From an optimization exercise on the open Yosys and OpenROAD flow, aimed at small area; shortcuts taken in it are not production practice.
RTL that was checked went through simulation tests only; none was proved equivalent to the original.
The series may have gaps, and a smaller design here may also do less where the tests do not look.
Function not checked in runs 3 and 4: the RTL went through the layout flow alone.

$ cat flow/config.mk
export PLATFORM = sky130hd
export DESIGN_NAME = i2c_counter_slave
export DESIGN_NICKNAME = i2c_counter_slave
export VERILOG_FILES = /design/flow/design.v
export SDC_FILE = /design/flow/constraint.sdc
export NUM_CORES = 4
export LEC_CHECK = 0
export CAP_MARGIN = 20
export CORE_MARGIN = 2
export CORE_UTILIZATION = 30
export PLACE_DENSITY = 0.45
export SLEW_MARGIN = 20
$ cat flow/design.v
`timescale 1ns / 1ps
module counter_dp (
    input clk,
    input reset,
    input  logic run,      
    input  logic updn,     
    input  logic clr_cmd,   
    input  logic load_cmd,  
    input  logic [31:0]set_tim_num,
    output logic [31:0] counter  
);
    wire tick;  
    tick_10hz U_TICK_10HZ (
    .clk(clk),
    .reset(reset),
    .tick(tick)
);
cnt_max U_CNT_MAX (
    .clk(clk),
    .reset(reset),
    .run(run),
    .updn(updn),
    .clr_cmd(clr_cmd),
    .load_cmd(load_cmd),
    .set_tim_num(set_tim_num),
    .tick(tick),
    .counter(counter)
);
endmodule
module cnt_max(
    input  logic clk,
    input  logic reset,
    input  logic run,      
    input  logic updn,     
    input  logic clr_cmd,   
    input  logic load_cmd,  
    input  logic [31:0]set_tim_num,
    input  logic tick,  
    output logic [31:0] counter
);
parameter int MAX_NUM = 65535 * 10000 + 9999;   
always_ff @(posedge clk or posedge reset) begin
        if (reset) begin
            counter   <= 32'd0;
        end else begin
            if (clr_cmd) begin
                counter <= 32'd0;
            end else if (load_cmd) begin
                if( set_tim_num < MAX_NUM)
                    counter <= set_tim_num; 
                else begin  
                    counter <= MAX_NUM;
                end
            end else if (run) begin
                if(tick) begin
                    if (updn == 1) begin
                        if (counter == MAX_NUM) counter <= 0;
                        else counter <= counter + 1;
                    end else begin
                        if (counter == 0) counter <= MAX_NUM;
                        else counter <= counter - 1;
                    end
                end
            end
        end
    end
endmodule
module tick_10hz (
    input clk,
    input reset,
    output reg tick
);
reg [$clog2(1000)-1:0]cnt_reg ;
 always @(posedge clk or posedge reset) begin
    if(reset)begin
        tick <=0;
        cnt_reg <=0;
    end else begin
        if (cnt_reg ==1000 -1 ) begin
            cnt_reg <=0;
            tick <=1'b1;
        end else begin
            cnt_reg <= cnt_reg +1;
            tick <=0;
        end
    end 
 end
endmodule
`timescale 1ns / 1ps
module fnd_controller (
    input clk,
    input rst,
    input  [13:0]cnt10000,
    output [7:0] fnd_data,
    output [3:0] fnd_com
);
wire tick_1khz;
reg [3:0] fnd_data_4pick;
wire [3:0]digit1,digit10,digit100,digit1000;
wire [1:0]w_4_cnt;
tick_1khz U_1khz(
    .clk(clk),
    .rst(rst),
    .tick_1khz(tick_1khz)
);
    digit_spliter U_digit_splite(
    .cnt(cnt10000),
    .digit1(digit1),
    .digit10(digit10),
    .digit100(digit100),
    .digit1000(digit1000)
);
    always @(*) begin
        case (w_4_cnt)
          2'b00  : fnd_data_4pick = digit1;
          2'b01  : fnd_data_4pick = digit10;
          2'b10  : fnd_data_4pick = digit100;
          2'b11  : fnd_data_4pick = digit1000;
            default: fnd_data_4pick = digit1;
        endcase
    end
    bcd_docoder U_BCD_DECODER(
    .bcd(fnd_data_4pick),
    .fnd_data(fnd_data)
    );
    seg_com_sel U_SEGCOM(
    .cnt(w_4_cnt),
    .seg_com(fnd_com)
    );
    cnt_4 U_CNT_4(
    .clk(clk),
    .rst(rst),
    .tick(tick_1khz),  
    .cnt(w_4_cnt)
    );
endmodule
module cnt_4(
    input clk,
    input rst,
    input tick,
    output reg [1:0]cnt 
    );
    always @(posedge clk, posedge rst) begin
        if(rst) begin
            cnt <= 0;
        end else if(tick)begin
            if(cnt == 2'd3) begin
                cnt <= 0;
            end else begin
                cnt <= cnt +1;
            end
        end
    end
endmodule
module seg_com_sel (
    input [1:0]     cnt,
    output reg [3:0]seg_com
);
always @(*) begin
    case (cnt)
        2'b00: seg_com = 4'b1110;
        2'b01: seg_com = 4'b1101;
        2'b10: seg_com = 4'b1011;
        2'b11: seg_com = 4'b0110;
        default: seg_com = 4'b1110;
    endcase
end
endmodule
module tick_1khz (
    input clk,
    input rst,
    output reg tick_1khz
);
reg [$clog2(10)-1:0]cnt_reg ;
 always @(posedge clk, posedge rst) begin
    if(rst)begin
        tick_1khz <=0;
        cnt_reg <=0;
    end else begin
        if (cnt_reg ==10-1) begin
            cnt_reg <=0;
            tick_1khz <=1'b1;
        end else begin
            cnt_reg <= cnt_reg +1;
            tick_1khz <=0;
        end
    end
 end
endmodule
module digit_spliter (
    input  [13:0]cnt,
    output [3:0] digit1,
    output [3:0] digit10,
    output [3:0] digit100,
    output [3:0] digit1000
);
    assign digit1 = cnt%10 ;
    assign digit10 = (cnt/10)%10 ;
    assign digit100 = (cnt/100)%10 ;
    assign digit1000 = (cnt/1000)%10 ;
endmodule
module  bcd_docoder (
    input [3:0]bcd,
    output reg [7:0]fnd_data
);
    always @(*) begin
        case (bcd)
            4'd0: fnd_data = 8'hc0;
            4'd1: fnd_data = 8'hF9;
            4'd2: fnd_data = 8'hA4;
            4'd3: fnd_data = 8'hB0;
            4'd4: fnd_data = 8'h99;
            4'd5: fnd_data = 8'h92;
            4'd6: fnd_data = 8'h82;
            4'd7: fnd_data = 8'hF8;
            4'd8: fnd_data = 8'h80;
            4'd9: fnd_data = 8'h90;
            default: fnd_data = 8'hc0;
        endcase
    end
endmodule
`timescale 1ns / 1ps
module counter_slave(
    input  logic clk,
    input  logic reset,    
    output logic [31:0] counter,  
    input  logic run,     
    input  logic updn,     
    input  logic clr_cmd,  
    input  logic load_cmd, 
    input  logic [31:0] set_tim_num,
    output [7:0]  fnd_data,
    output [3:0]  fnd_com,
    output [15:0] led
);
    counter_dp U_counter_DP(
        .clk(clk),
        .reset(reset),
        .run(run),
        .updn(updn),
        .clr_cmd(clr_cmd),
        .load_cmd(load_cmd),
        .set_tim_num(set_tim_num),
        .counter(counter)
    );
    logic [13:0] cnt_fnd;    
    logic [15:0] cnt_led;    
    assign cnt_fnd = counter % 10000;    
    assign cnt_led = counter / 10000;
    assign led = cnt_led;    
    fnd_controller U_FND_CONTROLLER(
        .clk(clk),
        .rst(reset),
        .cnt10000(cnt_fnd),
        .fnd_data(fnd_data),
        .fnd_com(fnd_com)
    );
endmodule
`timescale 1ns / 1ps
module i2c_counter_slave_interface #(
    parameter [6:0] I2C_ADDR = 7'b111_1111   
) (
    input  logic clk,
    input  logic reset,    
    input  logic SCL,
    input  logic sda_i,    
    output logic sda_o,    
    output logic sda_oe,   
    input  logic [31:0]counter,  
    output logic run,      
    output logic updn,     
    output logic clr_cmd,  
    output logic load_cmd,
    output logic [31:0]set_tim_num
);
    logic  [7:0] temp_rx_data_reg, temp_rx_data_next;
    logic  [7:0] temp_tx_data_reg, temp_tx_data_next;
    logic  [7:0] temp_addr_reg,    temp_addr_next;
    logic  [7:0] reg_addr_reg,     reg_addr_next;
    logic  [3:0] bit_counter_reg,  bit_counter_next;
    logic  [1:0] byte_cnt_reg,     byte_cnt_next;
    logic        read_ack_reg,     read_ack_next;
    logic        o_data;
    logic [31:0] temp_reg_0_next,temp_reg_0_reg;  
    logic [31:0] temp_reg_1_next,temp_reg_1_reg;
    logic [31:0] temp_reg_2_next,temp_reg_2_reg;
logic [2:0] scl_pipe, sda_pipe;    
logic       scl_sync, sda_sync;    
logic       scl_prev, sda_prev;    
function automatic logic majority3(input logic [2:0] v);
    majority3 = (v[0] & v[1]) | (v[1] & v[2]) | (v[0] & v[2]);
endfunction
always_ff @(posedge clk or posedge reset) begin
    if (reset) begin
        scl_pipe <= 3'b111;
        sda_pipe <= 3'b111;
        scl_sync <= 1'b1;
        sda_sync <= 1'b1;
        scl_prev <= 1'b1;
        sda_prev <= 1'b1;
    end else begin
        scl_pipe <= {scl_pipe[1:0], SCL};
        sda_pipe <= {sda_pipe[1:0], sda_i};
        scl_sync <= majority3(scl_pipe);
        sda_sync <= majority3(sda_pipe);
        scl_prev <= scl_sync;
        sda_prev <= sda_sync;
    end
end
wire scl_rise = (scl_sync == 1'b1 && scl_prev == 1'b0);
wire scl_fall = (scl_sync == 1'b0 && scl_prev == 1'b1);
wire start_cond = (scl_sync == 1'b1 && sda_prev == 1'b1 && sda_sync == 1'b0);
wire stop_cond  = (scl_sync == 1'b1 && sda_prev == 1'b0 && sda_sync == 1'b1);
    logic sda_en;
    assign sda_oe = sda_en;
    assign sda_o  = o_data;
    logic [31:0] reg0_cr_reg, reg0_cr_next;    
    logic [31:0] reg1_set_reg, reg1_set_next;  
    logic [31:0] reg2_time;                    
    logic [31:0] reg0_cr, reg1_set;
    assign reg0_cr = reg0_cr_reg;
    assign reg1_set = reg1_set_reg;
    assign run      = reg0_cr[0];
    assign updn     = reg0_cr[1];
    assign clr_cmd  = reg0_cr[2];
    assign load_cmd = reg0_cr[3];
    assign set_tim_num = reg1_set;
    typedef enum logic [3:0] {
        ST_IDLE,
        ST_ADDR,       
        ST_ACK_ADDR,   
        ST_REG,        
        ST_ACK_REG,    
        ST_RX,         
        ST_ACK_RX,     
        ST_TX,         
        ST_MACK        
    } i2c_state_t;
    i2c_state_t state, state_next;
    always_ff @(posedge clk or posedge reset) begin
        if (reset) begin
            reg2_time <= 32'd0;
        end else begin
            reg2_time <= counter;  
        end
    end
    always_ff @(posedge clk or posedge reset) begin
        if (reset) begin
            state           <= ST_IDLE;
            temp_rx_data_reg <= 8'd0;
            temp_tx_data_reg <= 8'd0;
            temp_addr_reg    <= 8'd0;
            reg_addr_reg     <= 8'd0;
            bit_counter_reg  <= 4'd0;
            byte_cnt_reg     <= 2'd0;
            read_ack_reg     <= 1'b0;
            reg0_cr_reg      <= 32'd0;
            reg1_set_reg     <= 32'd0;
            temp_reg_0_reg <=32'd0;
            temp_reg_1_reg <=32'd0;
            temp_reg_2_reg <=32'd0;
        end else begin
            state           <= state_next;
            temp_rx_data_reg <= temp_rx_data_next;
            temp_tx_data_reg <= temp_tx_data_next;
            temp_addr_reg    <= temp_addr_next;
            reg_addr_reg     <= reg_addr_next;
            bit_counter_reg  <= bit_counter_next;
            byte_cnt_reg     <= byte_cnt_next;
            read_ack_reg     <= read_ack_next;
            reg0_cr_reg      <= reg0_cr_next;
            reg1_set_reg     <= reg1_set_next;
            temp_reg_0_reg <= temp_reg_0_next;
            temp_reg_1_reg <= temp_reg_1_next;
            temp_reg_2_reg <= temp_reg_2_next;
        end
    end
    always_comb begin
        state_next         = state;
        sda_en             = 1'b0;
        o_data             = 1'b0;
        temp_rx_data_next  = temp_rx_data_reg;
        temp_tx_data_next  = temp_tx_data_reg;
        temp_addr_next     = temp_addr_reg;
        reg_addr_next      = reg_addr_reg;
        bit_counter_next   = bit_counter_reg;
        byte_cnt_next      = byte_cnt_reg;
        read_ack_next      = read_ack_reg;
        reg0_cr_next       = reg0_cr_reg;
        reg1_set_next      = reg1_set_reg;
        temp_reg_0_next = temp_reg_0_reg;
        temp_reg_1_next = temp_reg_1_reg;
        temp_reg_2_next = temp_reg_2_reg;
        if (start_cond) begin
            state_next        = ST_ADDR;
            bit_counter_next  = 4'd0;
            byte_cnt_next     = 2'd0;
            temp_addr_next    = 8'd0;
            temp_rx_data_next = 8'd0;
            temp_tx_data_next = 8'd0;
            sda_en            = 1'b0;
            temp_reg_0_next = reg0_cr_reg;
            temp_reg_1_next = reg1_set_reg;
            temp_reg_2_next = reg2_time;
        end
        else if (stop_cond) begin
            state_next        = ST_IDLE;
            sda_en            = 1'b0;
        end
        else begin
            case (state)
                ST_IDLE: begin
                    sda_en  = 1'b0;
                end
                ST_ADDR: begin
                    sda_en = 1'b0;  
                    if (scl_rise) begin
                        temp_addr_next = {temp_addr_reg[6:0], sda_i};
                    end
                    if (scl_fall) begin
                        if (bit_counter_reg == 4'd8) begin  
                            bit_counter_next = 4'd0;
                            state_next       = ST_ACK_ADDR;
                        end else begin
                            bit_counter_next = bit_counter_reg + 4'd1;
                        end
                    end
                end
                ST_ACK_ADDR: begin
                    if (temp_addr_reg[7:1] == I2C_ADDR) begin
                        sda_en = 1'b1;
                        o_data = 1'b0;    
                        if (scl_fall) begin
                            byte_cnt_next = 2'd0;
                            if (temp_addr_reg[0] == 1'b1) begin  
                                state_next       = ST_TX;
                                bit_counter_next = 4'd0;
                                case (reg_addr_reg[1:0])
                                    2'd0: temp_tx_data_next = temp_reg_0_reg[31:24];
                                    2'd1: temp_tx_data_next = temp_reg_1_reg[31:24];
                                    2'd2: temp_tx_data_next = temp_reg_2_reg[31:24];
                                    default: temp_tx_data_next = 8'h00;
                                endcase
                                byte_cnt_next = byte_cnt_reg + 2'd1;
                            end else begin
                                state_next = ST_REG;
                            end
                        end
                    end else begin
                        state_next = ST_IDLE;
                    end
                end
                ST_REG: begin
                    sda_en = 1'b0;
                    if (scl_rise) begin
                        reg_addr_next = {reg_addr_reg[6:0], sda_i};
                    end
                    if (scl_fall) begin
                        if (bit_counter_reg == 4'd7) begin
                            bit_counter_next = 4'd0;
                            state_next       = ST_ACK_REG;
                        end else begin
                            bit_counter_next = bit_counter_reg + 4'd1;
                        end
                    end
                end
                ST_ACK_REG: begin
                    sda_en = 1'b1;
                    o_data = 1'b0;   
                    if (scl_fall) begin
                        state_next       = ST_RX;  
                        byte_cnt_next    = 2'd0;
                        bit_counter_next = 4'd0;
                    end
                end
                ST_RX: begin
                    sda_en = 1'b0;
                    if (scl_rise) begin
                        temp_rx_data_next = {temp_rx_data_reg[6:0], sda_i};
                    end
                    if (scl_fall) begin
                        if (bit_counter_reg == 4'd7) begin
                            bit_counter_next = 4'd0;
                            state_next       = ST_ACK_RX;
                            case (reg_addr_reg[1:0])
                                2'd0: begin
                                    case (byte_cnt_reg)
                                        2'd0: reg0_cr_next[31:24] = temp_rx_data_reg;
                                        2'd1: reg0_cr_next[23:16] = temp_rx_data_reg;
                                        2'd2: reg0_cr_next[15:8 ] = temp_rx_data_reg;
                                        2'd3: reg0_cr_next[7:0  ] = temp_rx_data_reg;
                                    endcase
                                end
                                2'd1: begin
                                    case (byte_cnt_reg)
                                        2'd0: reg1_set_next[31:24] = temp_rx_data_reg;
                                        2'd1: reg1_set_next[23:16] = temp_rx_data_reg;
                                        2'd2: reg1_set_next[15:8 ] = temp_rx_data_reg;
                                        2'd3: reg1_set_next[7:0  ] = temp_rx_data_reg;
                                    endcase
                                end
                                2'd2: begin
                                end
                            endcase
                            byte_cnt_next = byte_cnt_reg + 2'd1;
                        end else begin
                            bit_counter_next = bit_counter_reg + 4'd1;
                        end
                    end
                end
                ST_ACK_RX: begin
                    sda_en = 1'b1;
                    o_data = 1'b0;  
                    if (scl_fall) begin
                        state_next = ST_RX;  
                    end
                end
                ST_TX: begin
                    sda_en = 1'b1;
                    o_data = temp_tx_data_reg[7];
                    if (scl_fall) begin
                        if (bit_counter_reg == 4'd7) begin
                            bit_counter_next = 4'd0;
                            state_next       = ST_MACK;  
                        end else begin
                            temp_tx_data_next = {temp_tx_data_reg[6:0], 1'b0};
                            bit_counter_next  = bit_counter_reg + 4'd1;
                        end
                    end
                end
                ST_MACK: begin
                    sda_en = 1'b0;
                    if (scl_rise) begin
                        read_ack_next = sda_i;  
                    end
                    if (scl_fall) begin
                        if (read_ack_reg == 1'b1) begin
                            read_ack_next = 1'b0;
                            state_next    = ST_IDLE;
                        end else if (read_ack_reg == 1'b0) begin
                            read_ack_next  = 1'b0;
                            state_next     = ST_TX;
                            bit_counter_next = 4'd0;
                            case (reg_addr_reg[1:0])
                                2'd0: begin
                                    case (byte_cnt_reg)
                                        2'd0: temp_tx_data_next = temp_reg_0_reg[31:24];
                                        2'd1: temp_tx_data_next = temp_reg_0_reg[23:16];
                                        2'd2: temp_tx_data_next = temp_reg_0_reg[15:8 ];
                                        2'd3: temp_tx_data_next = temp_reg_0_reg[7:0  ];
                                        default: temp_tx_data_next = 8'h00;
                                    endcase
                                end
                                2'd1: begin
                                    case (byte_cnt_reg)
                                        2'd0: temp_tx_data_next = temp_reg_1_reg[31:24];
                                        2'd1: temp_tx_data_next = temp_reg_1_reg[23:16];
                                        2'd2: temp_tx_data_next = temp_reg_1_reg[15:8 ];
                                        2'd3: temp_tx_data_next = temp_reg_1_reg[7:0  ];
                                        default: temp_tx_data_next = 8'h00;
                                    endcase
                                end
                                2'd2: begin
                                    case (byte_cnt_reg)
                                        2'd0: temp_tx_data_next = temp_reg_2_reg[31:24];
                                        2'd1: temp_tx_data_next = temp_reg_2_reg[23:16];
                                        2'd2: temp_tx_data_next = temp_reg_2_reg[15:8 ];
                                        2'd3: temp_tx_data_next = temp_reg_2_reg[7:0  ];
                                        default: temp_tx_data_next = 8'h00;
                                    endcase
                                end
                                default: temp_tx_data_next = 8'h00;
                            endcase
                            byte_cnt_next = byte_cnt_reg + 2'd1;
                        end
                    end
                end
                default: begin
                    state_next = ST_IDLE;
                end
            endcase
        end
        if (reg0_cr[2])  reg0_cr_next[2] = 1'b0;  
        if (reg0_cr[3]) reg0_cr_next[3] = 1'b0;  
    end
endmodule
`timescale 1ns / 1ps
module    i2c_counter_slave #(
    parameter [6:0] I2C_ADDR = 7'b111_1111   
) (
    input  logic clk,
    input  logic reset,    
    input  logic SCL,
    input  logic sda_i,
    output logic sda_o,
    output logic sda_oe,
    output [7:0]  fnd_data,
    output [3:0]  fnd_com,
    output [15:0] led
);
    logic [31:0] counter;  
    logic run;     
    logic updn;    
    logic clr_cmd;  
    logic load_cmd; 
    logic [31:0] set_tim_num;
    counter_slave U_CNT(
        .clk(clk), .reset(reset), .counter(counter), .run(run), .updn(updn),
        .clr_cmd(clr_cmd), .load_cmd(load_cmd), .set_tim_num(set_tim_num),
        .fnd_data(fnd_data), .fnd_com(fnd_com), .led(led)
    );
    i2c_counter_slave_interface #(.I2C_ADDR(I2C_ADDR)) U_I2C_CNT_INF(
        .clk(clk), .reset(reset), .SCL(SCL), .sda_i(sda_i), .sda_o(sda_o), .sda_oe(sda_oe),
        .counter(counter), .run(run), .updn(updn), .clr_cmd(clr_cmd),
        .load_cmd(load_cmd), .set_tim_num(set_tim_num)
    );
endmodule
$ cat flow/constraint.sdc
create_clock -name core_clock -period 150.0 [get_ports {clk}]
set_input_delay 30.0000 -clock core_clock [delete_from_list [all_inputs] [get_ports {clk}]]
set_output_delay 30.0000 -clock core_clock [all_outputs]
set_load 0.01 [all_outputs]
$ cat flow/run.sh
#!/bin/bash
# synth_recipe.tcl (not shown) runs the flow's synth.tcl, then flattens the netlist and writes it again
# the make line also repeats each setting of config.mk as NAME=value (left out here)
make -C /OpenROAD-flow-scripts/flow DESIGN_CONFIG=/design/flow/config.mk WORK_HOME=/design/flow/orfs CLKGATE_MAP_FILE= SYNTH_SCRIPT=/design/flow/synth_recipe.tcl finish
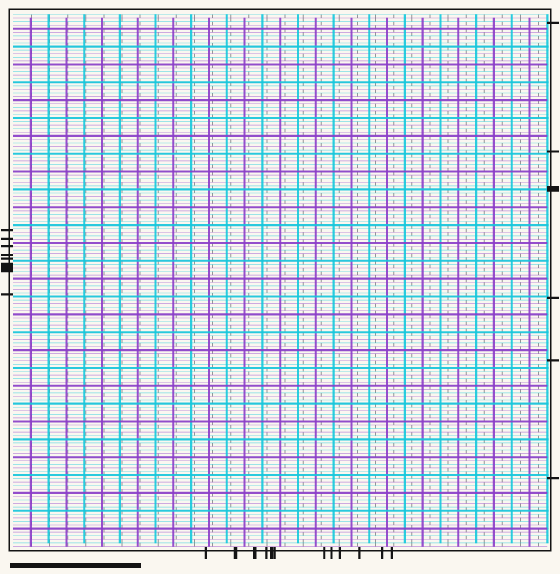
Figure 1: run 1, supply network.
Bar = 100 um. Pins as bars on the die edge. Tap cells in gray.
cyan -> VDD
purple -> VSS
tap cells = 2189
met1 rails = 150
signal pins = 34

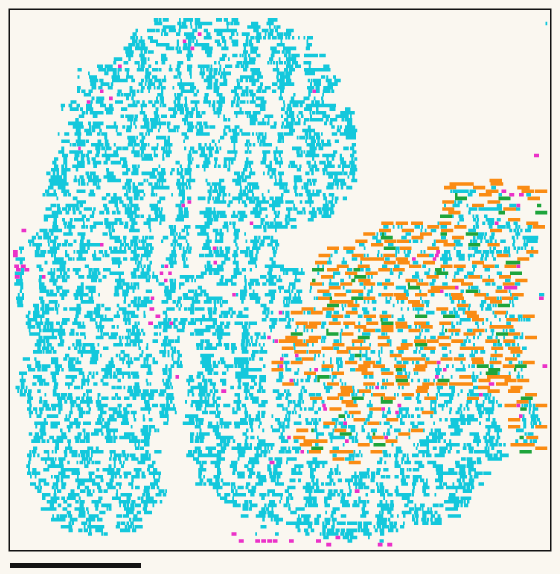
Figure 2: run 1, cell classes on the final placement.
Bar = 100 um.
green -> clock drivers and dummy loads  # cells 65, share of their area 2.4%
cyan -> combinational and other logic  # cells 5789, share of their area 82%
orange -> sequential cells  # cells 289, share of their area 14%
magenta -> remaining buffers and delay cells  # cells 92, share of their area 1.6%
fin area: 0.0527 sq mm
sequential cell area share: 0.137
post-layout util: 0.319

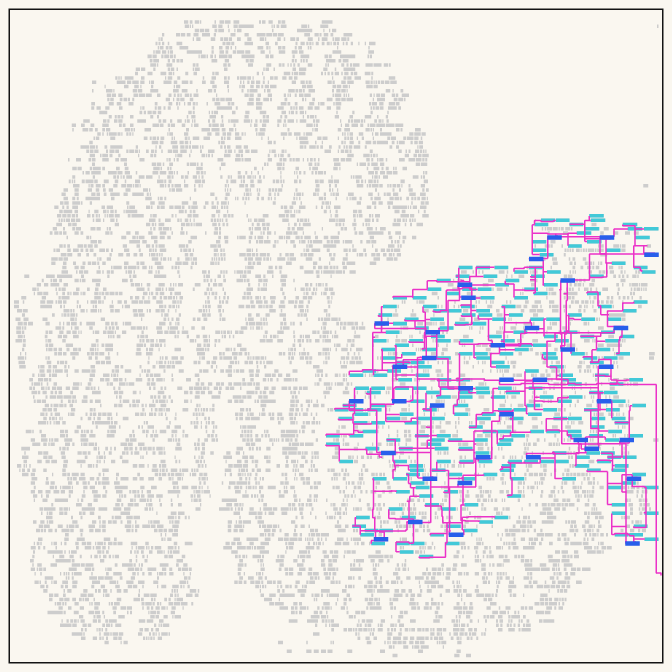
Figure 3: run 1, routed clock nets over the placement.
magenta -> clock wires  # length 4640 um
blue -> clock drivers  # count 37
cyan -> flip-flops  # count 289
routed clock nets = 38
Clock Latency Late Sink: 0.56 ns
Worst Skew: 0.0281 ns

-- run 1: per-stage QoR --
stage	hold WS [ns]	util	instances	setup WS [ns]
after CTS	0.360	0.319	8422	33.77
final	0.360	0.319	8424	33.29
after global routing	0.361	0.319	8424	26.67
after detailed placement	0.359	0.312	8357	34.64
after global placement	0.357	0.312	8357	36.14
after floorplan	0.352	-	6333	47.89
-- run 1: final cells by class --
| type | instances | area, sq um |
|---|---|---|
| timing repair buffer | 92 | 792 |
| clock inverter | 11 | 93.8 |
| tap | 2189 | 2740 |
| inverter | 182 | 704 |
| multi-input combinational | 5607 | 40000 |
| sequential | 289 | 7240 |
| fill | 17700 | 112000 |
| clock buffer | 54 | 1110 |
-- run 1: logic make-up (layout without fill, tap and decap cells) --
logic type               after synthesis  after routing  share of synthesized area
buffers and inverters                437            339                     0.0529
XOR/XNOR                             410            410                     0.0768
multiplexers                         271            271                     0.0619
other                                  2             20                   0.000151
AND/OR/NAND/NOR                     2668           2668                      0.286
AO/OA/AOI/OAI                       1981           1981                      0.313
adder cells (fa/ha/maj)              257            257                     0.0638
flip-flops                           289            289                      0.145
-- run 1: worst max-delay path: cells and delay by family (launching register included) --
kind | cells | cell delay, ns
AO/OA/AOI/OAI | 147 | 39.40
XOR/XNOR | 4 | 2.29
adder cells (fa/ha/maj) | 24 | 7.73
buffers and inverters | 13 | 2.20
flip-flops | 1 | 0.60
multiplexers | 10 | 3.50
AND/OR/NAND/NOR | 106 | 30.27
-- run 1: layout by cell type, fill, tap and decap left out, types with 47 or more instances in the layout --
cell type  instances
mux2i_1           96
o21a_1            81
buf_4             57
nand2b_1          63
a31oi_1           83
nor2_1           619
or3_1             56
o21ai_0          293
nand4_1           99
xor2_1           121
mux2_2           134
o211ai_1          64
xnor2_1          264
ha_1             240
a21o_1            64
o31ai_1           56
nand2_1          766
nand3_1          176
dfrtp_1          279
nor3_1           206
a21oi_1          384
a211oi_1          55
nor2b_1           47
inv_1            157
==> impl_metrics.toml, run 1 <==
[run_status]
status = "complete, no violations"

[worst_setup_path]
crit_top_cell = "ha_1"
path_class = "flip-flop to output port"
worst_path_largest_cell_delay_ns = 0.86
cp_slowest_cell = "xor2_1"
worstRegToRegCells = 15
worstPathMaxFanout = 23
r2r-end = "U_CNT.U_counter_DP.U_CNT_MAX.counter[29]"
crit_path_start = "U_CNT.U_counter_DP.U_CNT_MAX.counter[24]"

[synthesis]
syn_area_sq_mm = 0.0498
synth_commonest_cells = "766 x nand2_1, 621 x nor2_1, 384 x a21oi_1"
yosys_warnings = 8
synth.area.top_cells = "dfrtp_1 14%, ha_1 6.1%, nand2_1 5.8%, nor2_1 4.7%, xnor2_1 4.6%"
synth-main-ff-cell = "dfrtp_1"
ys_seq_elements = 289
synth_edf_count = 0
yosysTopAreaCell = "dfrtp_1"

[routing]
antenna_left = 0
avgRoutedWirePerCell_um = 19.7
dr_wl_met3_mm = 5.46
wl_met1_mm = 79.7
wl_met2_mm = 78.7
dr.max_layer_used = "met5"
finalWirelength_mm = 166

[sta]
finalHoldViolations = 0
rsz0062_at_grt = "false"
slew_headroom = 0.295
slew_violations = 0
fin_crit_ns = 116.71
setup_viol = 0

[clock_tree]
cts_inserted_buffers = 37
post_cts_buffers = 0
cts-root-buf = "clkbuf_16"

[placed_design]
numPortBuffers = 32
gp_congestion = 0.866
postPlaceCellArea_sq_mm = 0.0515
dp_hpwl_mm = 128

[hold_path]
hold_path.class = "flip-flop to flip-flop"
whs_path_depth = 0
hold_path_end = "U_I2C_CNT_INF.scl_pipe[2]"

[floorplan]
rows = 149
fp.dieArea_sq_mm = 0.169
core_sq_mm = 0.165
ioPinCount = 34
die_y_um = 411

[global_route]
use_met3 = 0.00993
grtUsageMet2 = 0.320
grt_pass1_vias = 45800
globalRouteTotalUtil = 0.187
grtUsageMet1 = 0.264
grt_first_pass_wirelength_mm = 264
grt_max_degree = 140
grt_overflow = 0

[job]
cap_violations = 0

[cells_and_area]
drive_above_1_share = 0.173
Figure 4. Signal wires by layer (run 1).
Only two layers are drawn.
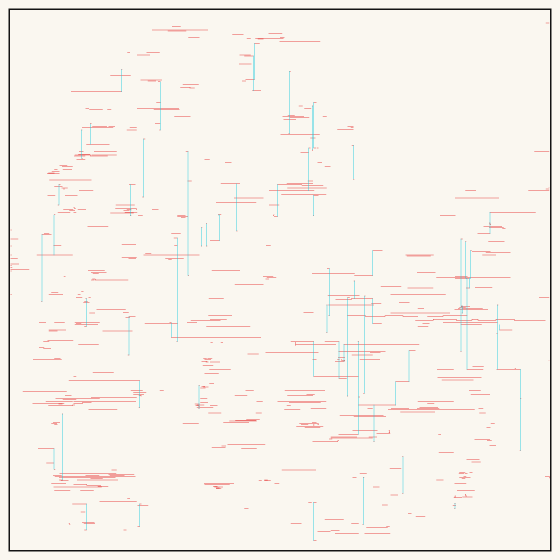

--- run 2 (changed files replaced; the others as in run 1) ---
==> flow/design.v <==
`timescale 1ns / 1ps
module i2c_counter_slave #(
    parameter [6:0] I2C_ADDR = 7'b111_1111
) (
    input  logic clk,
    input  logic reset,    
    input  logic SCL,
    input  logic sda_i,
    output logic sda_o,
    output logic sda_oe,
    output [7:0]  fnd_data,
    output [3:0]  fnd_com,
    output [15:0] led
);
    logic [2:0] scl_pipe, sda_pipe;
    logic       scl_sync, sda_sync, scl_prev, sda_prev;
    function automatic logic maj3(input logic [2:0] v);
        maj3 = (v[0] & v[1]) | (v[1] & v[2]) | (v[0] & v[2]);
    endfunction
    always_ff @(posedge clk or posedge reset) begin
        if (reset) begin
            scl_pipe <= 3'b111;
            sda_pipe <= 3'b111;
            scl_sync <= 1'b1;
            sda_sync <= 1'b1;
            scl_prev <= 1'b1;
            sda_prev <= 1'b1;
        end else begin
            scl_pipe <= {scl_pipe[1:0], SCL};
            sda_pipe <= {sda_pipe[1:0], sda_i};
            scl_sync <= maj3(scl_pipe);
            sda_sync <= maj3(sda_pipe);
            scl_prev <= scl_sync;
            sda_prev <= sda_sync;
        end
    end
    wire scl_rise = scl_sync & ~scl_prev;
    wire scl_fall = ~scl_sync & scl_prev;
    wire start    = scl_sync & sda_prev & ~sda_sync;
    wire stop     = scl_sync & ~sda_prev & sda_sync;
    wire start_nx = maj3(scl_pipe) & sda_sync & ~maj3(sda_pipe);
    localparam logic [3:0] S_IDLE = 4'd0, S_ADDR0 = 4'd1, S_ADDR = 4'd2,
                           S_ACKA = 4'd3, S_REG = 4'd4, S_ACKR = 4'd5,
                           S_RX = 4'd6, S_ACKX = 4'd7, S_TX = 4'd8,
                           S_MACK = 4'd9;
    logic [3:0]  state;
    logic [2:0]  bc;         
    logic [1:0]  bytec;      
    logic [7:0]  sh;         
    logic [1:0]  ra;         
    logic [31:0] reg0, reg1;
    logic [1:0]  snap0;      
    logic [32:0] wk;         
    logic [5:0]  wcnt;
    logic        wdiv;
    logic [15:0] hi;         
    logic [15:0] lo;         
    logic [3:0]  pv;         
    logic [6:0]  pw;         
    wire run  = reg0[0];
    wire updn = reg0[1];
    wire clr  = reg0[2];
    wire load = reg0[3];
    wire tick1k = (pv == 4'd10);
    wire tick   = tick1k & (pw == 7'd99);
    wire nss     = ~start & ~stop;
    wire addr_ok = (sh[7:1] == I2C_ADDR);
    wire st_tx   = (state == S_TX);
    assign sda_oe = nss & (((state == S_ACKA) & addr_ok) | (state == S_ACKR) |
                           (state == S_ACKX) | st_tx);
    assign sda_o  = st_tx & sh[7];
    wire wr      = nss & (state == S_RX) & scl_fall & (bc == 3'd7);
    wire txload  = nss & scl_fall & (((state == S_ACKA) & addr_ok & sh[0]) |
                                     ((state == S_MACK) & ~sh[0]));
    wire divgo   = nss & scl_fall & (state == S_ACKA) & addr_ok & ~sh[0];
    wire cap     = start_nx & ~((state == S_RX) & (ra == 2'd0));
    wire [31:0] r0v = {reg0[31:4], snap0, reg0[1:0]};
    logic [7:0] rdb;
    always_comb begin
        case (ra)
            2'd0: rdb = r0v[8*(3-bytec) +: 8];
            2'd1: rdb = reg1[8*(3-bytec) +: 8];
            2'd2: case (bytec)
                      2'd0: rdb = {2'b00, wk[15:10]};
                      2'd1: rdb = wk[9:2];
                      2'd2: rdb = wk[31:24];
                      default: rdb = wk[23:16];
                  endcase
            default: rdb = 8'h00;
        endcase
    end
    always_ff @(posedge clk or posedge reset) begin
        if (reset) begin
            state <= S_IDLE;
            ra    <= 2'd0;
        end else begin
            if (start) begin
                state <= S_ADDR0;
            end else if (stop) begin
                state <= S_IDLE;
            end else begin
                case (state)
                    S_ADDR0: if (scl_fall) state <= S_ADDR;
                    S_ADDR:  if (scl_fall && bc == 3'd7) state <= S_ACKA;
                    S_ACKA:  if (!addr_ok) state <= S_IDLE;
                             else if (scl_fall) state <= sh[0] ? S_TX : S_REG;
                    S_REG: begin
                        if (scl_rise) ra <= {ra[0], sda_i};
                        if (scl_fall && bc == 3'd7) state <= S_ACKR;
                    end
                    S_ACKR:  if (scl_fall) state <= S_RX;
                    S_RX:    if (scl_fall && bc == 3'd7) state <= S_ACKX;
                    S_ACKX:  if (scl_fall) state <= S_RX;
                    S_TX:    if (scl_fall && bc == 3'd7) state <= S_MACK;
                    S_MACK:  if (scl_fall) state <= sh[0] ? S_IDLE : S_TX;
                    default: ;
                endcase
            end
        end
    end
    always_ff @(posedge clk) begin
        if (start) begin
            bc    <= 3'd0;
            bytec <= 2'd0;
            snap0 <= reg0[3:2];
        end else if (!stop) begin
            if (scl_fall && (state == S_ADDR || state == S_REG ||
                             state == S_RX || state == S_TX))
                bc <= bc + 3'd1;
            if (wr || txload) bytec <= bytec + 2'd1;
            if (state == S_ACKR && scl_fall) bytec <= 2'd0;
            if (txload)
                sh <= rdb;
            else if (scl_rise && (state == S_ADDR || state == S_RX ||
                                  state == S_MACK))
                sh <= {sh[6:0], sda_i};
            else if (scl_fall && st_tx && bc != 3'd7)
                sh <= {sh[6:0], 1'b0};
        end
    end
    always_ff @(posedge clk or posedge reset) begin
        if (reset) begin
            reg0 <= 32'd0;
            reg1 <= 32'd0;
        end else begin
            if (wr && ra == 2'd0) reg0[8*(3-bytec) +: 8] <= sh;
            if (wr && ra == 2'd1) reg1[8*(3-bytec) +: 8] <= sh;
            if (reg0[2]) reg0[2] <= 1'b0;
            if (reg0[3]) reg0[3] <= 1'b0;
        end
    end
    function automatic logic [32:0] div_step(input logic [32:0] x, input logic b);
        logic [15:0] a;
        for (int i = 0; i < 4; i++)
            a[4*i +: 4] = (x[4*i +: 4] >= 4'd5) ? x[4*i +: 4] + 4'd3 : x[4*i +: 4];
        div_step = {x[32] | x[31], x[30:16], a[15], a[14:0], b};
    endfunction
    function automatic logic [31:0] half_step(input logic [31:0] x, input logic p1,
                                              input logic [2:0] e);
        logic [31:0] y;
        logic [3:0]  c, en;
        y[31:16] = p1 ? {x[0], x[31:17]} : x[31:16];
        c  = {p1 ? x[16] : x[0], x[12], x[8], x[4]};
        en = {p1, e | {3{p1}}};
        for (int j = 0; j < 4; j++)
            y[4*j +: 4] = en[j] ? ({1'b0, x[4*j+1 +: 3]} + (c[j] ? 4'd5 : 4'd0))
                                : {c[j], x[4*j+1 +: 3]};
        half_step = y;
    endfunction
    wire       p1 = ~wcnt[3];
    wire [2:0] en = {wcnt[3:0] <= 4'd9, wcnt[3:0] <= 4'd11, wcnt[3:0] <= 4'd13};
    always_ff @(posedge clk) begin
        if (cap) begin
            wk[31:0] <= {hi, lo};
            wdiv     <= 1'b0;
            wcnt     <= 6'd0;
        end else if (divgo) begin
            wk       <= 33'd0;
            wdiv     <= 1'b1;
            wcnt     <= 6'd0;
        end else if (wdiv) begin
            if (!wcnt[5]) begin
                wk   <= div_step(wk, reg1[~wcnt[4:0]]);
                wcnt <= wcnt + 6'd1;
            end
        end else if (wcnt[3:0] != 4'd15) begin
            wk[31:0] <= half_step(half_step(wk[31:0], p1, en), p1, en);
            wcnt     <= wcnt + 6'd1;
        end
    end
    logic [15:0] lo_n;
    logic [4:0]  cy;
    always_comb begin
        cy[0] = 1'b1;
        for (int i = 0; i < 4; i++) begin
            if (updn) begin
                lo_n[4*i +: 4] = (lo[4*i +: 4] == 4'd9) ? 4'd0 : lo[4*i +: 4] + 4'd1;
                cy[i+1] = cy[i] & (lo[4*i +: 4] == 4'd9);
            end else begin
                lo_n[4*i +: 4] = (lo[4*i +: 4] == 4'd0) ? 4'd9 : lo[4*i +: 4] - 4'd1;
                cy[i+1] = cy[i] & (lo[4*i +: 4] == 4'd0);
            end
        end
    end
    always_ff @(posedge clk or posedge reset) begin
        if (reset) begin
            hi <= 16'd0;
            lo <= 16'd0;
        end else if (clr) begin
            hi <= 16'd0;
            lo <= 16'd0;
        end else if (load) begin
            hi <= wk[32] ? 16'hFFFF : wk[31:16];
            lo <= wk[32] ? 16'h9999 : wk[15:0];
        end else if (run && tick) begin
            for (int i = 0; i < 4; i++)
                if (cy[i]) lo[4*i +: 4] <= lo_n[4*i +: 4];
            if (cy[4]) hi <= updn ? hi + 16'd1 : hi - 16'd1;
        end
    end
    always_ff @(posedge clk or posedge reset) begin
        if (reset) begin
            pv <= 4'd0;
            pw <= 7'd0;
        end else begin
            pv <= tick1k ? 4'd1 : pv + 4'd1;
            if (tick1k) pw <= (pw == 7'd99) ? 7'd0 : pw + 7'd1;
        end
    end
    assign led = hi;
    wire [1:0] dsel = pw[1:0];
    wire [3:0] digit = lo[4*dsel +: 4];
    logic [7:0] seg;
    always_comb begin
        case (digit)
            4'd0: seg = 8'hC0;
            4'd1: seg = 8'hF9;
            4'd2: seg = 8'hA4;
            4'd3: seg = 8'hB0;
            4'd4: seg = 8'h99;
            4'd5: seg = 8'h92;
            4'd6: seg = 8'h82;
            4'd7: seg = 8'hF8;
            4'd8: seg = 8'h80;
            4'd9: seg = 8'h90;
            default: seg = 8'hC0;
        endcase
    end
    assign fnd_data = seg;
    assign fnd_com  = (dsel == 2'd0) ? 4'b1110 :
                      (dsel == 2'd1) ? 4'b1101 :
                      (dsel == 2'd2) ? 4'b1011 : 4'b0110;
endmodule
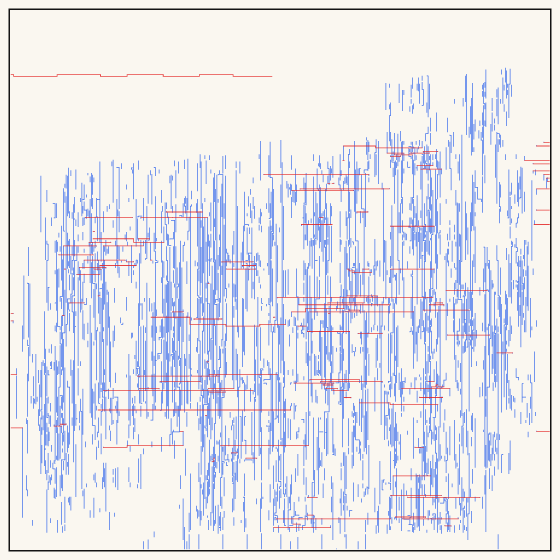
Figure 5: run 2, signal wires by layer.
Only two layers are drawn.
blue -> metal 2  # wire length 17500 um
red -> metal 3  # wire length 1590 um

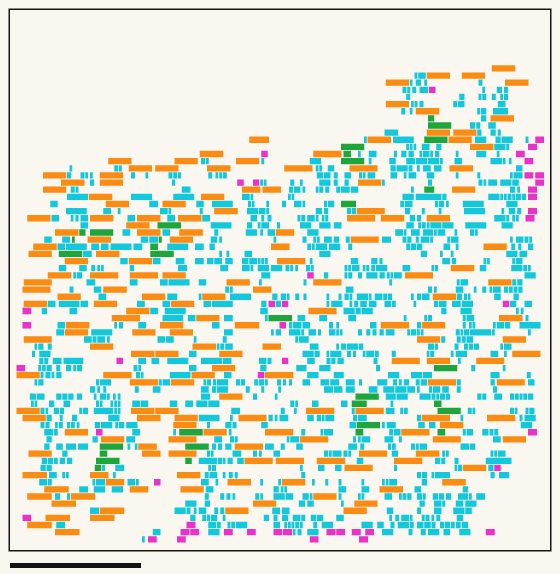
Figure 6: run 2, cell classes on the final placement.
Bar = 50 um.
cyan -> combinational and other logic  # cells 1054, share of their area 56%
orange -> sequential cells  # cells 178, share of their area 36%
magenta -> remaining buffers and delay cells  # cells 47, share of their area 3.4%
green -> clock drivers and dummy loads  # cells 32, share of their area 4.3%

==> run 2 against run 1 <==
  * Worst setup slack improved by 84 ns
  * Die area decreased by 75%
  * Critical path depth decreased by 298
  * Flip-flop and latch count decreased by 111
  * Final cell count decreased by 78%
  * Design area decreased by 74%
  * Fmax increased to 3.5 times the previous value
  * Sequential share of layout area increased by 20 points
  * Global-route usage decreased by 0.36 points
  * Clock skew decreased by 0.013 ns
  * Hold slack improved by 0.0060 ns
  * Register-to-register slack improved by 1.7 ns
  * Highest routed layer is now met4
==> impl_metrics.toml, run 2 <==
[sta]
fin_skew_ns = 0.0152
setup_viol = 0
finalHoldViolations = 0
fin_crit_ns = 32.97

[placed_design]
numPortBuffers = 32
dp_hpwl_mm = 26.3
gp_congestion = 0.815

[hold_path]
hold_path.class = "flip-flop to flip-flop"

[routing]
antenna_left = 0

[floorplan]
core_sq_mm = 0.0400
ioPinCount = 34
die_y_um = 206

[cells_and_area]
layout_commonest_cell = "nand2_1"
fin_util = 0.338
drive_above_1_share = 0.0885
postLayoutCellArea_sq_mm = 0.0135
final_cell_mix = "165 x nand2_1, 122 x nor2_1, 112 x dfrtp_1"

[synthesis]
synth_commonest_cells = "165 x nand2_1, 122 x nor2_1, 113 x dfrtp_1"
synth-main-ff-cell = "dfrtp_1"
synth.area.top_cells = "dfrtp_1 23%, edfxtp_1 11%, ha_1 7.8%, nand2_1 5.1%, mux4_2 4.8%"
yosysTopAreaCell = "dfrtp_1"
ys_seq_elements = 178
syn_area_sq_mm = 0.0122
yosys_warnings = 1

[clock_tree]
worstSkewPairLatency_ns = 0.46
cts-root-buf = "clkbuf_16"
post_cts_buffers = 0

[run_status]
status = "complete, no violations"

[global_route]
grt_overflow = 0
grt_pass1_vias = 9790
grt_max_degree = 73

[job]
cap_violations = 0
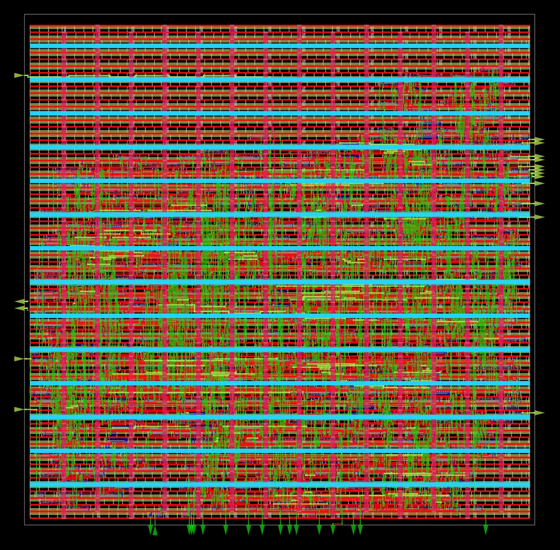
Figure 7: run 2, top view of the die.
die area: 0.0424 sq mm
non-filler cells, final: 1836

[run 2: worst max-delay path: stages, from the launching register on]
cell and delay, ns:
dfrtp_1 0.55, mux4_2 0.62, inv_1 0.13, ha_1 0.25, or2_2 0.29, a21oi_1 0.14
clkdlybuf4s50_1 0.55
[run 2: through the flow]
step	instances
2_1_floorplan	1322
5_1_grt	1836
3_3_place_gp	1804
6_report	1836
3_5_place_dp	1804
4_1_cts	1836
[run 2: cell families (layout without fill, tap and decap cells)]
| kind of cell | after synthesis | count (layout) | synth area share |
|---|---|---|---|
| AO/OA/AOI/OAI | 392 | 392 | 0.216 |
| XOR/XNOR | 36 | 36 | 0.0258 |
| adder cells (fa/ha/maj) | 79 | 79 | 0.0811 |
| buffers and inverters | 137 | 126 | 0.0451 |
| flip-flops | 178 | 178 | 0.378 |
| multiplexers | 79 | 79 | 0.0924 |
| other | 1 | 1 | 0.000307 |
| AND/OR/NAND/NOR | 420 | 420 | 0.161 |
[run 2: per-layer routing]
layer | wire length, um | global-route usage | up-vias | part of all wire
met5 | 0 | 0 | - | 0
met4 | 447 | 0.0467 | 0 | 0.012
met3 | 1590 | 0.0309 | 26 | 0.042
met2 | 17500 | 0.291 | 231 | 0.46
met1 | 18400 | 0.260 | 5034 | 0.48
li1 | - | - | 4810 | -
[run 2: layout make-up]
cell class	count	area, sq um	share of cell area
clock buffers	18	429	0.0317
clock inverters	14	130	0.00961
inverters	47	181	0.0134
multi-input cells	1007	7080	0.523
flip-flops and latches	178	4620	0.342
well taps	525	657	0.0485
repair buffers	47	433	0.0320
[run 2: final timing paths]
check	end	slack, ns	cells past startpoint
worst max register to register	wk[6]	146.37	10
worst max-delay path	fnd_data[3]	117.03	6
max in group asynchronous	reg0[3]	118.72	3
worst min-delay path	scl_pipe[1]	0.37	0
min in group asynchronous	hi[2]	30.06	2
worst min register to register	scl_pipe[1]	0.37	0
Figure 8. Supply network (run 2).
Bar = 50 um. Pins as bars on the die edge. Tap cells in gray.
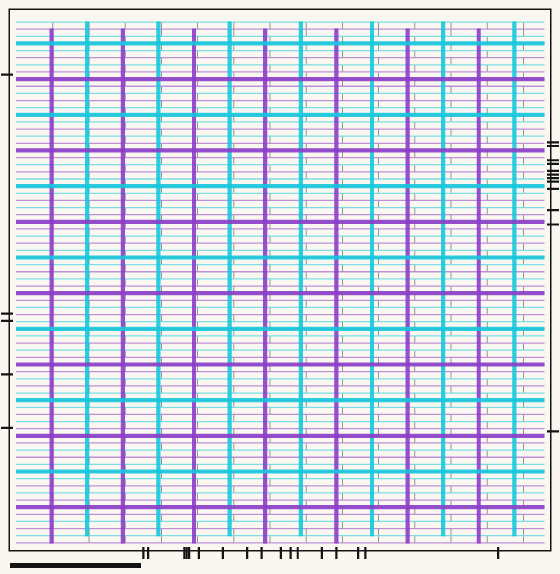

## Run 3: files that changed since run 2, shown whole
==> flow/design.v <==
`timescale 1ns / 1ps
module i2c_counter_slave #(
    parameter [6:0] I2C_ADDR = 7'b111_1111
) (
    input  logic clk,
    input  logic reset,    
    input  logic SCL,
    input  logic sda_i,
    output logic sda_o,
    output logic sda_oe,
    output [7:0]  fnd_data,
    output [3:0]  fnd_com,
    output [15:0] led
);
    logic [2:0] scl_pipe, sda_pipe;
    logic       scl_sync, sda_sync, scl_prev, sda_prev;
    function automatic logic maj3(input logic [2:0] v);
        maj3 = (v[0] & v[1]) | (v[1] & v[2]) | (v[0] & v[2]);
    endfunction
    always_ff @(posedge clk or posedge reset) begin
        if (reset) begin
            scl_pipe <= 3'b111;
            sda_pipe <= 3'b111;
            scl_sync <= 1'b1;
            sda_sync <= 1'b1;
            scl_prev <= 1'b1;
            sda_prev <= 1'b1;
        end else begin
            scl_pipe <= {scl_pipe[1:0], SCL};
            sda_pipe <= {sda_pipe[1:0], sda_i};
            scl_sync <= maj3(scl_pipe);
            sda_sync <= maj3(sda_pipe);
            scl_prev <= scl_sync;
            sda_prev <= sda_sync;
        end
    end
    wire scl_rise = scl_sync & ~scl_prev;
    wire scl_fall = ~scl_sync & scl_prev;
    wire start    = scl_sync & sda_prev & ~sda_sync;
    wire stop     = scl_sync & ~sda_prev & sda_sync;
    wire start_nx = maj3(scl_pipe) & sda_sync & ~maj3(sda_pipe);
    localparam logic [3:0] S_IDLE = 4'd0, S_ADDR0 = 4'd1, S_ADDR = 4'd2,
                           S_ACKA = 4'd3, S_REG = 4'd4, S_ACKR = 4'd5,
                           S_RX = 4'd6, S_ACKX = 4'd7, S_TX = 4'd8,
                           S_MACK = 4'd9;
    logic [3:0]  state;
    logic [2:0]  bc;         
    logic [1:0]  bytec;      
    logic [7:0]  sh;         
    logic [1:0]  ra;         
    logic [31:0] reg0, reg1;
    logic [1:0]  snap0;      
    logic [32:0] wk;         
    logic [5:0]  wcnt;
    logic        wdiv;
    logic [15:0] hi;         
    logic [15:0] lo;         
    logic [3:0]  pv;         
    logic [6:0]  pw;         
    wire run  = reg0[0];
    wire updn = reg0[1];
    wire clr  = reg0[2];
    wire load = reg0[3];
    wire tick1k = (pv == 4'd10);
    wire tick   = tick1k & (pw == 7'd99);
    wire nss     = ~start & ~stop;
    wire addr_ok = (sh[7:1] == I2C_ADDR);
    wire st_tx   = (state == S_TX);
    assign sda_oe = nss & (((state == S_ACKA) & addr_ok) | (state == S_ACKR) |
                           (state == S_ACKX) | st_tx);
    assign sda_o  = st_tx & wk[31];
    wire wr      = nss & (state == S_RX) & scl_fall & (bc == 3'd7);
    wire acka    = nss & scl_fall & (state == S_ACKA) & addr_ok;
    wire rdcap   = acka & sh[0] & (ra != 2'd2);
    wire divgo   = acka & ~sh[0];
    wire txsh    = nss & scl_fall & ((st_tx & (bc != 3'd7)) |
                                     ((state == S_MACK) & ~sh[0]));
    wire cap     = start_nx & ~((state == S_RX) & (ra == 2'd0));
    always_ff @(posedge clk or posedge reset) begin
        if (reset) begin
            state <= S_IDLE;
            ra    <= 2'd0;
        end else begin
            if (start) begin
                state <= S_ADDR0;
            end else if (stop) begin
                state <= S_IDLE;
            end else begin
                case (state)
                    S_ADDR0: if (scl_fall) state <= S_ADDR;
                    S_ADDR:  if (scl_fall && bc == 3'd7) state <= S_ACKA;
                    S_ACKA:  if (!addr_ok) state <= S_IDLE;
                             else if (scl_fall) state <= sh[0] ? S_TX : S_REG;
                    S_REG: begin
                        if (scl_rise) ra <= {ra[0], sda_i};
                        if (scl_fall && bc == 3'd7) state <= S_ACKR;
                    end
                    S_ACKR:  if (scl_fall) state <= S_RX;
                    S_RX:    if (scl_fall && bc == 3'd7) state <= S_ACKX;
                    S_ACKX:  if (scl_fall) state <= S_RX;
                    S_TX:    if (scl_fall && bc == 3'd7) state <= S_MACK;
                    S_MACK:  if (scl_fall) state <= sh[0] ? S_IDLE : S_TX;
                    default: ;
                endcase
            end
        end
    end
    always_ff @(posedge clk) begin
        if (start) begin
            bc    <= 3'd0;
            bytec <= 2'd0;
            snap0 <= reg0[3:2];
        end else if (!stop) begin
            if (scl_fall && (state == S_ADDR || state == S_REG ||
                             state == S_RX || state == S_TX))
                bc <= bc + 3'd1;
            if (wr) bytec <= bytec + 2'd1;
            if (scl_rise && (state == S_ADDR || state == S_RX ||
                             state == S_MACK))
                sh <= {sh[6:0], sda_i};
        end
    end
    always_ff @(posedge clk or posedge reset) begin
        if (reset) begin
            reg0 <= 32'd0;
            reg1 <= 32'd0;
        end else begin
            if (wr && ra == 2'd0 && bytec == 2'd0) reg0[31:24] <= sh;
            if (wr && ra == 2'd0 && bytec == 2'd1) reg0[23:16] <= sh;
            if (wr && ra == 2'd0 && bytec == 2'd2) reg0[15:8]  <= sh;
            if (wr && ra == 2'd0 && bytec == 2'd3) reg0[7:0]   <= sh;
            if (wr && ra == 2'd1 && bytec == 2'd0) reg1[31:24] <= sh;
            if (wr && ra == 2'd1 && bytec == 2'd1) reg1[23:16] <= sh;
            if (wr && ra == 2'd1 && bytec == 2'd2) reg1[15:8]  <= sh;
            if (wr && ra == 2'd1 && bytec == 2'd3) reg1[7:0]   <= sh;
            if (reg0[2]) reg0[2] <= 1'b0;
            if (reg0[3]) reg0[3] <= 1'b0;
        end
    end
    function automatic logic [3:0] add3(input logic [3:0] d);
        logic ge5;
        ge5 = d[3] | (d[2] & (d[1] | d[0]));
        add3[3] = ge5;
        add3[2] = (d[2] & ~d[1] & ~d[0]) | (d[3] & d[0]);
        add3[1] = ge5 ? ((d[2] & d[1] & d[0]) | (d[3] & ~d[0])) : d[1];
        add3[0] = d[0] ^ ge5;
    endfunction
    function automatic logic [3:0] half_dig(input logic [3:1] d, input logic c, input logic en);
        logic big;
        big = d[3] | (d[2] & d[1]);
        half_dig[3] = c & (~en | big);
        half_dig[2] = (c & en) ? ~big : d[3];
        half_dig[1] = (c & en) ? (d[2] ^ d[1]) : d[2];
        half_dig[0] = d[1] ^ (c & en);
    endfunction
    function automatic logic [31:0] half_step(input logic [31:0] x, input logic [3:0] en);
        logic [31:0] y;
        y[31:16] = {x[0], x[31:17]};
        for (int j = 0; j < 4; j++)
            y[4*j +: 4] = half_dig(x[4*j+1 +: 3], x[4*j+4], en[j]);
        half_step = y;
    endfunction
    function automatic logic [32:0] shl(input logic [32:0] x, input logic b, input logic dv);
        logic [15:0] a;
        for (int i = 0; i < 4; i++)
            a[4*i +: 4] = dv ? add3(x[4*i +: 4]) : x[4*i +: 4];
        shl = {x[32] | x[31], x[30:16], a[15], a[14:0], dv ? b : x[31]};
    endfunction
    wire [3:0] en = {~wcnt[3], wcnt[3:0] <= 4'd9, wcnt[3:0] <= 4'd11, wcnt[3:0] <= 4'd13};
    wire [31:0] r0v = {reg0[31:4], snap0, reg0[1:0]};
    always_ff @(posedge clk) begin
        if (cap) begin
            wk[31:0] <= {hi, lo};
            wdiv     <= 1'b0;
            wcnt     <= 6'd0;
        end else if (rdcap || divgo) begin
            wk       <= {1'b0, (ra == 2'd0 && sh[0]) ? r0v :
                               (ra == 2'd1 && sh[0]) ? reg1 : 32'd0};
            wdiv     <= divgo;
            wcnt     <= {1'b0, ~divgo, 4'd0};
        end else if (txsh) begin
            wk       <= shl(wk, 1'b0, 1'b0);
        end else if (wdiv && !wcnt[5]) begin
            wk       <= shl(wk, reg1[~wcnt[4:0]], 1'b1);
            wcnt     <= wcnt + 6'd1;
        end else if (!wdiv && !wcnt[4]) begin
            wk[31:0] <= half_step(half_step(wk[31:0], en), en);
            wcnt     <= wcnt + 6'd1;
        end
    end
    function automatic logic [4:0] bcd_step(input logic [3:0] d, input logic up);
        logic [3:0] n;
        logic w;
        if (up) begin
            w    = d[3] & d[0];
            n[0] = ~d[0];
            n[1] = (d[1] ^ d[0]) & ~w;
            n[2] = d[2] ^ (d[1] & d[0]);
            n[3] = (d[3] & ~d[0]) | (d[2] & d[1] & d[0]);
        end else begin
            w    = ~(d[3] | d[2] | d[1] | d[0]);
            n[0] = ~d[0];
            n[1] = (d[1] ^ ~d[0]) & ~w;
            n[2] = (d[2] ^ (~d[1] & ~d[0])) & ~w;
            n[3] = w | (d[3] & d[0]);
        end
        bcd_step = {w, n};
    endfunction
    logic [15:0] lo_n;
    logic [4:0]  cy;
    logic [15:0] hi_n;
    logic [16:0] hc;
    always_comb begin
        cy[0] = run & tick;
        for (int i = 0; i < 4; i++) begin
            logic [4:0] r;
            r = bcd_step(lo[4*i +: 4], updn);
            lo_n[4*i +: 4] = cy[i] ? r[3:0] : lo[4*i +: 4];
            cy[i+1] = cy[i] & r[4];
        end
        hc[0] = cy[4];
        for (int i = 0; i < 16; i++) begin
            hi_n[i]  = hi[i] ^ hc[i];
            hc[i+1] = hc[i] & (hi[i] ~^ updn);
        end
    end
    wire        ovf   = wk[32];
    wire [15:0] ld_hi = {16{~clr}} & (wk[31:16] | {16{ovf}});
    wire [15:0] ld_lo = {16{~clr}} & ((wk[15:0] & {16{~ovf}}) | ({16{ovf}} & 16'h9999));
    always_ff @(posedge clk or posedge reset) begin
        if (reset) begin
            hi <= 16'd0;
            lo <= 16'd0;
        end else if (clr || load) begin
            hi <= ld_hi;
            lo <= ld_lo;
        end else begin
            lo <= lo_n;
            hi <= hi_n;
        end
    end
    always_ff @(posedge clk or posedge reset) begin
        if (reset) begin
            pv <= 4'd0;
            pw <= 7'd0;
        end else begin
            pv <= tick1k ? 4'd1 : pv + 4'd1;
            if (tick1k) pw <= (pw == 7'd99) ? 7'd0 : pw + 7'd1;
        end
    end
    assign led = hi;
    wire [1:0] dsel = pw[1:0];
    wire [3:0] digit = lo[4*dsel +: 4];
    logic [7:0] seg;
    always_comb begin
        case (digit)
            4'd0: seg = 8'hC0;
            4'd1: seg = 8'hF9;
            4'd2: seg = 8'hA4;
            4'd3: seg = 8'hB0;
            4'd4: seg = 8'h99;
            4'd5: seg = 8'h92;
            4'd6: seg = 8'h82;
            4'd7: seg = 8'hF8;
            4'd8: seg = 8'h80;
            4'd9: seg = 8'h90;
            default: seg = 8'hC0;
        endcase
    end
    assign fnd_data = seg;
    assign fnd_com  = (dsel == 2'd0) ? 4'b1110 :
                      (dsel == 2'd1) ? 4'b1101 :
                      (dsel == 2'd2) ? 4'b1011 : 4'b0110;
endmodule
==> flow/config.mk <==
export PLATFORM = sky130hd
export DESIGN_NAME = i2c_counter_slave
export DESIGN_NICKNAME = i2c_counter_slave
export VERILOG_FILES = /design/flow/design.v
export SDC_FILE = /design/flow/constraint.sdc
export NUM_CORES = 4
export LEC_CHECK = 0
export CAP_MARGIN = 20
export CORE_MARGIN = 2
export CORE_UTILIZATION = 65
export CTS_BUF_LIST = sky130_fd_sc_hd__clkbuf_8
export PLACE_DENSITY = 0.75
export SLEW_MARGIN = 20
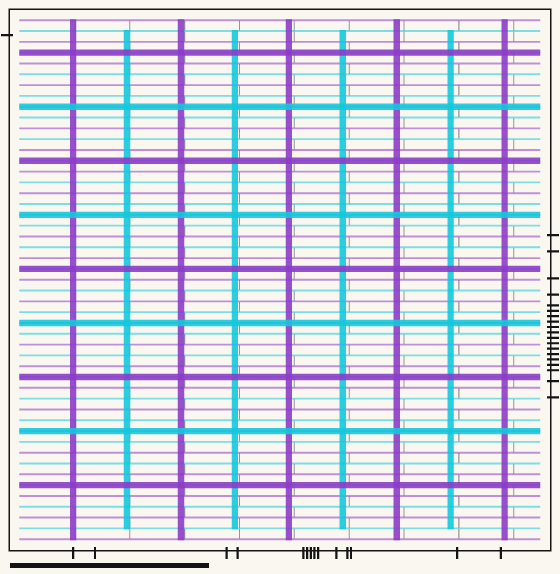
Figure 9: run 3, supply network.
Bar = 50 um. Pins as bars on the die edge. Tap cells in gray.
purple -> VSS
cyan -> VDD
signal pins = 34
tap cells = 225
die height: 136 um
Die X-Extent: 136 um
core area: 0.0171 sq mm

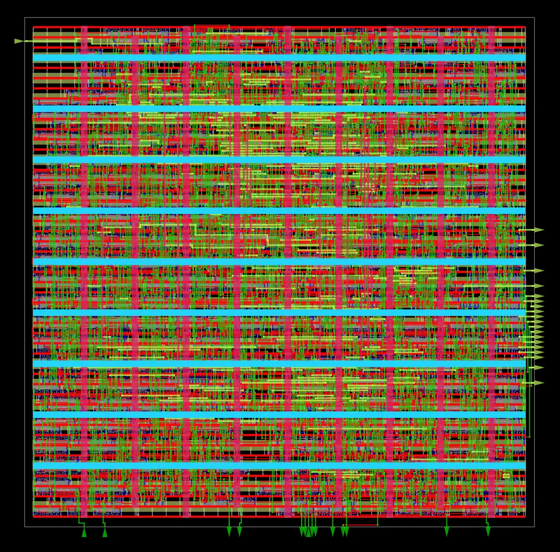
Figure 10: run 3, top view of the die.
fin area: 0.0121 sq mm
non-filler cells, final: 1412

==> run 3 against run 2 <==
  * Hold slack worse by 0.015 ns
  * Utilization is 37 points higher
  * Final cell count is 23% lower
  * Fmax about the same
  * Sequential share of layout area grew 4.0 points
  * Critical path type unchanged
  * Highest routed layer unchanged
==> impl_metrics.toml, run 3 <==
[run_status]
status = "complete, no violations"

[sta]
setup_viol = 0
slew_headroom = 0.319
slew_violations = 0
fin_crit_ns = 32.98

[global_route]
grt_first_pass_wirelength_mm = 47.3
globalRouteTotalUtil = 0.332
grt_overflow = 0
grt_pass1_vias = 8538

[worst_setup_path]
path_class = "flip-flop to output port"
worstRegToRegCells = 12
worstPathMaxFanout = 11
crit_path_start = "pw[0]"

[hold_path]
hold_path_end = "scl_pipe[2]"

[cells_and_area]
layout_commonest_cell = "nand2_1"
fin_util = 0.708
final_cell_mix = "130 x nand2_1, 111 x dfrtp_1, 94 x o21ai_0"

[routing]
antenna_left = 0
avgRoutedWirePerCell_um = 21.2

[clock_tree]
post_cts_buffers = 0
cts-root-buf = "clkbuf_8"

[placed_design]
dp_hpwl_mm = 21.0
dpl.cell_count = 1380

[synthesis]
yosys_warnings = 1
synth_commonest_cells = "130 x nand2_1, 113 x dfrtp_1, 94 x o21ai_0"
yosysTopAreaCell = "dfrtp_1"
synth_edf_count = 43

[job]
cap_violations = 0
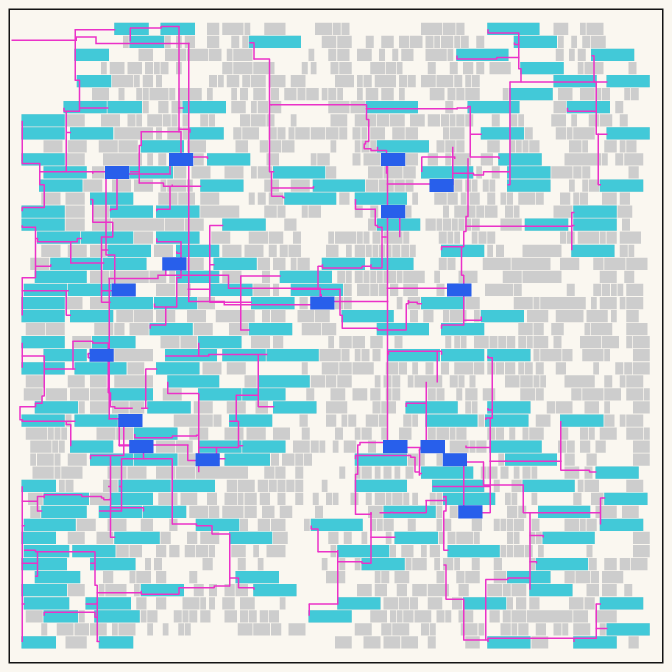
Figure 11: run 3, routed clock nets over the placement.
cyan -> flip-flops  # count 178
magenta -> clock wires  # length 2140 um
blue -> clock drivers  # count 17
flops lie = all over the die
routed clock nets = 18

## run 3: how the worst max path moves through the flow
| stage | endpoint | slack (ns) | cells after the start |
|---|---|---|---|
| floorplan | async pin | 116.75 | 1 |
| global placement | fnd_data[3] | 117.57 | 7 |
| detailed placement | fnd_data[3] | 117.51 | 7 |
| CTS | fnd_data[3] | 117.00 | 7 |
| global route | fnd_data[3] | 116.88 | 7 |
| finish | fnd_data[3] | 117.02 | 7 |
## run 3: final cells by class
type                       count  area share
sequential                   178       0.382
timing repair buffer          45      0.0348
clock buffer                  17      0.0193
tap                          225      0.0232
inverter                      47      0.0148
multi-input combinational    885       0.511
clock inverter                15      0.0155
## run 3: kinds of logic (layout without fill, tap and decap cells)
logic type      after synthesis  count (layout)  share of synthesized area
compound gates              291             291                      0.168
xor+xnor                     41              41                     0.0318
fa+ha+maj                    41              41                     0.0450
buf+inv                     123             124                     0.0440
flops                       178             178                      0.409
mux                         126             126                      0.134
other cells                   1               1                   0.000332
simple gates                385             385                      0.168
## run 3: routing by layer
layer  up-vias  part of all wire  wire, um  GRT usage
li1       4292                 -         -          -
met1      4533              0.43     12900      0.475
met2       427              0.47     14100      0.526
met3        46             0.078      2330     0.0578
met4         0             0.019       584     0.0943
met5         -                 0         0          0
## run 3: critical path: stages (launching register included)
cell	delay [ns]
dfrtp_1	0.63
mux4_1	0.68
inv_1	0.17
ha_1	0.25
nand2_1	0.08
o21ai_0	0.08
nor2_1	0.08
clkdlybuf4s50_1	0.54
## run 3: per-stage QoR
step | setup slack, ns | hold WS, ns | cell area [sq um]
2_1_floorplan | 116.75 | 0.355 | 11300
3_3_place_gp | 117.57 | 0.357 | 11700
3_5_place_dp | 117.51 | 0.357 | 11700
4_1_cts | 117.00 | 0.359 | 12100
5_1_grt | 116.88 | 0.362 | 12100
6_report | 117.02 | 0.351 | 12100
--- run 4 (diff from run 3) ---
--- a/flow/config.mk
+++ b/flow/config.mk
@@ -10,3 +10,4 @@
 export CORE_UTILIZATION = 65
-export CTS_BUF_LIST = sky130_fd_sc_hd__clkbuf_8
+export CTS_BUF_LIST = sky130_fd_sc_hd__clkbuf_4 sky130_fd_sc_hd__clkbuf_8
+export CTS_CLUSTER_SIZE = 8
 export PLACE_DENSITY = 0.75
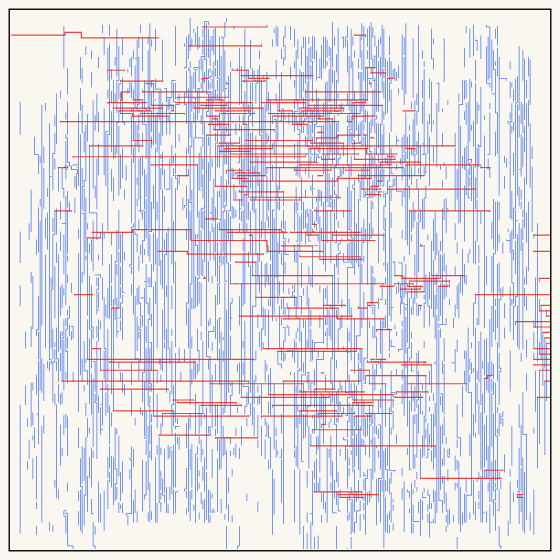
Figure 12: run 4, signal wires by layer.
Only two layers are drawn.
red -> metal 3  # wire length 2330 um
blue -> metal 2  # wire length 14100 um

==> run 4 against run 3 <==
  * Still clean on timing, DRC and antenna
  * Clock skew stayed put
  * Global-route usage stayed put
  * Final cell count stayed put
  * Hold slack stayed put
  * Critical endpoint unchanged
==> impl_metrics.toml, run 4 <==
[routing]
finalWirelength_mm = 30.0
dr_wl_met3_mm = 2.33
wl_met1_mm = 12.9
dr.max_layer_used = "met4"
drtIter0Drc = 1065
wl_met2_mm = 14.1
avgRoutedWirePerCell_um = 21.2

[synthesis]
synth_edf_count = 43
synth.area.top_cells = "dfrtp_1 25%, edfxtp_1 11%, mux2_2 8.0%, ha_1 4.3%, nand2_1 4.3%"
synth-main-ff-cell = "dfrtp_1"
synth_commonest_cells = "130 x nand2_1, 113 x dfrtp_1, 94 x o21ai_0"
yosysTopAreaCell = "dfrtp_1"
syn_area_sq_mm = 0.0113
ys_seq_elements = 178
yosys_warnings = 1

[cells_and_area]
layout_commonest_cell = "nand2_1"
drive_above_1_share = 0.151
postLayoutCellArea_sq_mm = 0.0121
fillers = 1347
final_cell_mix = "130 x nand2_1, 111 x dfrtp_1, 94 x o21ai_0"

[global_route]
globalRouteTotalUtil = 0.332
grt_max_degree = 81
grt_overflow = 0
grt_first_pass_wirelength_mm = 47.3
grt_pass1_vias = 8538

[sta]
fin_ws_ns = 117.02
whs_ns = 0.351
rsz0062_at_grt = "false"
slew_violations = 0
fin_crit_ns = 32.98
finalHoldViolations = 0
setup_viol = 0

[placed_design]
place_ws_ns = 117.51
postPlaceCellArea_sq_mm = 0.0117
numPortBuffers = 32
gp_congestion = 0.930
dp_hpwl_mm = 21.0

[worst_setup_path]
path_class = "flip-flop to output port"
worstPathMaxFanout = 11

[job]
cap_violations = 0

[floorplan]
die_y_um = 136
rows = 48
fp.dieArea_sq_mm = 0.0185
core_sq_mm = 0.0171
die_width_um = 136

[clock_tree]
cts_inserted_buffers = 17
worstSkewPairLatency_ns = 0.47
post_cts_buffers = 0

[run_status]
status = "complete, no violations"

[hold_path]
hold_path.class = "flip-flop to flip-flop"
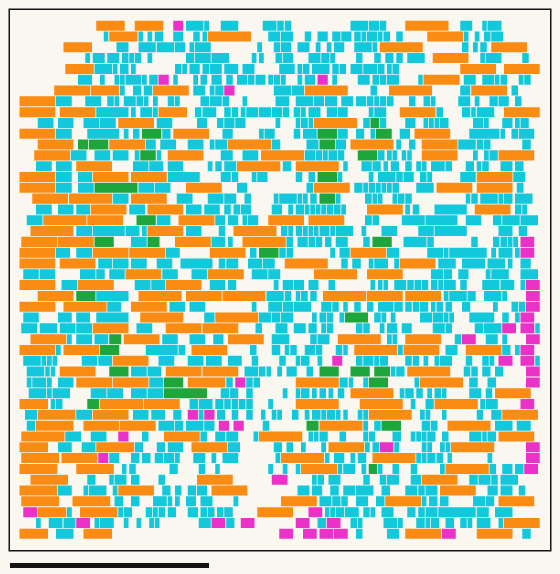
Figure 13: run 4, cell classes on the final placement.
Bar = 50 um.
orange -> sequential cells  # cells 178, share of their area 39%
cyan -> combinational and other logic  # cells 932, share of their area 54%
magenta -> remaining buffers and delay cells  # cells 45, share of their area 3.6%
green -> clock drivers and dummy loads  # cells 32, share of their area 3.6%

==> run 4: cell counts after synthesis <==
No cell type changed its count.
==> run 4: path summary, 6_finish.rpt <==
check	from	end	slack, ns	cells after the start
max	pw[0]	fnd_data[3]	117.02	7
min	scl_pipe[1]	scl_pipe[2]	0.35	0
max reg2reg	wcnt[0]	flip-flop	146.35	12
min reg2reg	scl_pipe[1]	scl_pipe[2]	0.35	0
max in group asynchronous	reset	reg0[1]	118.91	3
min in group asynchronous	reset	hi[1]	29.93	2
==> run 4: worst max-delay path, stage by stage, from the launching register on <==
cell and delay, ns:
dfrtp_1 0.63, mux4_1 0.68, inv_1 0.17, ha_1 0.25, nand2_1 0.08, o21ai_0 0.08
nor2_1 0.08, clkdlybuf4s50_1 0.54
==> run 4: kinds of logic after synthesis <==
logic type / after synthesis / share of synthesized area
simple gates: 385 / 0.168
buf+inv: 123 / 0.0440
compound gates: 291 / 0.168
other cells: 1 / 0.000332
mux: 126 / 0.134
xor+xnor: 41 / 0.0318
fa+ha+maj: 41 / 0.0450
flops: 178 / 0.409
==> run 4: metal layers <==
layer	vias to the layer above	global-route usage
li1	4292	-
met1	4533	0.475
met2	427	0.526
met3	46	0.0578
met4	0	0.0943
met5	-	0
==> run 4: through the flow <==
step | instances
2_1_floorplan | 1186
3_3_place_gp | 1380
3_5_place_dp | 1380
4_1_cts | 1412
5_1_grt | 1412
6_report | 1412
==> run 4: final cells by class <==
class | instances | area, sq um | share of cell area
inverters | 47 | 179 | 0.0148
flip-flops and latches | 178 | 4620 | 0.382
multi-input cells | 885 | 6190 | 0.511
well taps | 225 | 282 | 0.0232
clock inverters | 15 | 188 | 0.0155
clock buffers | 17 | 234 | 0.0193
repair buffers | 45 | 422 | 0.0348
--- run 5 (diff from run 4) ---
--- a/flow/design.v
+++ b/flow/design.v
@@ -14,4 +14,4 @@
 );
-    logic [2:0] scl_pipe, sda_pipe;
-    logic       scl_sync, sda_sync, scl_prev, sda_prev;
+    logic [2:0] scl_pipe_n, sda_pipe_n;
+    logic       scl_sync_n, sda_sync_n, scl_prev_n, sda_prev_n;
     function automatic logic maj3(input logic [2:0] v);
@@ -21,22 +21,22 @@
         if (reset) begin
-            scl_pipe <= 3'b111;
-            sda_pipe <= 3'b111;
-            scl_sync <= 1'b1;
-            sda_sync <= 1'b1;
-            scl_prev <= 1'b1;
-            sda_prev <= 1'b1;
-        end else begin
-            scl_pipe <= {scl_pipe[1:0], SCL};
-            sda_pipe <= {sda_pipe[1:0], sda_i};
-            scl_sync <= maj3(scl_pipe);
-            sda_sync <= maj3(sda_pipe);
-            scl_prev <= scl_sync;
-            sda_prev <= sda_sync;
-        end
-    end
-    wire scl_rise = scl_sync & ~scl_prev;
-    wire scl_fall = ~scl_sync & scl_prev;
-    wire start    = scl_sync & sda_prev & ~sda_sync;
-    wire stop     = scl_sync & ~sda_prev & sda_sync;
-    wire start_nx = maj3(scl_pipe) & sda_sync & ~maj3(sda_pipe);
+            scl_pipe_n <= 3'b000;
+            sda_pipe_n <= 3'b000;
+            scl_sync_n <= 1'b0;
+            sda_sync_n <= 1'b0;
+            scl_prev_n <= 1'b0;
+            sda_prev_n <= 1'b0;
+        end else begin
+            scl_pipe_n <= {scl_pipe_n[1:0], ~SCL};
+            sda_pipe_n <= {sda_pipe_n[1:0], ~sda_i};
+            scl_sync_n <= maj3(scl_pipe_n);
+            sda_sync_n <= maj3(sda_pipe_n);
+            scl_prev_n <= scl_sync_n;
+            sda_prev_n <= sda_sync_n;
+        end
+    end
+    wire scl_rise = ~scl_sync_n & scl_prev_n;
+    wire scl_fall = scl_sync_n & ~scl_prev_n;
+    wire start    = ~scl_sync_n & ~sda_prev_n & sda_sync_n;
+    wire stop     = ~scl_sync_n & sda_prev_n & ~sda_sync_n;
+    wire start_nx = ~maj3(scl_pipe_n) & ~sda_sync_n & maj3(sda_pipe_n);
     localparam logic [3:0] S_IDLE = 4'd0, S_ADDR0 = 4'd1, S_ADDR = 4'd2,
@@ -51,3 +51,2 @@
     logic [31:0] reg0, reg1;
-    logic [1:0]  snap0;      
     logic [32:0] wk;         
@@ -73,3 +72,2 @@
     wire acka    = nss & scl_fall & (state == S_ACKA) & addr_ok;
-    wire rdcap   = acka & sh[0] & (ra != 2'd2);
     wire divgo   = acka & ~sh[0];
@@ -111,3 +109,2 @@
             bytec <= 2'd0;
-            snap0 <= reg0[3:2];
         end else if (!stop) begin
@@ -169,13 +166,10 @@
     wire [3:0] en = {~wcnt[3], wcnt[3:0] <= 4'd9, wcnt[3:0] <= 4'd11, wcnt[3:0] <= 4'd13};
-    wire [31:0] r0v = {reg0[31:4], snap0, reg0[1:0]};
+    wire rcap = start & (ra != 2'd2);
     always_ff @(posedge clk) begin
-        if (cap) begin
-            wk[31:0] <= {hi, lo};
-            wdiv     <= 1'b0;
-            wcnt     <= 6'd0;
-        end else if (rdcap || divgo) begin
-            wk       <= {1'b0, (ra == 2'd0 && sh[0]) ? r0v :
-                               (ra == 2'd1 && sh[0]) ? reg1 : 32'd0};
+        if (cap || rcap || divgo) begin
+            wk       <= {1'b0, cap ? {hi, lo} :
+                               (rcap && ra == 2'd0) ? reg0 :
+                               (rcap && ra == 2'd1) ? reg1 : 32'd0};
             wdiv     <= divgo;
-            wcnt     <= {1'b0, ~divgo, 4'd0};
+            wcnt     <= {1'b0, rcap, 4'd0};
         end else if (txsh) begin
@@ -252,3 +246,11 @@
     wire [1:0] dsel = pw[1:0];
-    wire [3:0] digit = lo[4*dsel +: 4];
+    logic [3:0] digit;
+    always_comb begin
+        case (dsel)
+            2'd0: digit = lo[3:0];
+            2'd1: digit = lo[7:4];
+            2'd2: digit = lo[11:8];
+            default: digit = lo[15:12];
+        endcase
+    end
     logic [7:0] seg;
==> flow/config.mk (replaced) <==
export PLATFORM = sky130hd
export DESIGN_NAME = i2c_counter_slave
export DESIGN_NICKNAME = i2c_counter_slave
export VERILOG_FILES = /design/flow/design.v
export SDC_FILE = /design/flow/constraint.sdc
export NUM_CORES = 4
export LEC_CHECK = 0
export ABC_AREA = 1
export CAP_MARGIN = 20
export CORE_MARGIN = 2
export CORE_UTILIZATION = 70
export CTS_BUF_LIST = sky130_fd_sc_hd__clkbuf_8
export PLACE_DENSITY = 0.8
export SLEW_MARGIN = 20
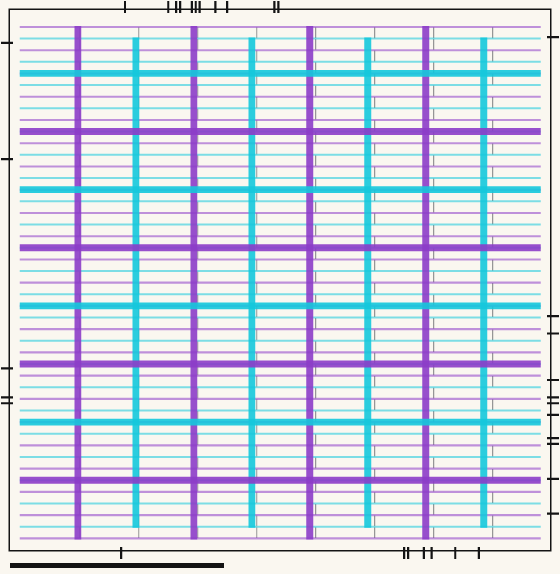
Figure 14: run 5, supply network.
Bar = 50 um. Pins as bars on the die edge. Tap cells in gray.
cyan -> VDD
purple -> VSS
met5 straps = 8
tap cells = 184

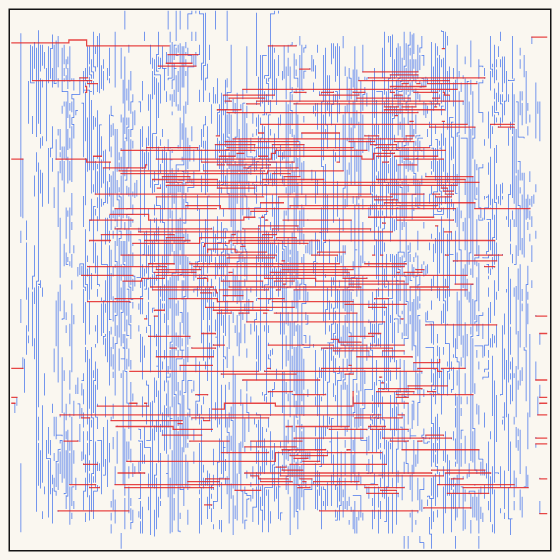
Figure 15: run 5, signal wires by layer.
Only two layers are drawn.
blue -> metal 2  # wire length 12800 um
red -> metal 3  # wire length 3900 um

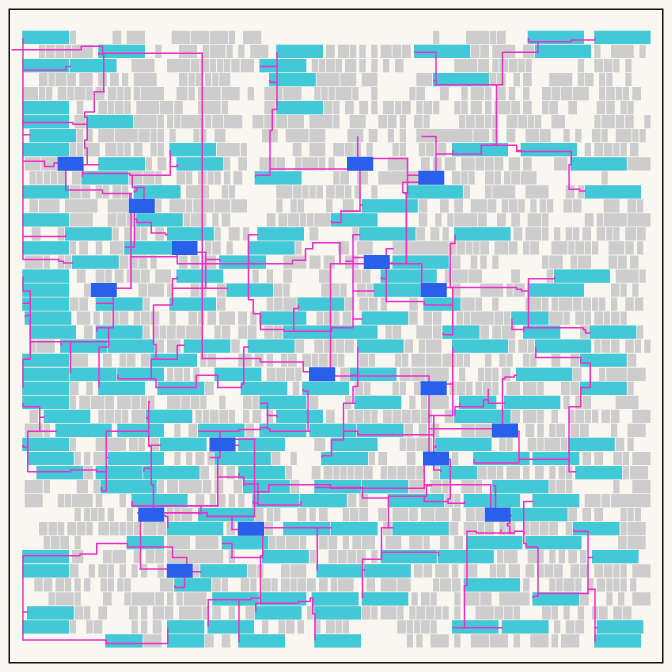
Figure 16: run 5, routed clock nets over the placement.
Worst Skew: 0.0138 ns
Clock Latency Late Sink: 0.47 ns

==> run 5 against run 4 <==
  * Still clean on timing, DRC and antenna
  * First-iteration DRC count is 36% higher
  * Clock-buffer cell count unchanged
  * Global-route usage increased by 4.3 points
  * Register-to-register slack worse by 0.26 ns
  * Wire length decreased by 2.4%
==> impl_metrics.toml, run 5 <==
[hold_path]
hold_path.class = "flip-flop to flip-flop"

[synthesis]
postSynth.asyncResetShare = 0.699
syn_area_sq_mm = 0.0105
syn_area_per_cell_sq_um = 7.87
yosysTopAreaCell = "dfrtp_1"
synth_commonest_cells = "231 x nand2_1, 211 x o21ai_0, 157 x inv_1"
ys_seq_elements = 176
yosys_warnings = 1
synth.area.top_cells = "dfrtp_1 29%, edfxtp_1 12%, o21ai_0 10%, nand2_1 8.3%, inv_1 5.6%"
synth_edf_count = 42
synth-main-ff-cell = "dfrtp_1"

[run_status]
status = "complete, no violations"

[global_route]
grt_overflow = 0
grt_max_degree = 79
grt_pass1_vias = 8959
globalRouteTotalUtil = 0.375
grt_first_pass_wirelength_mm = 46.9

[worst_setup_path]
worstPathMaxFanout = 8
path_class = "flip-flop to output port"
start_kind = "flip-flop"

[clock_tree]
cts-root-buf = "clkbuf_8"
post_cts_buffers = 0
cts_resized = 0
clockBufferDepth = 2
clk_pin_slew_ns = 0.09
cts_inserted_buffers = 17

[floorplan]
fp.dieArea_sq_mm = 0.0160
die_y_um = 126
die_width_um = 126
rows = 44
ioPinCount = 34
core_sq_mm = 0.0146

[cells_and_area]
layout_commonest_cell = "nand2_1"
fin_util = 0.774
final_cell_mix = "231 x nand2_1, 211 x o21ai_0, 161 x inv_1"
drive_above_1_share = 0.0561
finalNonFillerCells = 1539
postLayoutCellArea_sq_mm = 0.0113

[routing]
avgRoutedWirePerCell_um = 19.0
first_pass_iters = 7
finalWirelength_mm = 29.2
drtIter0Drc = 1448
antenna_left = 0

[sta]
slew_violations = 0
rsz0062_at_grt = "false"
slew_headroom = 0.233
setup_viol = 0
finalHoldViolations = 0
whs_ns = 0.383
fin_crit_ns = 33.08

[placed_design]
numPortBuffers = 32
postPlaceCellArea_sq_mm = 0.0109
dp_hpwl_mm = 21.0
gp_congestion = 1.02
dpl.cell_count = 1507

[job]
cap_violations = 0
## run 5: cell count changes in the layout (fill, tap and decap cells not counted), moves of 14 or more
cell and change:
o21ai_0 +117, inv_2 +14, a211oi_1 -16, nand3_1 +89
nor3_1 -18, and3_1 -18, nand2_1 +101, xnor2_1 -18
mux2_2 -80, inv_1 +115, o221ai_1 +17, mux2i_1 -34
## run 5: critical path: stages, from the launching register on
cell and delay (ns):
dfrtp_1 0.42, ha_1 0.26, inv_1 0.21, nand2_1 0.09
o22ai_1 0.33, inv_1 0.13, ha_1 0.24, a221oi_1 0.33
clkdlybuf4s50_1 0.61
## run 5: metal layers
layer  vias up  wire length [um]  part of all wire  global-route usage
li1       4572                 -                 -                   -
met2       616             12800              0.44               0.549
met1      4560             11700              0.40               0.530
met3        83              3900              0.13               0.140
met4         0               800             0.027               0.111
met5         -                 0                 0                   0
## run 5: layout make-up
cell class,instances,area (sq um)
clock buffers,17,234
clock inverters,15,155
fillers,1082,3300
inverters,172,648
multi-input cells,932,5060
flip-flops and latches,176,4560
well taps,184,230
repair buffers,43,403
## run 5: per-stage QoR
stage | setup WS, ns
after detailed placement | 117.53
after CTS | 117.03
after global placement | 117.65
after floorplan | 116.73
final | 116.92
after global routing | 116.74
## run 5: path summary, 6_finish.rpt
kind / startpoint / endpoint / slack, ns / cells after the start
hold reg to reg: sda_pipe_n[1] / sda_pipe_n[2] / 0.38 / 0
hold / removal: sda_pipe_n[1] / sda_pipe_n[2] / 0.38 / 0
max in group asynchronous: reset / reg0[16] / 118.67 / 3
setup reg to reg: state[3] / flip-flop / 146.09 / 14
setup / recovery: pw[0] / fnd_data[4] / 116.92 / 8
min in group asynchronous: reset / state[2] / 29.94 / 2
## run 5: kinds of logic after synthesis
logic type      share of synthesized area
simple gates                        0.210
xor+xnor                           0.0176
flops                               0.435
fa+ha+maj                          0.0473
other cells                      0.000358
compound gates                      0.207
buf+inv                            0.0827
Figure 17. Cell classes on the final placement (run 5).
Bar = 50 um.
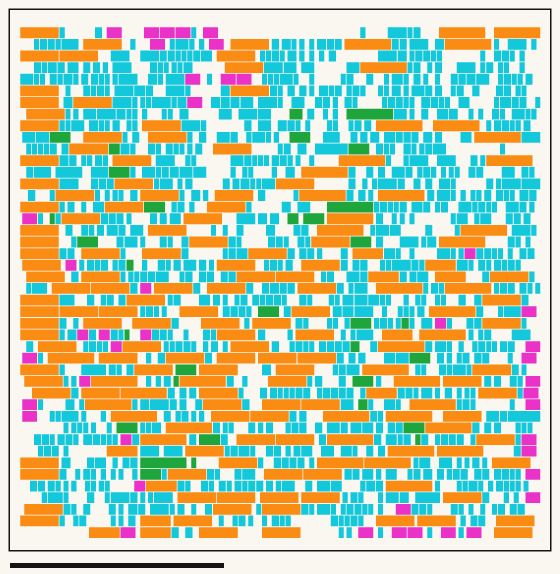

--- run 6 (diff from run 5) ---
==> flow/flow/run.sh (new file) <==
#!/bin/bash
# The standard layout with two changes to how the layout is built:
#  * the port buffers are the smallest buffer cell (sky130_fd_sc_hd__buf_1)
#    instead of the delay buffer buffer_ports picks by default;
#  * clock tree synthesis inserts no dummy loads (the clock buffers are the
#    same clkbuf_8 the flow settings ask for).
# Synthesis is the unchanged standard synthesis. Each step's full output
# goes to its own log file in this folder.
set -euo pipefail
bash standard.sh synth > synth_make.log 2>&1
BUFFER_PORTS_ARGS="-buffer_cell sky130_fd_sc_hd__buf_1" \
CTS_ARGS="-sink_clustering_enable -repair_clock_nets -buf_list sky130_fd_sc_hd__clkbuf_8 -dont_use_dummy_load" \
  bash standard.sh finish > layout_make.log 2>&1
==> flow/standard.sh (new file) <==
#!/bin/bash
# synth_recipe.tcl (not shown) runs the flow's synth.tcl, then flattens the netlist and writes it again
# the make line also repeats each setting of config.mk as NAME=value (left out here)
make -C /OpenROAD-flow-scripts/flow DESIGN_CONFIG=/design/flow/config.mk WORK_HOME=/design/flow/orfs CLKGATE_MAP_FILE= SYNTH_SCRIPT=/design/flow/synth_recipe.tcl "${@:-finish}"
removed: flow/run.sh
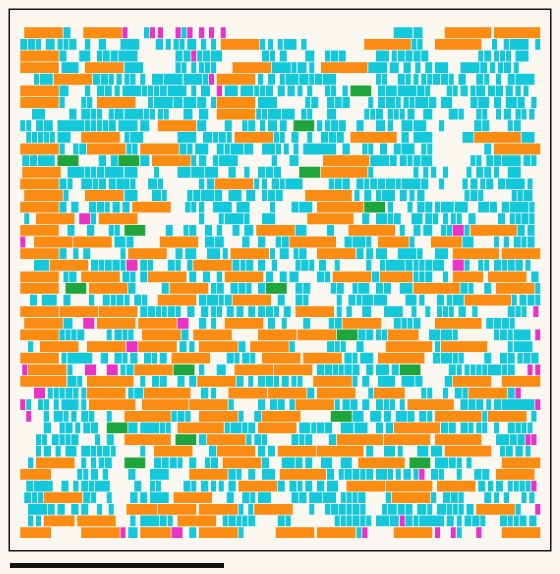
Figure 18: run 6, cell classes on the final placement.
Bar = 50 um.
cell row count: 44
fin area: 0.0109 sq mm
core area: 0.0146 sq mm
sequential cell area share: 0.417

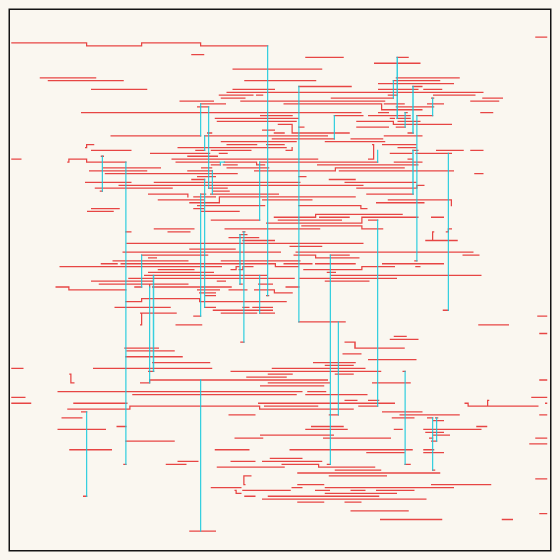
Figure 19: run 6, signal wires by layer.
Only two layers are drawn.
gr usage total: 0.376
routed wire length: 29.4 mm
Avg WL per Cell: 19.3 um
via total after detailed routing: 9871

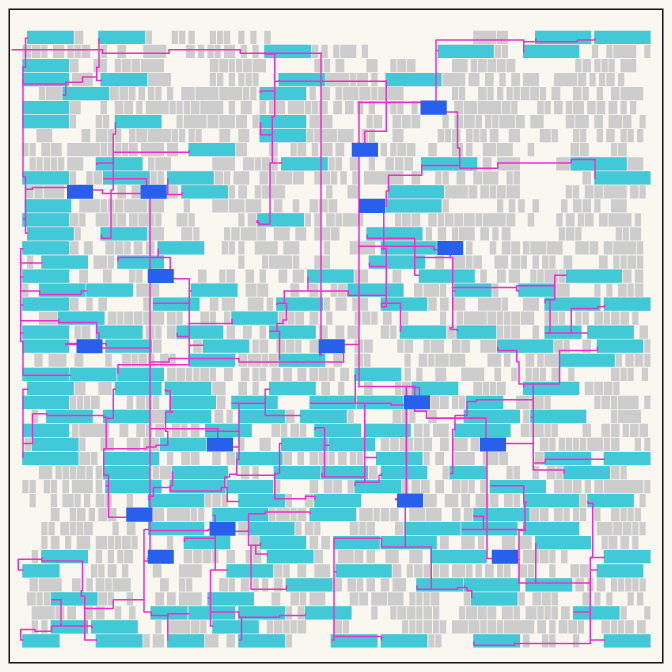
Figure 20: run 6, routed clock nets over the placement.
blue -> clock drivers  # count 17
magenta -> clock wires  # length 2000 um
cyan -> flip-flops  # count 176
flops lie = all over the die
routed clock nets = 18
Worst Skew: 0.0271 ns

==> run 6 against run 5 <==
  * Non-clock buffer count did not move
  * Hold slack improved by 0.0088 ns
  * Die area did not move
  * Fmax rose by 1.4%
  * Design area fell by 3.1%
  * Wire length rose by 0.54%
==> impl_metrics.toml, run 6 <==
[floorplan]
ioPinCount = 34
die_y_um = 126
die_width_um = 126
fp.dieArea_sq_mm = 0.0160

[sta]
slew_violations = 0
fin_crit_ns = 32.62
setup_viol = 0
slew_headroom = 0.419

[clock_tree]
clockBufferDepth = 2
post_cts_buffers = 0
clk_pin_slew_ns = 0.08
worstSkewPairLatency_ns = 0.47
cts_inserted_buffers = 17
cts-root-buf = "clkbuf_8"

[synthesis]
synth_commonest_cells = "231 x nand2_1, 211 x o21ai_0, 157 x inv_1"
syn_area_sq_mm = 0.0105
ys_seq_elements = 176
synth.area.top_cells = "dfrtp_1 29%, edfxtp_1 12%, o21ai_0 10%, nand2_1 8.3%, inv_1 5.6%"
synth-main-ff-cell = "dfrtp_1"
postSynth.asyncResetShare = 0.699
yosys_warnings = 1

[cells_and_area]
fin_util = 0.749
drive_above_1_share = 0.0500
layout_commonest_cell = "nand2_1"

[worst_setup_path]
crit_family = "compound AO/OA/AOI/OAI gates"
path_class = "flip-flop to output port"
worstRegToRegCells = 11
cp_slowest_cell = "dfrtp_1"
worstPathMaxFanout = 7
start_kind = "flip-flop"
path_cells = "inv_1 -> ha_1 -> inv_1 -> o22ai_1 -> a211oi_1 -> a21oi_1 -> nor2_1 -> a221oi_1 -> buf_1"
worst-r2r-setup-slack_ns = 146.10
worst_path_largest_cell_delay_ns = 0.42
reg2reg_from = "ra[1]"
crit_top_cell = "inv_1"

[global_route]
grt_overflow = 0
grt_first_pass_wirelength_mm = 47.1
grt_pass1_vias = 8859
grt_max_degree = 64

[hold_path]
whs_path_depth = 0
hold_path.startpoint = "sda_pipe_n[1]"
hold_path_end = "sda_pipe_n[2]"

[placed_design]
gp_congestion = 1.02
dp_hpwl_mm = 21.2
numPortBuffers = 32

[job]
cap_violations = 0

[run_status]
status = "complete, no violations"

[routing]
antenna_left = 0
first_pass_iters = 6
drtIter0Drc = 1636
[run 6: worst max path at each step]
| stage | start | end | depth (start not counted) |
|---|---|---|---|
| 2_1_floorplan | reset | async pin | 1 |
| 3_3_place_gp | pw[0] | fnd_data[4] | 8 |
| 3_5_place_dp | pw[0] | fnd_data[4] | 9 |
| 4_1_cts | pw[0] | fnd_data[4] | 9 |
| 5_1_grt | pw[0] | fnd_data[4] | 9 |
| 6_report | pw[0] | fnd_data[4] | 9 |
[run 6: cell type report]
| type | instances | area [sq um] |
|---|---|---|
| Clock buffer | 17 | 234 |
| Fill cell | 1117 | 3660 |
| Inverter | 172 | 648 |
| Multi-Input combinational cell | 932 | 5060 |
| Sequential cell | 176 | 4560 |
| Tap cell | 184 | 230 |
| Timing Repair Buffer | 43 | 203 |
[run 6: worst reg2reg max path, cell delays in order, from the launching register on]
cell and delay [ns]:
dfrtp_1 0.43, nor2_2 0.09, buf_4 0.39, nand2_1 0.25
nand3_1 0.14, buf_4 0.36, nand2_1 0.18, nor2_4 0.65
nand2_1 0.51, buf_4 0.39, inv_1 0.15, a21oi_1 0.07
[run 6: cell families after synthesis]
group / share of synthesized area
flops: 0.435
other cells: 0.000358
fa+ha+maj: 0.0473
compound gates: 0.207
xor+xnor: 0.0176
buf+inv: 0.0827
simple gates: 0.210
[run 6: routing by layer]
layer	track usage	wire (um)	part of all wire
met1	0.550	12200	0.41
met2	0.551	12800	0.44
met4	0.107	734	0.025
met5	0	13	0.00044
met3	0.110	3650	0.12
[run 6: metrics by stage]
step                      instance area (sq um)  setup slack [ns]  hold WS, ns  cells
after floorplan                           10500            116.73        0.356   1331
after global placement                    10700            118.06        0.368   1507
after detailed placement                  10700            117.90        0.368   1507
after CTS                                 10900            117.43        0.393   1524
after global routing                      10900            117.23        0.400   1524
final                                     10900            117.38        0.392   1524
Figure 21. Top view of the die (run 6).
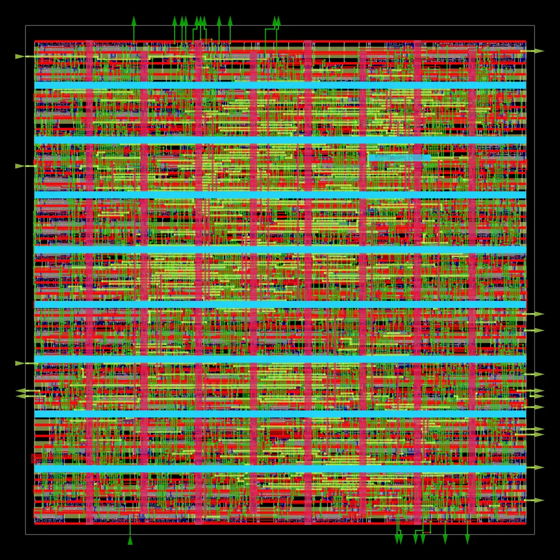

--- run 7 (diff from run 6) ---
--- a/flow/design.v
+++ b/flow/design.v
@@ -174,7 +174,5 @@
             wcnt     <= {1'b0, rcap, 4'd0};
-        end else if (txsh) begin
-            wk       <= shl(wk, 1'b0, 1'b0);
-        end else if (wdiv && !wcnt[5]) begin
-            wk       <= shl(wk, reg1[~wcnt[4:0]], 1'b1);
-            wcnt     <= wcnt + 6'd1;
+        end else if (txsh || (wdiv && !wcnt[5])) begin
+            wk       <= shl(wk, reg1[~wcnt[4:0]], wdiv);
+            if (wdiv) wcnt <= wcnt + 6'd1;
         end else if (!wdiv && !wcnt[4]) begin
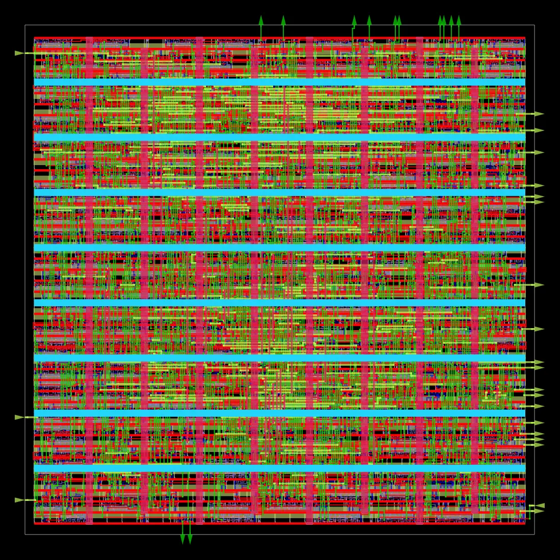
Figure 22: run 7, top view of the die.
post-layout util: 0.746
routed wire length: 27.8 mm

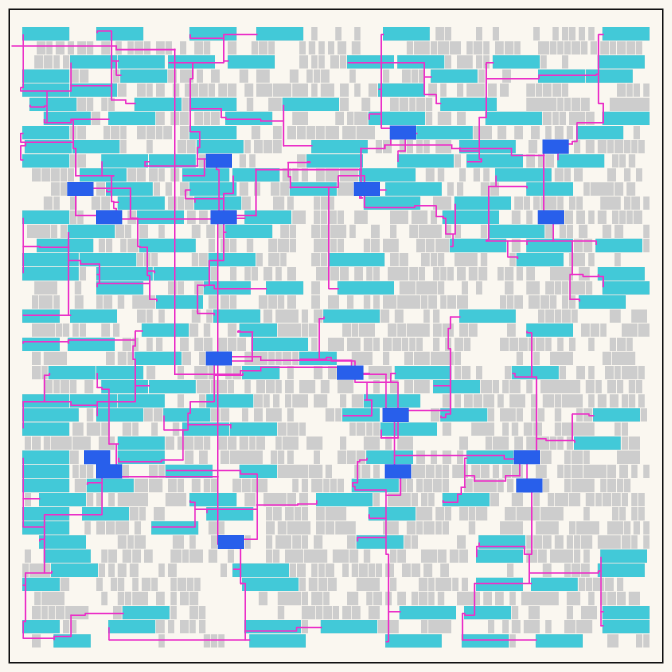
Figure 23: run 7, routed clock nets over the placement.
cyan -> flip-flops  # count 176
blue -> clock drivers  # count 17
magenta -> clock wires  # length 1980 um
routed clock nets = 18
Worst Skew: 0.0436 ns

==> run 7 against run 6 <==
  * Still clean on timing, DRC and antenna
  * Clock skew rose by 0.016 ns
  * Synthesized cell count fell by 2.4%
  * Fmax rose by 0.39%
  * First-iteration DRC count fell by 43%
  * Via count fell by 4.6%
  * Final cell count fell by 2.1%
  * Global-route usage fell by 1.3 points
  * Synthesized area fell by 1.2%
  * Highest routed layer is now met4
==> impl_metrics.toml, run 7 <==
[run_status]
status = "complete, no violations"

[floorplan]
die_width_um = 126
core_sq_mm = 0.0145
ioPinCount = 34
fp.dieArea_sq_mm = 0.0158
die_y_um = 126
rows = 44

[synthesis]
synth-simple-area-share = 0.215
ys_seq_elements = 176
yosysTopAreaCell = "dfrtp_1"
synth_top_family_by_area = "simple AND/OR/NAND/NOR gates"
synth.area.top_cells = "dfrtp_1 30%, edfxtp_1 12%, nand2_1 9.2%, o21ai_0 7.6%, nand3_1 5.0%"
syn_area_per_cell_sq_um = 7.97
synth_compound_area_frac = 0.192
yosys.area_share.adder = 0.0481
syn_area_sq_mm = 0.0104
postSynth.asyncResetShare = 0.699
muxShareOfSynthArea = 0.00423
synth-main-ff-cell = "dfrtp_1"

[hold_path]
hold_path.startpoint = "sda_pipe_n[0]"
hold_path_end = "sda_pipe_n[1]"
whs_path_depth = 0
hold_path.class = "flip-flop to flip-flop"

[clock_tree]
cts_resized = 0
post_cts_buffers = 0
clockBufferDepth = 2
clk_pin_slew_ns = 0.09
worstSkewPairLatency_ns = 0.48
cts-root-buf = "clkbuf_8"

[sta]
slew_violations = 0
slew_headroom = 0.350
finalHoldViolations = 0
fin_crit_ns = 32.50
setup_viol = 0
rsz0062_at_grt = "false"

[global_route]
grt_pass1_vias = 8642
grt_first_pass_wirelength_mm = 45.2
grt_max_degree = 85
grt_overflow = 0

[worst_setup_path]
worstRegToRegCells = 12
worstPathMaxFanout = 5
start_kind = "flip-flop"
path_class = "flip-flop to output port"
reg2reg_from = "ra[1]"
worst-r2r-setup-slack_ns = 146.41

[placed_design]
numPortBuffers = 32
gp_congestion = 0.954
dp_hpwl_mm = 20.1

[routing]
antenna_left = 0
drtIter0Drc = 936
first_pass_iters = 7

[job]
cap_violations = 0

[cells_and_area]
layout_commonest_cell = "nand2_1"
fillers = 1144
final_cell_mix = "253 x nand2_1, 157 x o21ai_0, 126 x inv_1"
drive_above_1_share = 0.0680

[power_and_ir_drop]
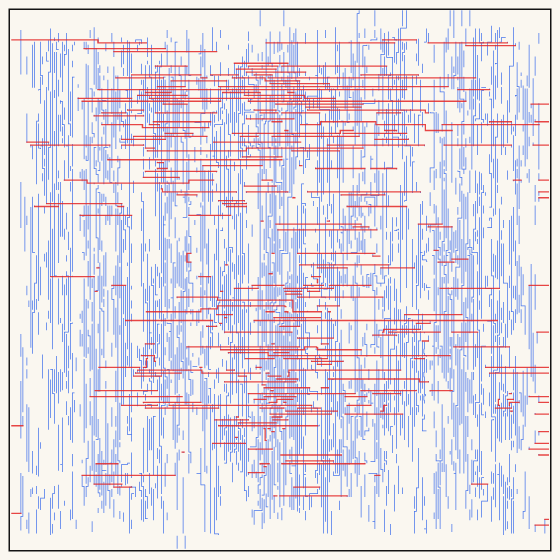
Figure 24: run 7, signal wires by layer.
Only two layers are drawn.
blue -> metal 2  # wire length 12600 um
red -> metal 3  # wire length 2800 um
gr usage total: 0.363
Avg WL per Cell: 18.6 um
via total after detailed routing: 9414

[run 7: area by class of cell]
| class | count | area [sq um] | area share |
|---|---|---|---|
| Clock buffer | 17 | 234 | 0.0217 |
| Timing Repair Buffer | 41 | 191 | 0.0177 |
| Multi-Input combinational cell | 918 | 5000 | 0.463 |
| Inverter | 156 | 588 | 0.0544 |
| Sequential cell | 176 | 4560 | 0.422 |
| Tap cell | 184 | 230 | 0.0213 |
[run 7: worst max path at each step]
stage | end | start | cells after the start
floorplan | async pin | reset | 1
global placement | fnd_data[1] | pw[0] | 8
detailed placement | fnd_data[4] | pw[0] | 8
CTS | fnd_data[3] | pw[0] | 10
global route | fnd_data[4] | pw[0] | 9
finish | fnd_data[3] | pw[0] | 10
[run 7: kinds of logic after synthesis]
kind of cell | after synthesis
other | 1
and+or+nand+nor | 495
muxes | 4
AOI/OAI and AO/OA | 352
DFF | 176
xor gates and xnor gates | 26
adders and majority gates | 40
buffers and inverters | 205
[run 7: worst max-delay path, stage by stage, from the launching register on]
cell and delay [ns]:
dfrtp_1 0.41, inv_1 0.12, ha_1 0.21, inv_1 0.13
o22ai_1 0.10, o22ai_1 0.30, inv_1 0.13, ha_1 0.24
o21ai_0 0.23, nor2_1 0.06, buf_1 0.13
[run 7: metrics by stage]
stage | cell area [sq um] | std cells | worst slack, ns
detailed placement | 10600 | 1475 | 118.00
CTS | 10800 | 1492 | 117.51
floorplan | 10400 | 1299 | 116.73
global route | 10800 | 1492 | 117.30
global placement | 10600 | 1475 | 118.05
finish | 10800 | 1492 | 117.51
[run 7: per-layer routing]
| layer | wire length [um] | global-route usage |
|---|---|---|
| met5 | 0 | 0 |
| met4 | 720 | 0.116 |
| met3 | 2800 | 0.0901 |
| met2 | 12600 | 0.554 |
| met1 | 11600 | 0.517 |
Figure 25. Cell classes on the final placement (run 7).
Bar = 50 um.
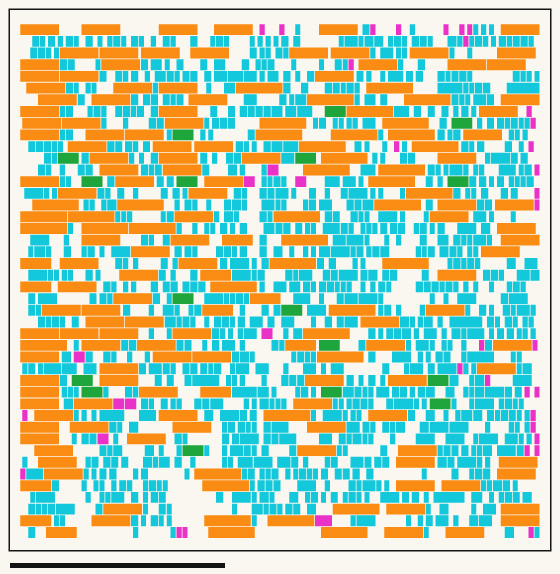

--- run 8 (diff from run 7) ---
--- a/flow/config.mk
+++ b/flow/config.mk
@@ -10,5 +10,5 @@
 export CORE_MARGIN = 2
-export CORE_UTILIZATION = 70
+export CORE_UTILIZATION = 75
 export CTS_BUF_LIST = sky130_fd_sc_hd__clkbuf_8
-export PLACE_DENSITY = 0.8
+export PLACE_DENSITY = 0.85
 export SLEW_MARGIN = 20
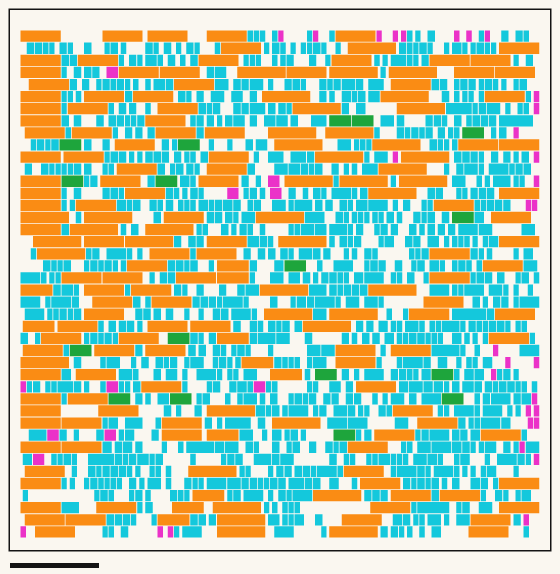
Figure 26: run 8, cell classes on the final placement.
Bar = 20 um.
orange -> sequential cells  # cells 176, share of their area 43%
magenta -> remaining buffers and delay cells  # cells 41, share of their area 1.8%
green -> clock drivers  # cells 17, share of their area 2.2%
cyan -> combinational and other logic  # cells 1074, share of their area 53%
cell row count: 42
core area: 0.0133 sq mm

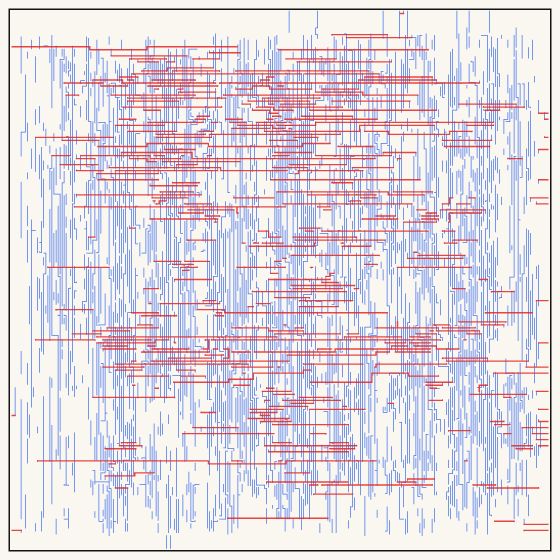
Figure 27: run 8, signal wires by layer.
Only two layers are drawn.
red -> metal 3  # wire length 3560 um
blue -> metal 2  # wire length 12900 um

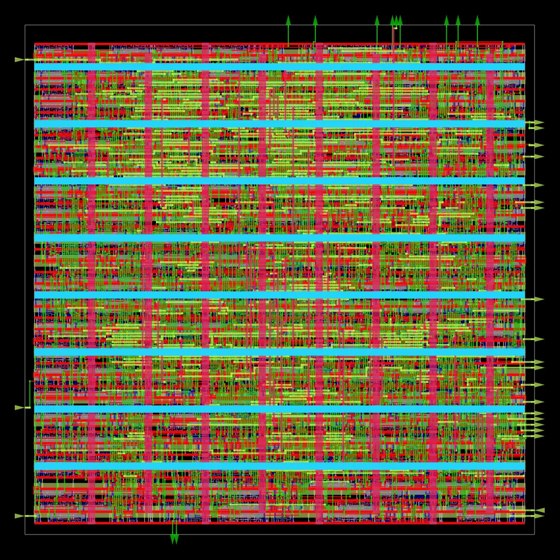
Figure 28: run 8, top view of the die.
Die X-Extent: 121 um
non-filler cells, final: 1484

==> run 8 against run 7 <==
  * Flip-flop and latch count unchanged
  * First-iteration DRC count rose by 56%
  * Non-clock buffer count unchanged
  * Critical path type unchanged
  * Die area shrank 6.5%
  * Highest routed layer unchanged
  * Design area shrank 0.13%
  * Register-to-register slack improved by 0.10 ns
  * Still clean
  * Clock-buffer cell count is the same
  * Synthesized cell count unchanged
  * Global-route usage grew 3.9 points
  * Final cell count fell by 0.54%
==> impl_metrics.toml, run 8 <==
[cells_and_area]
layout_commonest_cell = "nand2_1"
final_cell_mix = "253 x nand2_1, 157 x o21ai_0, 126 x inv_1"
ff_latch_area_sq_mm = 0.00456

[worst_setup_path]
worst_path_largest_cell_delay_ns = 0.44
path_class = "flip-flop to output port"
crit_path_start = "pw[0]"
worstPathMaxFanout = 5

[placed_design]
numPortBuffers = 32
gp_congestion = 1.02
place_ws_ns = 117.93

[clock_tree]
post_cts_buffers = 0
cts_resized = 0
clk_pin_slew_ns = 0.09
clockBufferDepth = 2
cts_inserted_buffers = 17
cts-root-buf = "clkbuf_8"

[synthesis]
synth-main-ff-cell = "dfrtp_1"
yosysTopAreaCell = "dfrtp_1"
synth.area.top_cells = "dfrtp_1 30%, edfxtp_1 12%, nand2_1 9.2%, o21ai_0 7.6%, nand3_1 5.0%"
synth_edf_count = 42

[routing]
avgRoutedWirePerCell_um = 19.1
finalWirelength_mm = 28.4
first_pass_iters = 6

[sta]
rsz0062_at_grt = "false"
fin_skew_ns = 0.0334
slew_headroom = 0.319
fin_ws_ns = 117.34

[floorplan]
fp.dieArea_sq_mm = 0.0148

[run_status]
status = "complete, no violations"

[job]
cap_violations = 0

[global_route]
grt_max_degree = 70
globalRouteTotalUtil = 0.402
==> run 8: cell counts after synthesis <==
Identical to the previous run, type by type.
==> run 8: layout make-up <==
type / instances / share of cell area
sequential: 176 / 0.423
inverter: 156 / 0.0545
clock buffer: 17 / 0.0217
timing repair buffer: 41 / 0.0174
tap: 176 / 0.0204
multi-input combinational: 918 / 0.463
==> run 8: worst paths after layout <==
path / to / slack (ns) / cells past startpoint
worst max register to register: flip-flop / 146.51 / 13
min in group asynchronous: pw[6] / 29.70 / 2
worst max-delay path: fnd_data[1] / 117.34 / 9
worst min-delay path: scl_pipe_n[1] / 0.39 / 0
worst min register to register: scl_pipe_n[1] / 0.39 / 0
max in group asynchronous: reg0[14] / 119.04 / 3
==> run 8: worst reg2reg max path, stage by stage, from the launching register on <==
cell	delay [ns]
dfrtp_1	0.40
inv_2	0.09
nand3_1	0.11
inv_1	0.12
nand3_1	0.09
and3_1	0.17
buf_4	0.21
inv_2	0.37
nand3_4	0.27
nor2_4	0.61
o21ai_2	0.29
buf_4	0.33
o21ai_1	0.13
inv_1	0.07
==> run 8: layer usage <==
layer	vias up	global-route usage	routed length, um
met3	95	0.103	3560
met2	683	0.612	12900
met1	4468	0.564	11100
li1	4433	-	-
met5	-	0	0
met4	0	0.144	868
==> run 8: per-stage QoR <==
step	hold WS (ns)	instance area, sq um
2_1_floorplan	0.360	10400
3_3_place_gp	0.371	10600
3_5_place_dp	0.370	10600
4_1_cts	0.396	10800
5_1_grt	0.402	10800
6_report	0.392	10800
==> run 8: cells by family (layout without fill, tap and decap cells) <==
family	after synthesis	after routing	share of synthesized area
adders and majority gates	40	40	0.0481
DFF	176	176	0.440
xor gates and xnor gates	26	26	0.0220
other	1	1	0.000362
and+or+nand+nor	495	495	0.215
muxes	4	4	0.00423
buffers and inverters	205	214	0.0778
AOI/OAI and AO/OA	352	352	0.192
Figure 29. Routed clock nets over the placement (run 8).
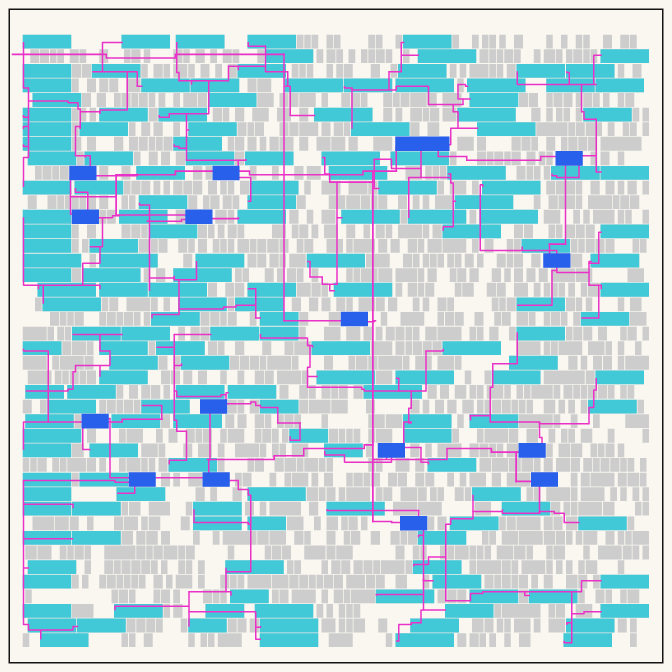

--- run 9 (diff from run 8) ---
--- a/flow/flow/run.sh
+++ b/flow/flow/run.sh
@@ -1,5 +1,7 @@
 #!/bin/bash
-# The standard layout with two changes to how the layout is built:
+# The standard layout with three changes to how the layout is built:
 #  * the port buffers are the smallest buffer cell (sky130_fd_sc_hd__buf_1)
 #    instead of the delay buffer buffer_ports picks by default;
+#  * before detailed placement the resizer's power recovery downsizes cells
+#    that have timing slack to spare (flow/downsize.tcl);
 #  * clock tree synthesis inserts no dummy loads (the clock buffers are the
@@ -9,4 +11,6 @@
 set -euo pipefail
+here=$(pwd)
 bash standard.sh synth > synth_make.log 2>&1
 BUFFER_PORTS_ARGS="-buffer_cell sky130_fd_sc_hd__buf_1" \
+PRE_DETAIL_PLACE_TCL="$here/flow/downsize.tcl" \
 CTS_ARGS="-sink_clustering_enable -repair_clock_nets -buf_list sky130_fd_sc_hd__clkbuf_8 -dont_use_dummy_load" \
==> flow/flow/downsize.tcl (new file) <==
# Runs before detailed placement: with the clock period far above every path
# delay, let the resizer's power recovery move cells to their smallest sizes
# that still meet timing (registers keep their cell type).
source $::env(PLATFORM_DIR)/setRC.tcl
set_dont_use $::env(DONT_USE_CELLS)
estimate_parasitics -placement
repair_timing -recover_power 100
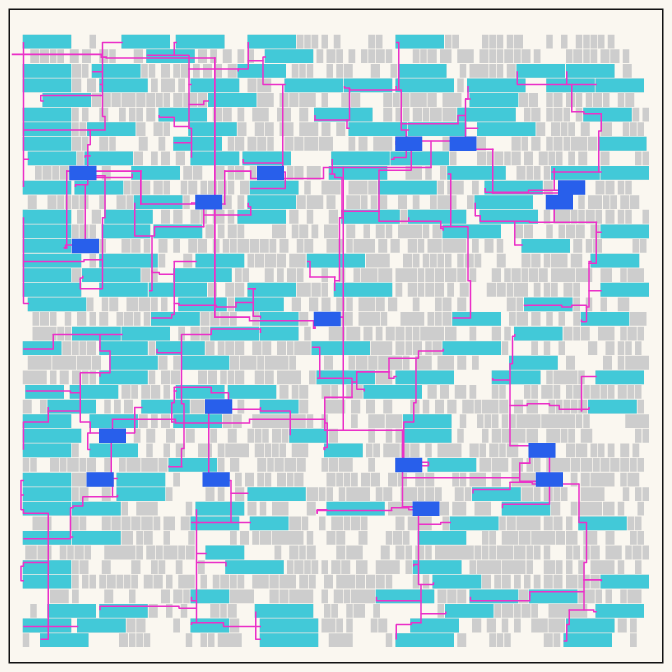
Figure 30: run 9, routed clock nets over the placement.
cyan -> flip-flops  # count 176
magenta -> clock wires  # length 1910 um
blue -> clock drivers  # count 17
flops lie = all over the die
routed clock nets = 18
Worst Skew: 0.0241 ns

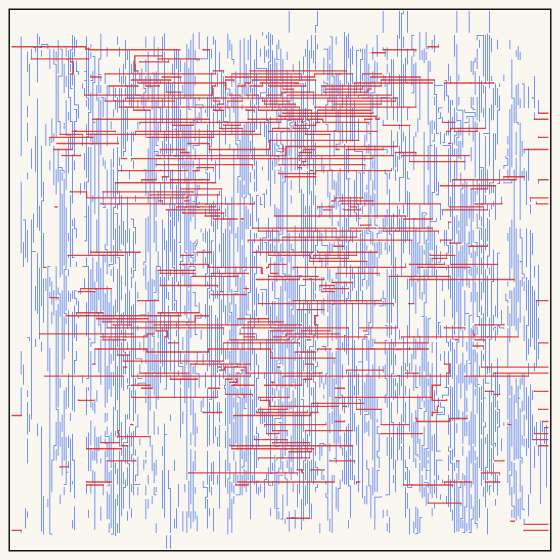
Figure 31: run 9, signal wires by layer.
Only two layers are drawn.
Avg WL per Cell: 19.1 um
routed wire length: 28.4 mm
gr usage total: 0.400
via total after detailed routing: 9620

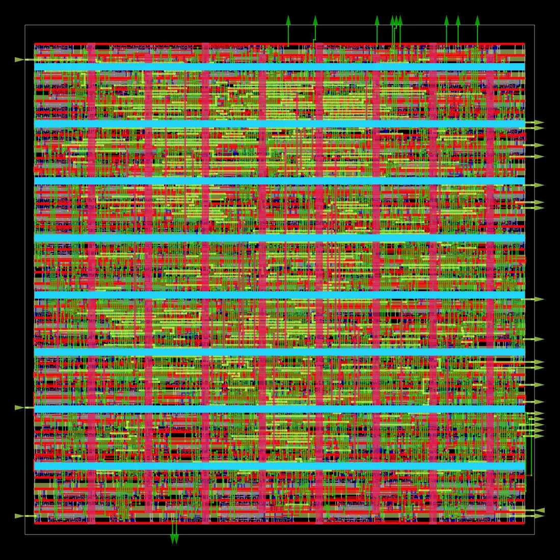
Figure 32: run 9, top view of the die.
non-filler cells, final: 1488
Top-Level Pins: 34
die area: 0.0148 sq mm
post-layout util: 0.804

==> run 9 against run 8 <==
  * Still clean
  * Clock-buffer cell count is the same
  * Fmax grew 0.16%
  * Via count shrank 0.61%
  * Critical path depth is the same
  * First-iteration DRC count shrank 11%
  * Register-to-register slack lost 0.73 ns
  * Global-route usage shrank 0.25 points
  * Critical path type unchanged
==> impl_metrics.toml, run 9 <==
[placed_design]
gp_congestion = 1.02
numPortBuffers = 32
dp_hpwl_mm = 20.3

[sta]
setup_viol = 0
slew_headroom = 0.303
finalHoldViolations = 0
fin_crit_ns = 32.61
rsz0062_at_grt = "false"

[run_status]
status = "complete, no violations"

[global_route]
grt_first_pass_wirelength_mm = 45.3
grt_max_degree = 70
grt_pass1_vias = 8804

[synthesis]
yosysTopAreaCell = "dfrtp_1"
postSynth.asyncResetShare = 0.699
ys_seq_elements = 176
yosys_warnings = 1
syn_area_per_cell_sq_um = 7.97
synth.area.top_cells = "dfrtp_1 30%, edfxtp_1 12%, nand2_1 9.2%, o21ai_0 7.6%, nand3_1 5.0%"
synth_commonest_cells = "253 x nand2_1, 157 x o21ai_0, 127 x inv_1"
synth_edf_count = 42
synth-main-ff-cell = "dfrtp_1"

[worst_setup_path]
reg2reg_from = "sda_prev_n"
crit_path_start = "pw[0]"
worstPathMaxFanout = 5
start_kind = "flip-flop"

[cells_and_area]
final_cell_mix = "254 x nand2_1, 203 x o21ai_0, 131 x inv_1"
layout_commonest_cell = "nand2_1"
drive_above_1_share = 0.0526

[clock_tree]
cts-root-buf = "clkbuf_8"
cts_resized = 0
clk_pin_slew_ns = 0.08
post_cts_buffers = 0
worstSkewPairLatency_ns = 0.47
cts_inserted_buffers = 17

[routing]
antenna_left = 0
drtIter0Drc = 1306
first_pass_iters = 9

[floorplan]
core_sq_mm = 0.0133
die_y_um = 121

[hold_path]
hold_path.startpoint = "scl_pipe_n[1]"
==> run 9: metal layers <==
metal	track usage	part of all wire	vias to the layer above
met5	0	0	-
met4	0.145	0.030	0
met3	0.0930	0.12	79
met2	0.610	0.46	655
met1	0.564	0.39	4448
li1	-	-	4438
==> run 9: metrics by stage <==
stage,std cells,hold slack [ns],setup slack [ns],cell area (sq um)
floorplan,1299,0.360,116.73,10400
global placement,1467,0.371,118.07,10600
detailed placement,1467,0.370,115.23,10400
CTS,1484,0.392,115.73,10600
global route,1488,0.400,117.27,10700
finish,1488,0.390,117.39,10700
==> run 9: cell families (layout without fill, tap and decap cells) <==
family | after synthesis | after routing | share of synthesized area
AOI/OAI and AO/OA | 352 | 352 | 0.192
xor gates and xnor gates | 26 | 26 | 0.0220
adders and majority gates | 40 | 40 | 0.0481
buffers and inverters | 205 | 218 | 0.0778
DFF | 176 | 176 | 0.440
muxes | 4 | 4 | 0.00423
other | 1 | 1 | 0.000362
and+or+nand+nor | 495 | 495 | 0.215
==> run 9: critical path, cell delays in order, from the launching register on <==
cell and delay [ns]:
dfrtp_1 0.42, inv_1 0.12, ha_1 0.22, inv_1 0.14, o22ai_1 0.11, o22ai_1 0.28
inv_1 0.14, ha_1 0.32, nor3_1 0.23, buf_1 0.18
==> run 9: final cells by class <==
class	count	area (sq um)
clock buffers	17	234
fillers	948	2610
inverters	156	589
multi-input cells	918	4880
flip-flops and latches	176	4560
well taps	176	220
repair buffers	45	259
==> run 9: worst paths after layout <==
kind	end	slack (ns)	depth (start not counted)
max in group asynchronous	reg0[3]	119.09	5
worst max register to register	flip-flop	145.78	11
worst min-delay path	scl_pipe_n[2]	0.39	0
min in group asynchronous	pw[6]	29.43	2
worst min register to register	scl_pipe_n[2]	0.39	0
worst max-delay path	fnd_data[1]	117.39	9
Figure 33. Supply network (run 9).
Bar = 20 um. Pins as bars on the die edge. Tap cells in gray.
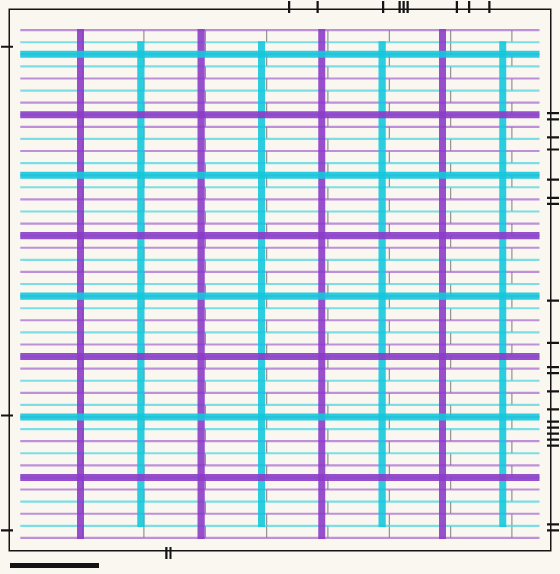

--- run 10 (diff from run 9) ---
--- a/flow/design.v
+++ b/flow/design.v
@@ -69,3 +69,4 @@
                            (state == S_ACKX) | st_tx);
-    assign sda_o  = st_tx & wk[31];
+    wire   rd_bit = reg1[~wcnt[4:0]];    
+    assign sda_o  = st_tx & ((ra == 2'd1) ? rd_bit : wk[31]);
     wire wr      = nss & (state == S_RX) & scl_fall & (bc == 3'd7);
@@ -170,10 +171,10 @@
             wk       <= {1'b0, cap ? {hi, lo} :
-                               (rcap && ra == 2'd0) ? reg0 :
-                               (rcap && ra == 2'd1) ? reg1 : 32'd0};
+                               (rcap && ra == 2'd0) ? reg0 : 32'd0};
             wdiv     <= divgo;
-            wcnt     <= {1'b0, rcap, 4'd0};
+            wcnt     <= {rcap, 5'd0};
         end else if (txsh || (wdiv && !wcnt[5])) begin
-            wk       <= shl(wk, reg1[~wcnt[4:0]], wdiv);
+            wk       <= shl(wk, rd_bit, wdiv);
             if (wdiv) wcnt <= wcnt + 6'd1;
-        end else if (!wdiv && !wcnt[4]) begin
+            else if (ra == 2'd1) wcnt[4:0] <= wcnt[4:0] + 5'd1;
+        end else if (!wdiv && !wcnt[5] && !wcnt[4]) begin
             wk[31:0] <= half_step(half_step(wk[31:0], en), en);
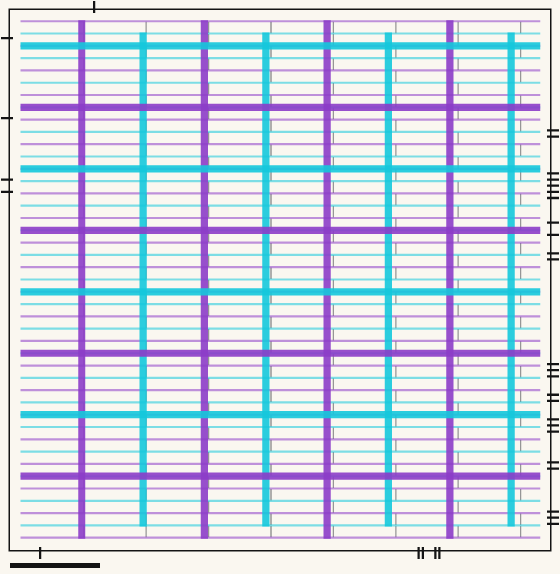
Figure 34: run 10, supply network.
Bar = 20 um. Pins as bars on the die edge. Tap cells in gray.
cyan -> VDD
purple -> VSS
met1 rails = 43
met5 straps = 8
signal pins = 34
Die X-Extent: 119 um
core area: 0.0131 sq mm

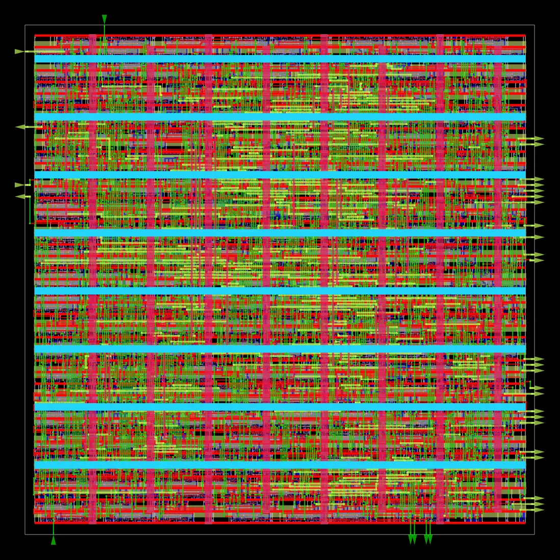
Figure 35: run 10, top view of the die.
die area: 0.0143 sq mm
die height: 119 um
non-filler cells, final: 1448

==> run 10 against run 9 <==
  * Synthesized area is 3.4% lower
  * Register-to-register slack better by 0.22 ns
  * Final cell count is 2.7% lower
  * Clock skew is 0.0017 ns lower
  * Largest cell class unchanged
==> impl_metrics.toml, run 10 <==
[global_route]
top_usage_layer = "met2"
grtUsageMet2 = 0.572
grt_max_degree = 80
use_met3 = 0.0666
grt_overflow = 0
grt_first_pass_wirelength_mm = 41.1

[routing]
drtIter0Drc = 1130
vias = 8989
antenna_left = 0
avgRoutedWirePerCell_um = 17.3

[placed_design]
dpl.cell_count = 1428
numPortBuffers = 32
postPlaceCellArea_sq_mm = 0.0101
gp_congestion = 0.989
dp_hpwl_mm = 17.5

[cells_and_area]
final_cell_mix = "289 x nand2_1, 218 x o21ai_0, 133 x inv_1"
layout_commonest_cell = "nand2_1"
ff_latch_area_sq_mm = 0.00456

[sta]
fin_skew_ns = 0.0224
rsz0062_at_grt = "false"
setup_viol = 0
slew_headroom = 0.367
fin_crit_ns = 33.14

[worst_setup_path]
path_class = "flip-flop to output port"
path_cells = "clkinv_1 -> o21ai_0 -> o211ai_1 -> nand3_1 -> nand3_1 -> o21ai_0 -> a21oi_1 -> buf_1"
worstRegToRegCells = 11
start_kind = "flip-flop"
reg2reg_from = "reg0[1]"
r2r-end = "hi[15]"
worstPathMaxFanout = 22

[clock_tree]
cts-root-buf = "clkbuf_8"
post_cts_buffers = 0
cts_inserted_buffers = 17
worstSkewPairLatency_ns = 0.47
clockBufferDepth = 2

[synthesis]
postSynth.asyncResetShare = 0.699
synth-main-ff-cell = "dfrtp_1"
ys_seq_elements = 176
syn_area_sq_mm = 0.0100
yosysTopAreaCell = "dfrtp_1"
synth.area.top_cells = "dfrtp_1 31%, edfxtp_1 13%, nand2_1 11%, o21ai_0 11%, inv_1 4.9%"

[hold_path]
hold_path.class = "flip-flop to flip-flop"
whs_path_depth = 0
hold_path.startpoint = "sda_pipe_n[1]"

[run_status]
status = "complete, no violations"
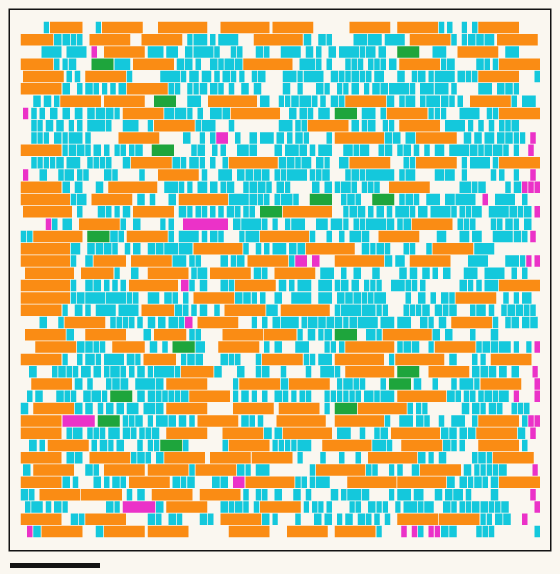
Figure 36: run 10, cell classes on the final placement.
Bar = 20 um.
cyan -> combinational and other logic  # cells 1038, share of their area 51%
orange -> sequential cells  # cells 176, share of their area 45%
magenta -> remaining buffers and delay cells  # cells 41, share of their area 2.2%
green -> clock drivers  # cells 17, share of their area 2.3%

[run 10: layer usage]
| metal | part of all wire | up-vias |
|---|---|---|
| met5 | 0 | - |
| met3 | 0.10 | 69 |
| met1 | 0.41 | 4160 |
| met2 | 0.46 | 510 |
| met4 | 0.023 | 0 |
| li1 | - | 4250 |
[run 10: final cells by class]
type	count	share of cell area
Sequential cell	176	0.438
Clock buffer	17	0.0225
Tap cell	176	0.0211
Multi-Input combinational cell	889	0.443
Timing Repair Buffer	41	0.0216
Inverter	149	0.0540
[run 10: cell families after synthesis]
logic type / after synthesis / share of synthesized area
adders and majority gates: 40 / 0.0496
buffers and inverters: 189 / 0.0732
xor gates and xnor gates: 26 / 0.0228
AOI/OAI and AO/OA: 344 / 0.191
other: 1 / 0.000375
and+or+nand+nor: 476 / 0.204
muxes: 2 / 0.00213
DFF: 176 / 0.456
[run 10: worst max path at each step]
stage	start	endpoint	cells past startpoint
after floorplan	reset	async pin	1
after global placement	wcnt[0]	sda_o	8
after detailed placement	reset	pv[0]	3
after CTS	reset	pw[0]	3
after global routing	wcnt[0]	sda_o	8
final	wcnt[0]	sda_o	8
[run 10: worst max-delay path: cells and delay by family (launching register included)]
family | cells | cell delay [ns]
AO/OA/AOI/OAI | 4 | 0.93
flip-flops | 1 | 0.82
buffers and inverters | 2 | 0.73
AND/OR/NAND/NOR | 2 | 0.18
[run 10: metrics by stage]
stage	worst slack [ns]	util	hold slack, ns
6_report	116.86	0.793	0.388
3_3_place_gp	117.65	0.777	0.361
5_1_grt	116.69	0.793	0.399
3_5_place_dp	115.32	0.769	0.370
2_1_floorplan	116.73	-	0.356
4_1_cts	115.79	0.787	0.389

what the ideal ports hide:
No port has a modelled driver above. Below, the same layouts with a new extraction and two added sets of constraints. Step 1 (the two cells are an assumption about what drives the block):
set clk [get_ports {clk}]
set_driving_cell -lib_cell sky130_fd_sc_hd__clkbuf_16 $clk
set_driving_cell -lib_cell sky130_fd_sc_hd__buf_2 [delete_from_list [all_inputs] $clk]
Step 2 moves the port delays by t, midway between the first and last clock arrival at a register: inputs arrive t later, outputs are due t later. That takes back most of the time a late clock gives input paths. Three values: no drivers, after step 1, after step 2; two values: the first two.
| run | t, ns | slack for setup (ns) | worst setup path at the end | worst slew at a driven data input, ns | cell pins on the clock port's net |
|---|---|---|---|---|---|
| run 1 | 0.595 | 33.288 / 33.236 / 33.831 | register to output | 0.06 | 1 |
| run 2 | 0.503 | 117.027 / 116.974 / 117.477 | register to output | 0.04 | 1 |
| run 3 | 0.498 | 117.023 / 116.983 / 117.481 | register to output | 0.04 | 1 |
| run 4 | 0.498 | 117.023 / 116.983 / 117.481 | register to output | 0.04 | 1 |
| run 5 | 0.506 | 116.917 / 116.876 / 117.382 | register to output | 0.03 | 1 |
| run 6 | 0.502 | 117.378 / 117.337 / 117.839 | register to output | 0.04 | 1 |
| run 7 | 0.504 | 117.505 / 117.461 / 117.965 | register to output | 0.03 | 1 |
| run 8 | 0.501 | 117.337 / 117.295 / 117.796 | register to output | 0.03 | 1 |
| run 9 | 0.501 | 117.390 / 117.350 / 117.851 | register to output | 0.03 | 1 |
| run 10 | 0.497 | 116.861 / 116.825 / 117.323 | register to output | 0.03 | 1 |
After both steps setup and hold are still met in every run listed.
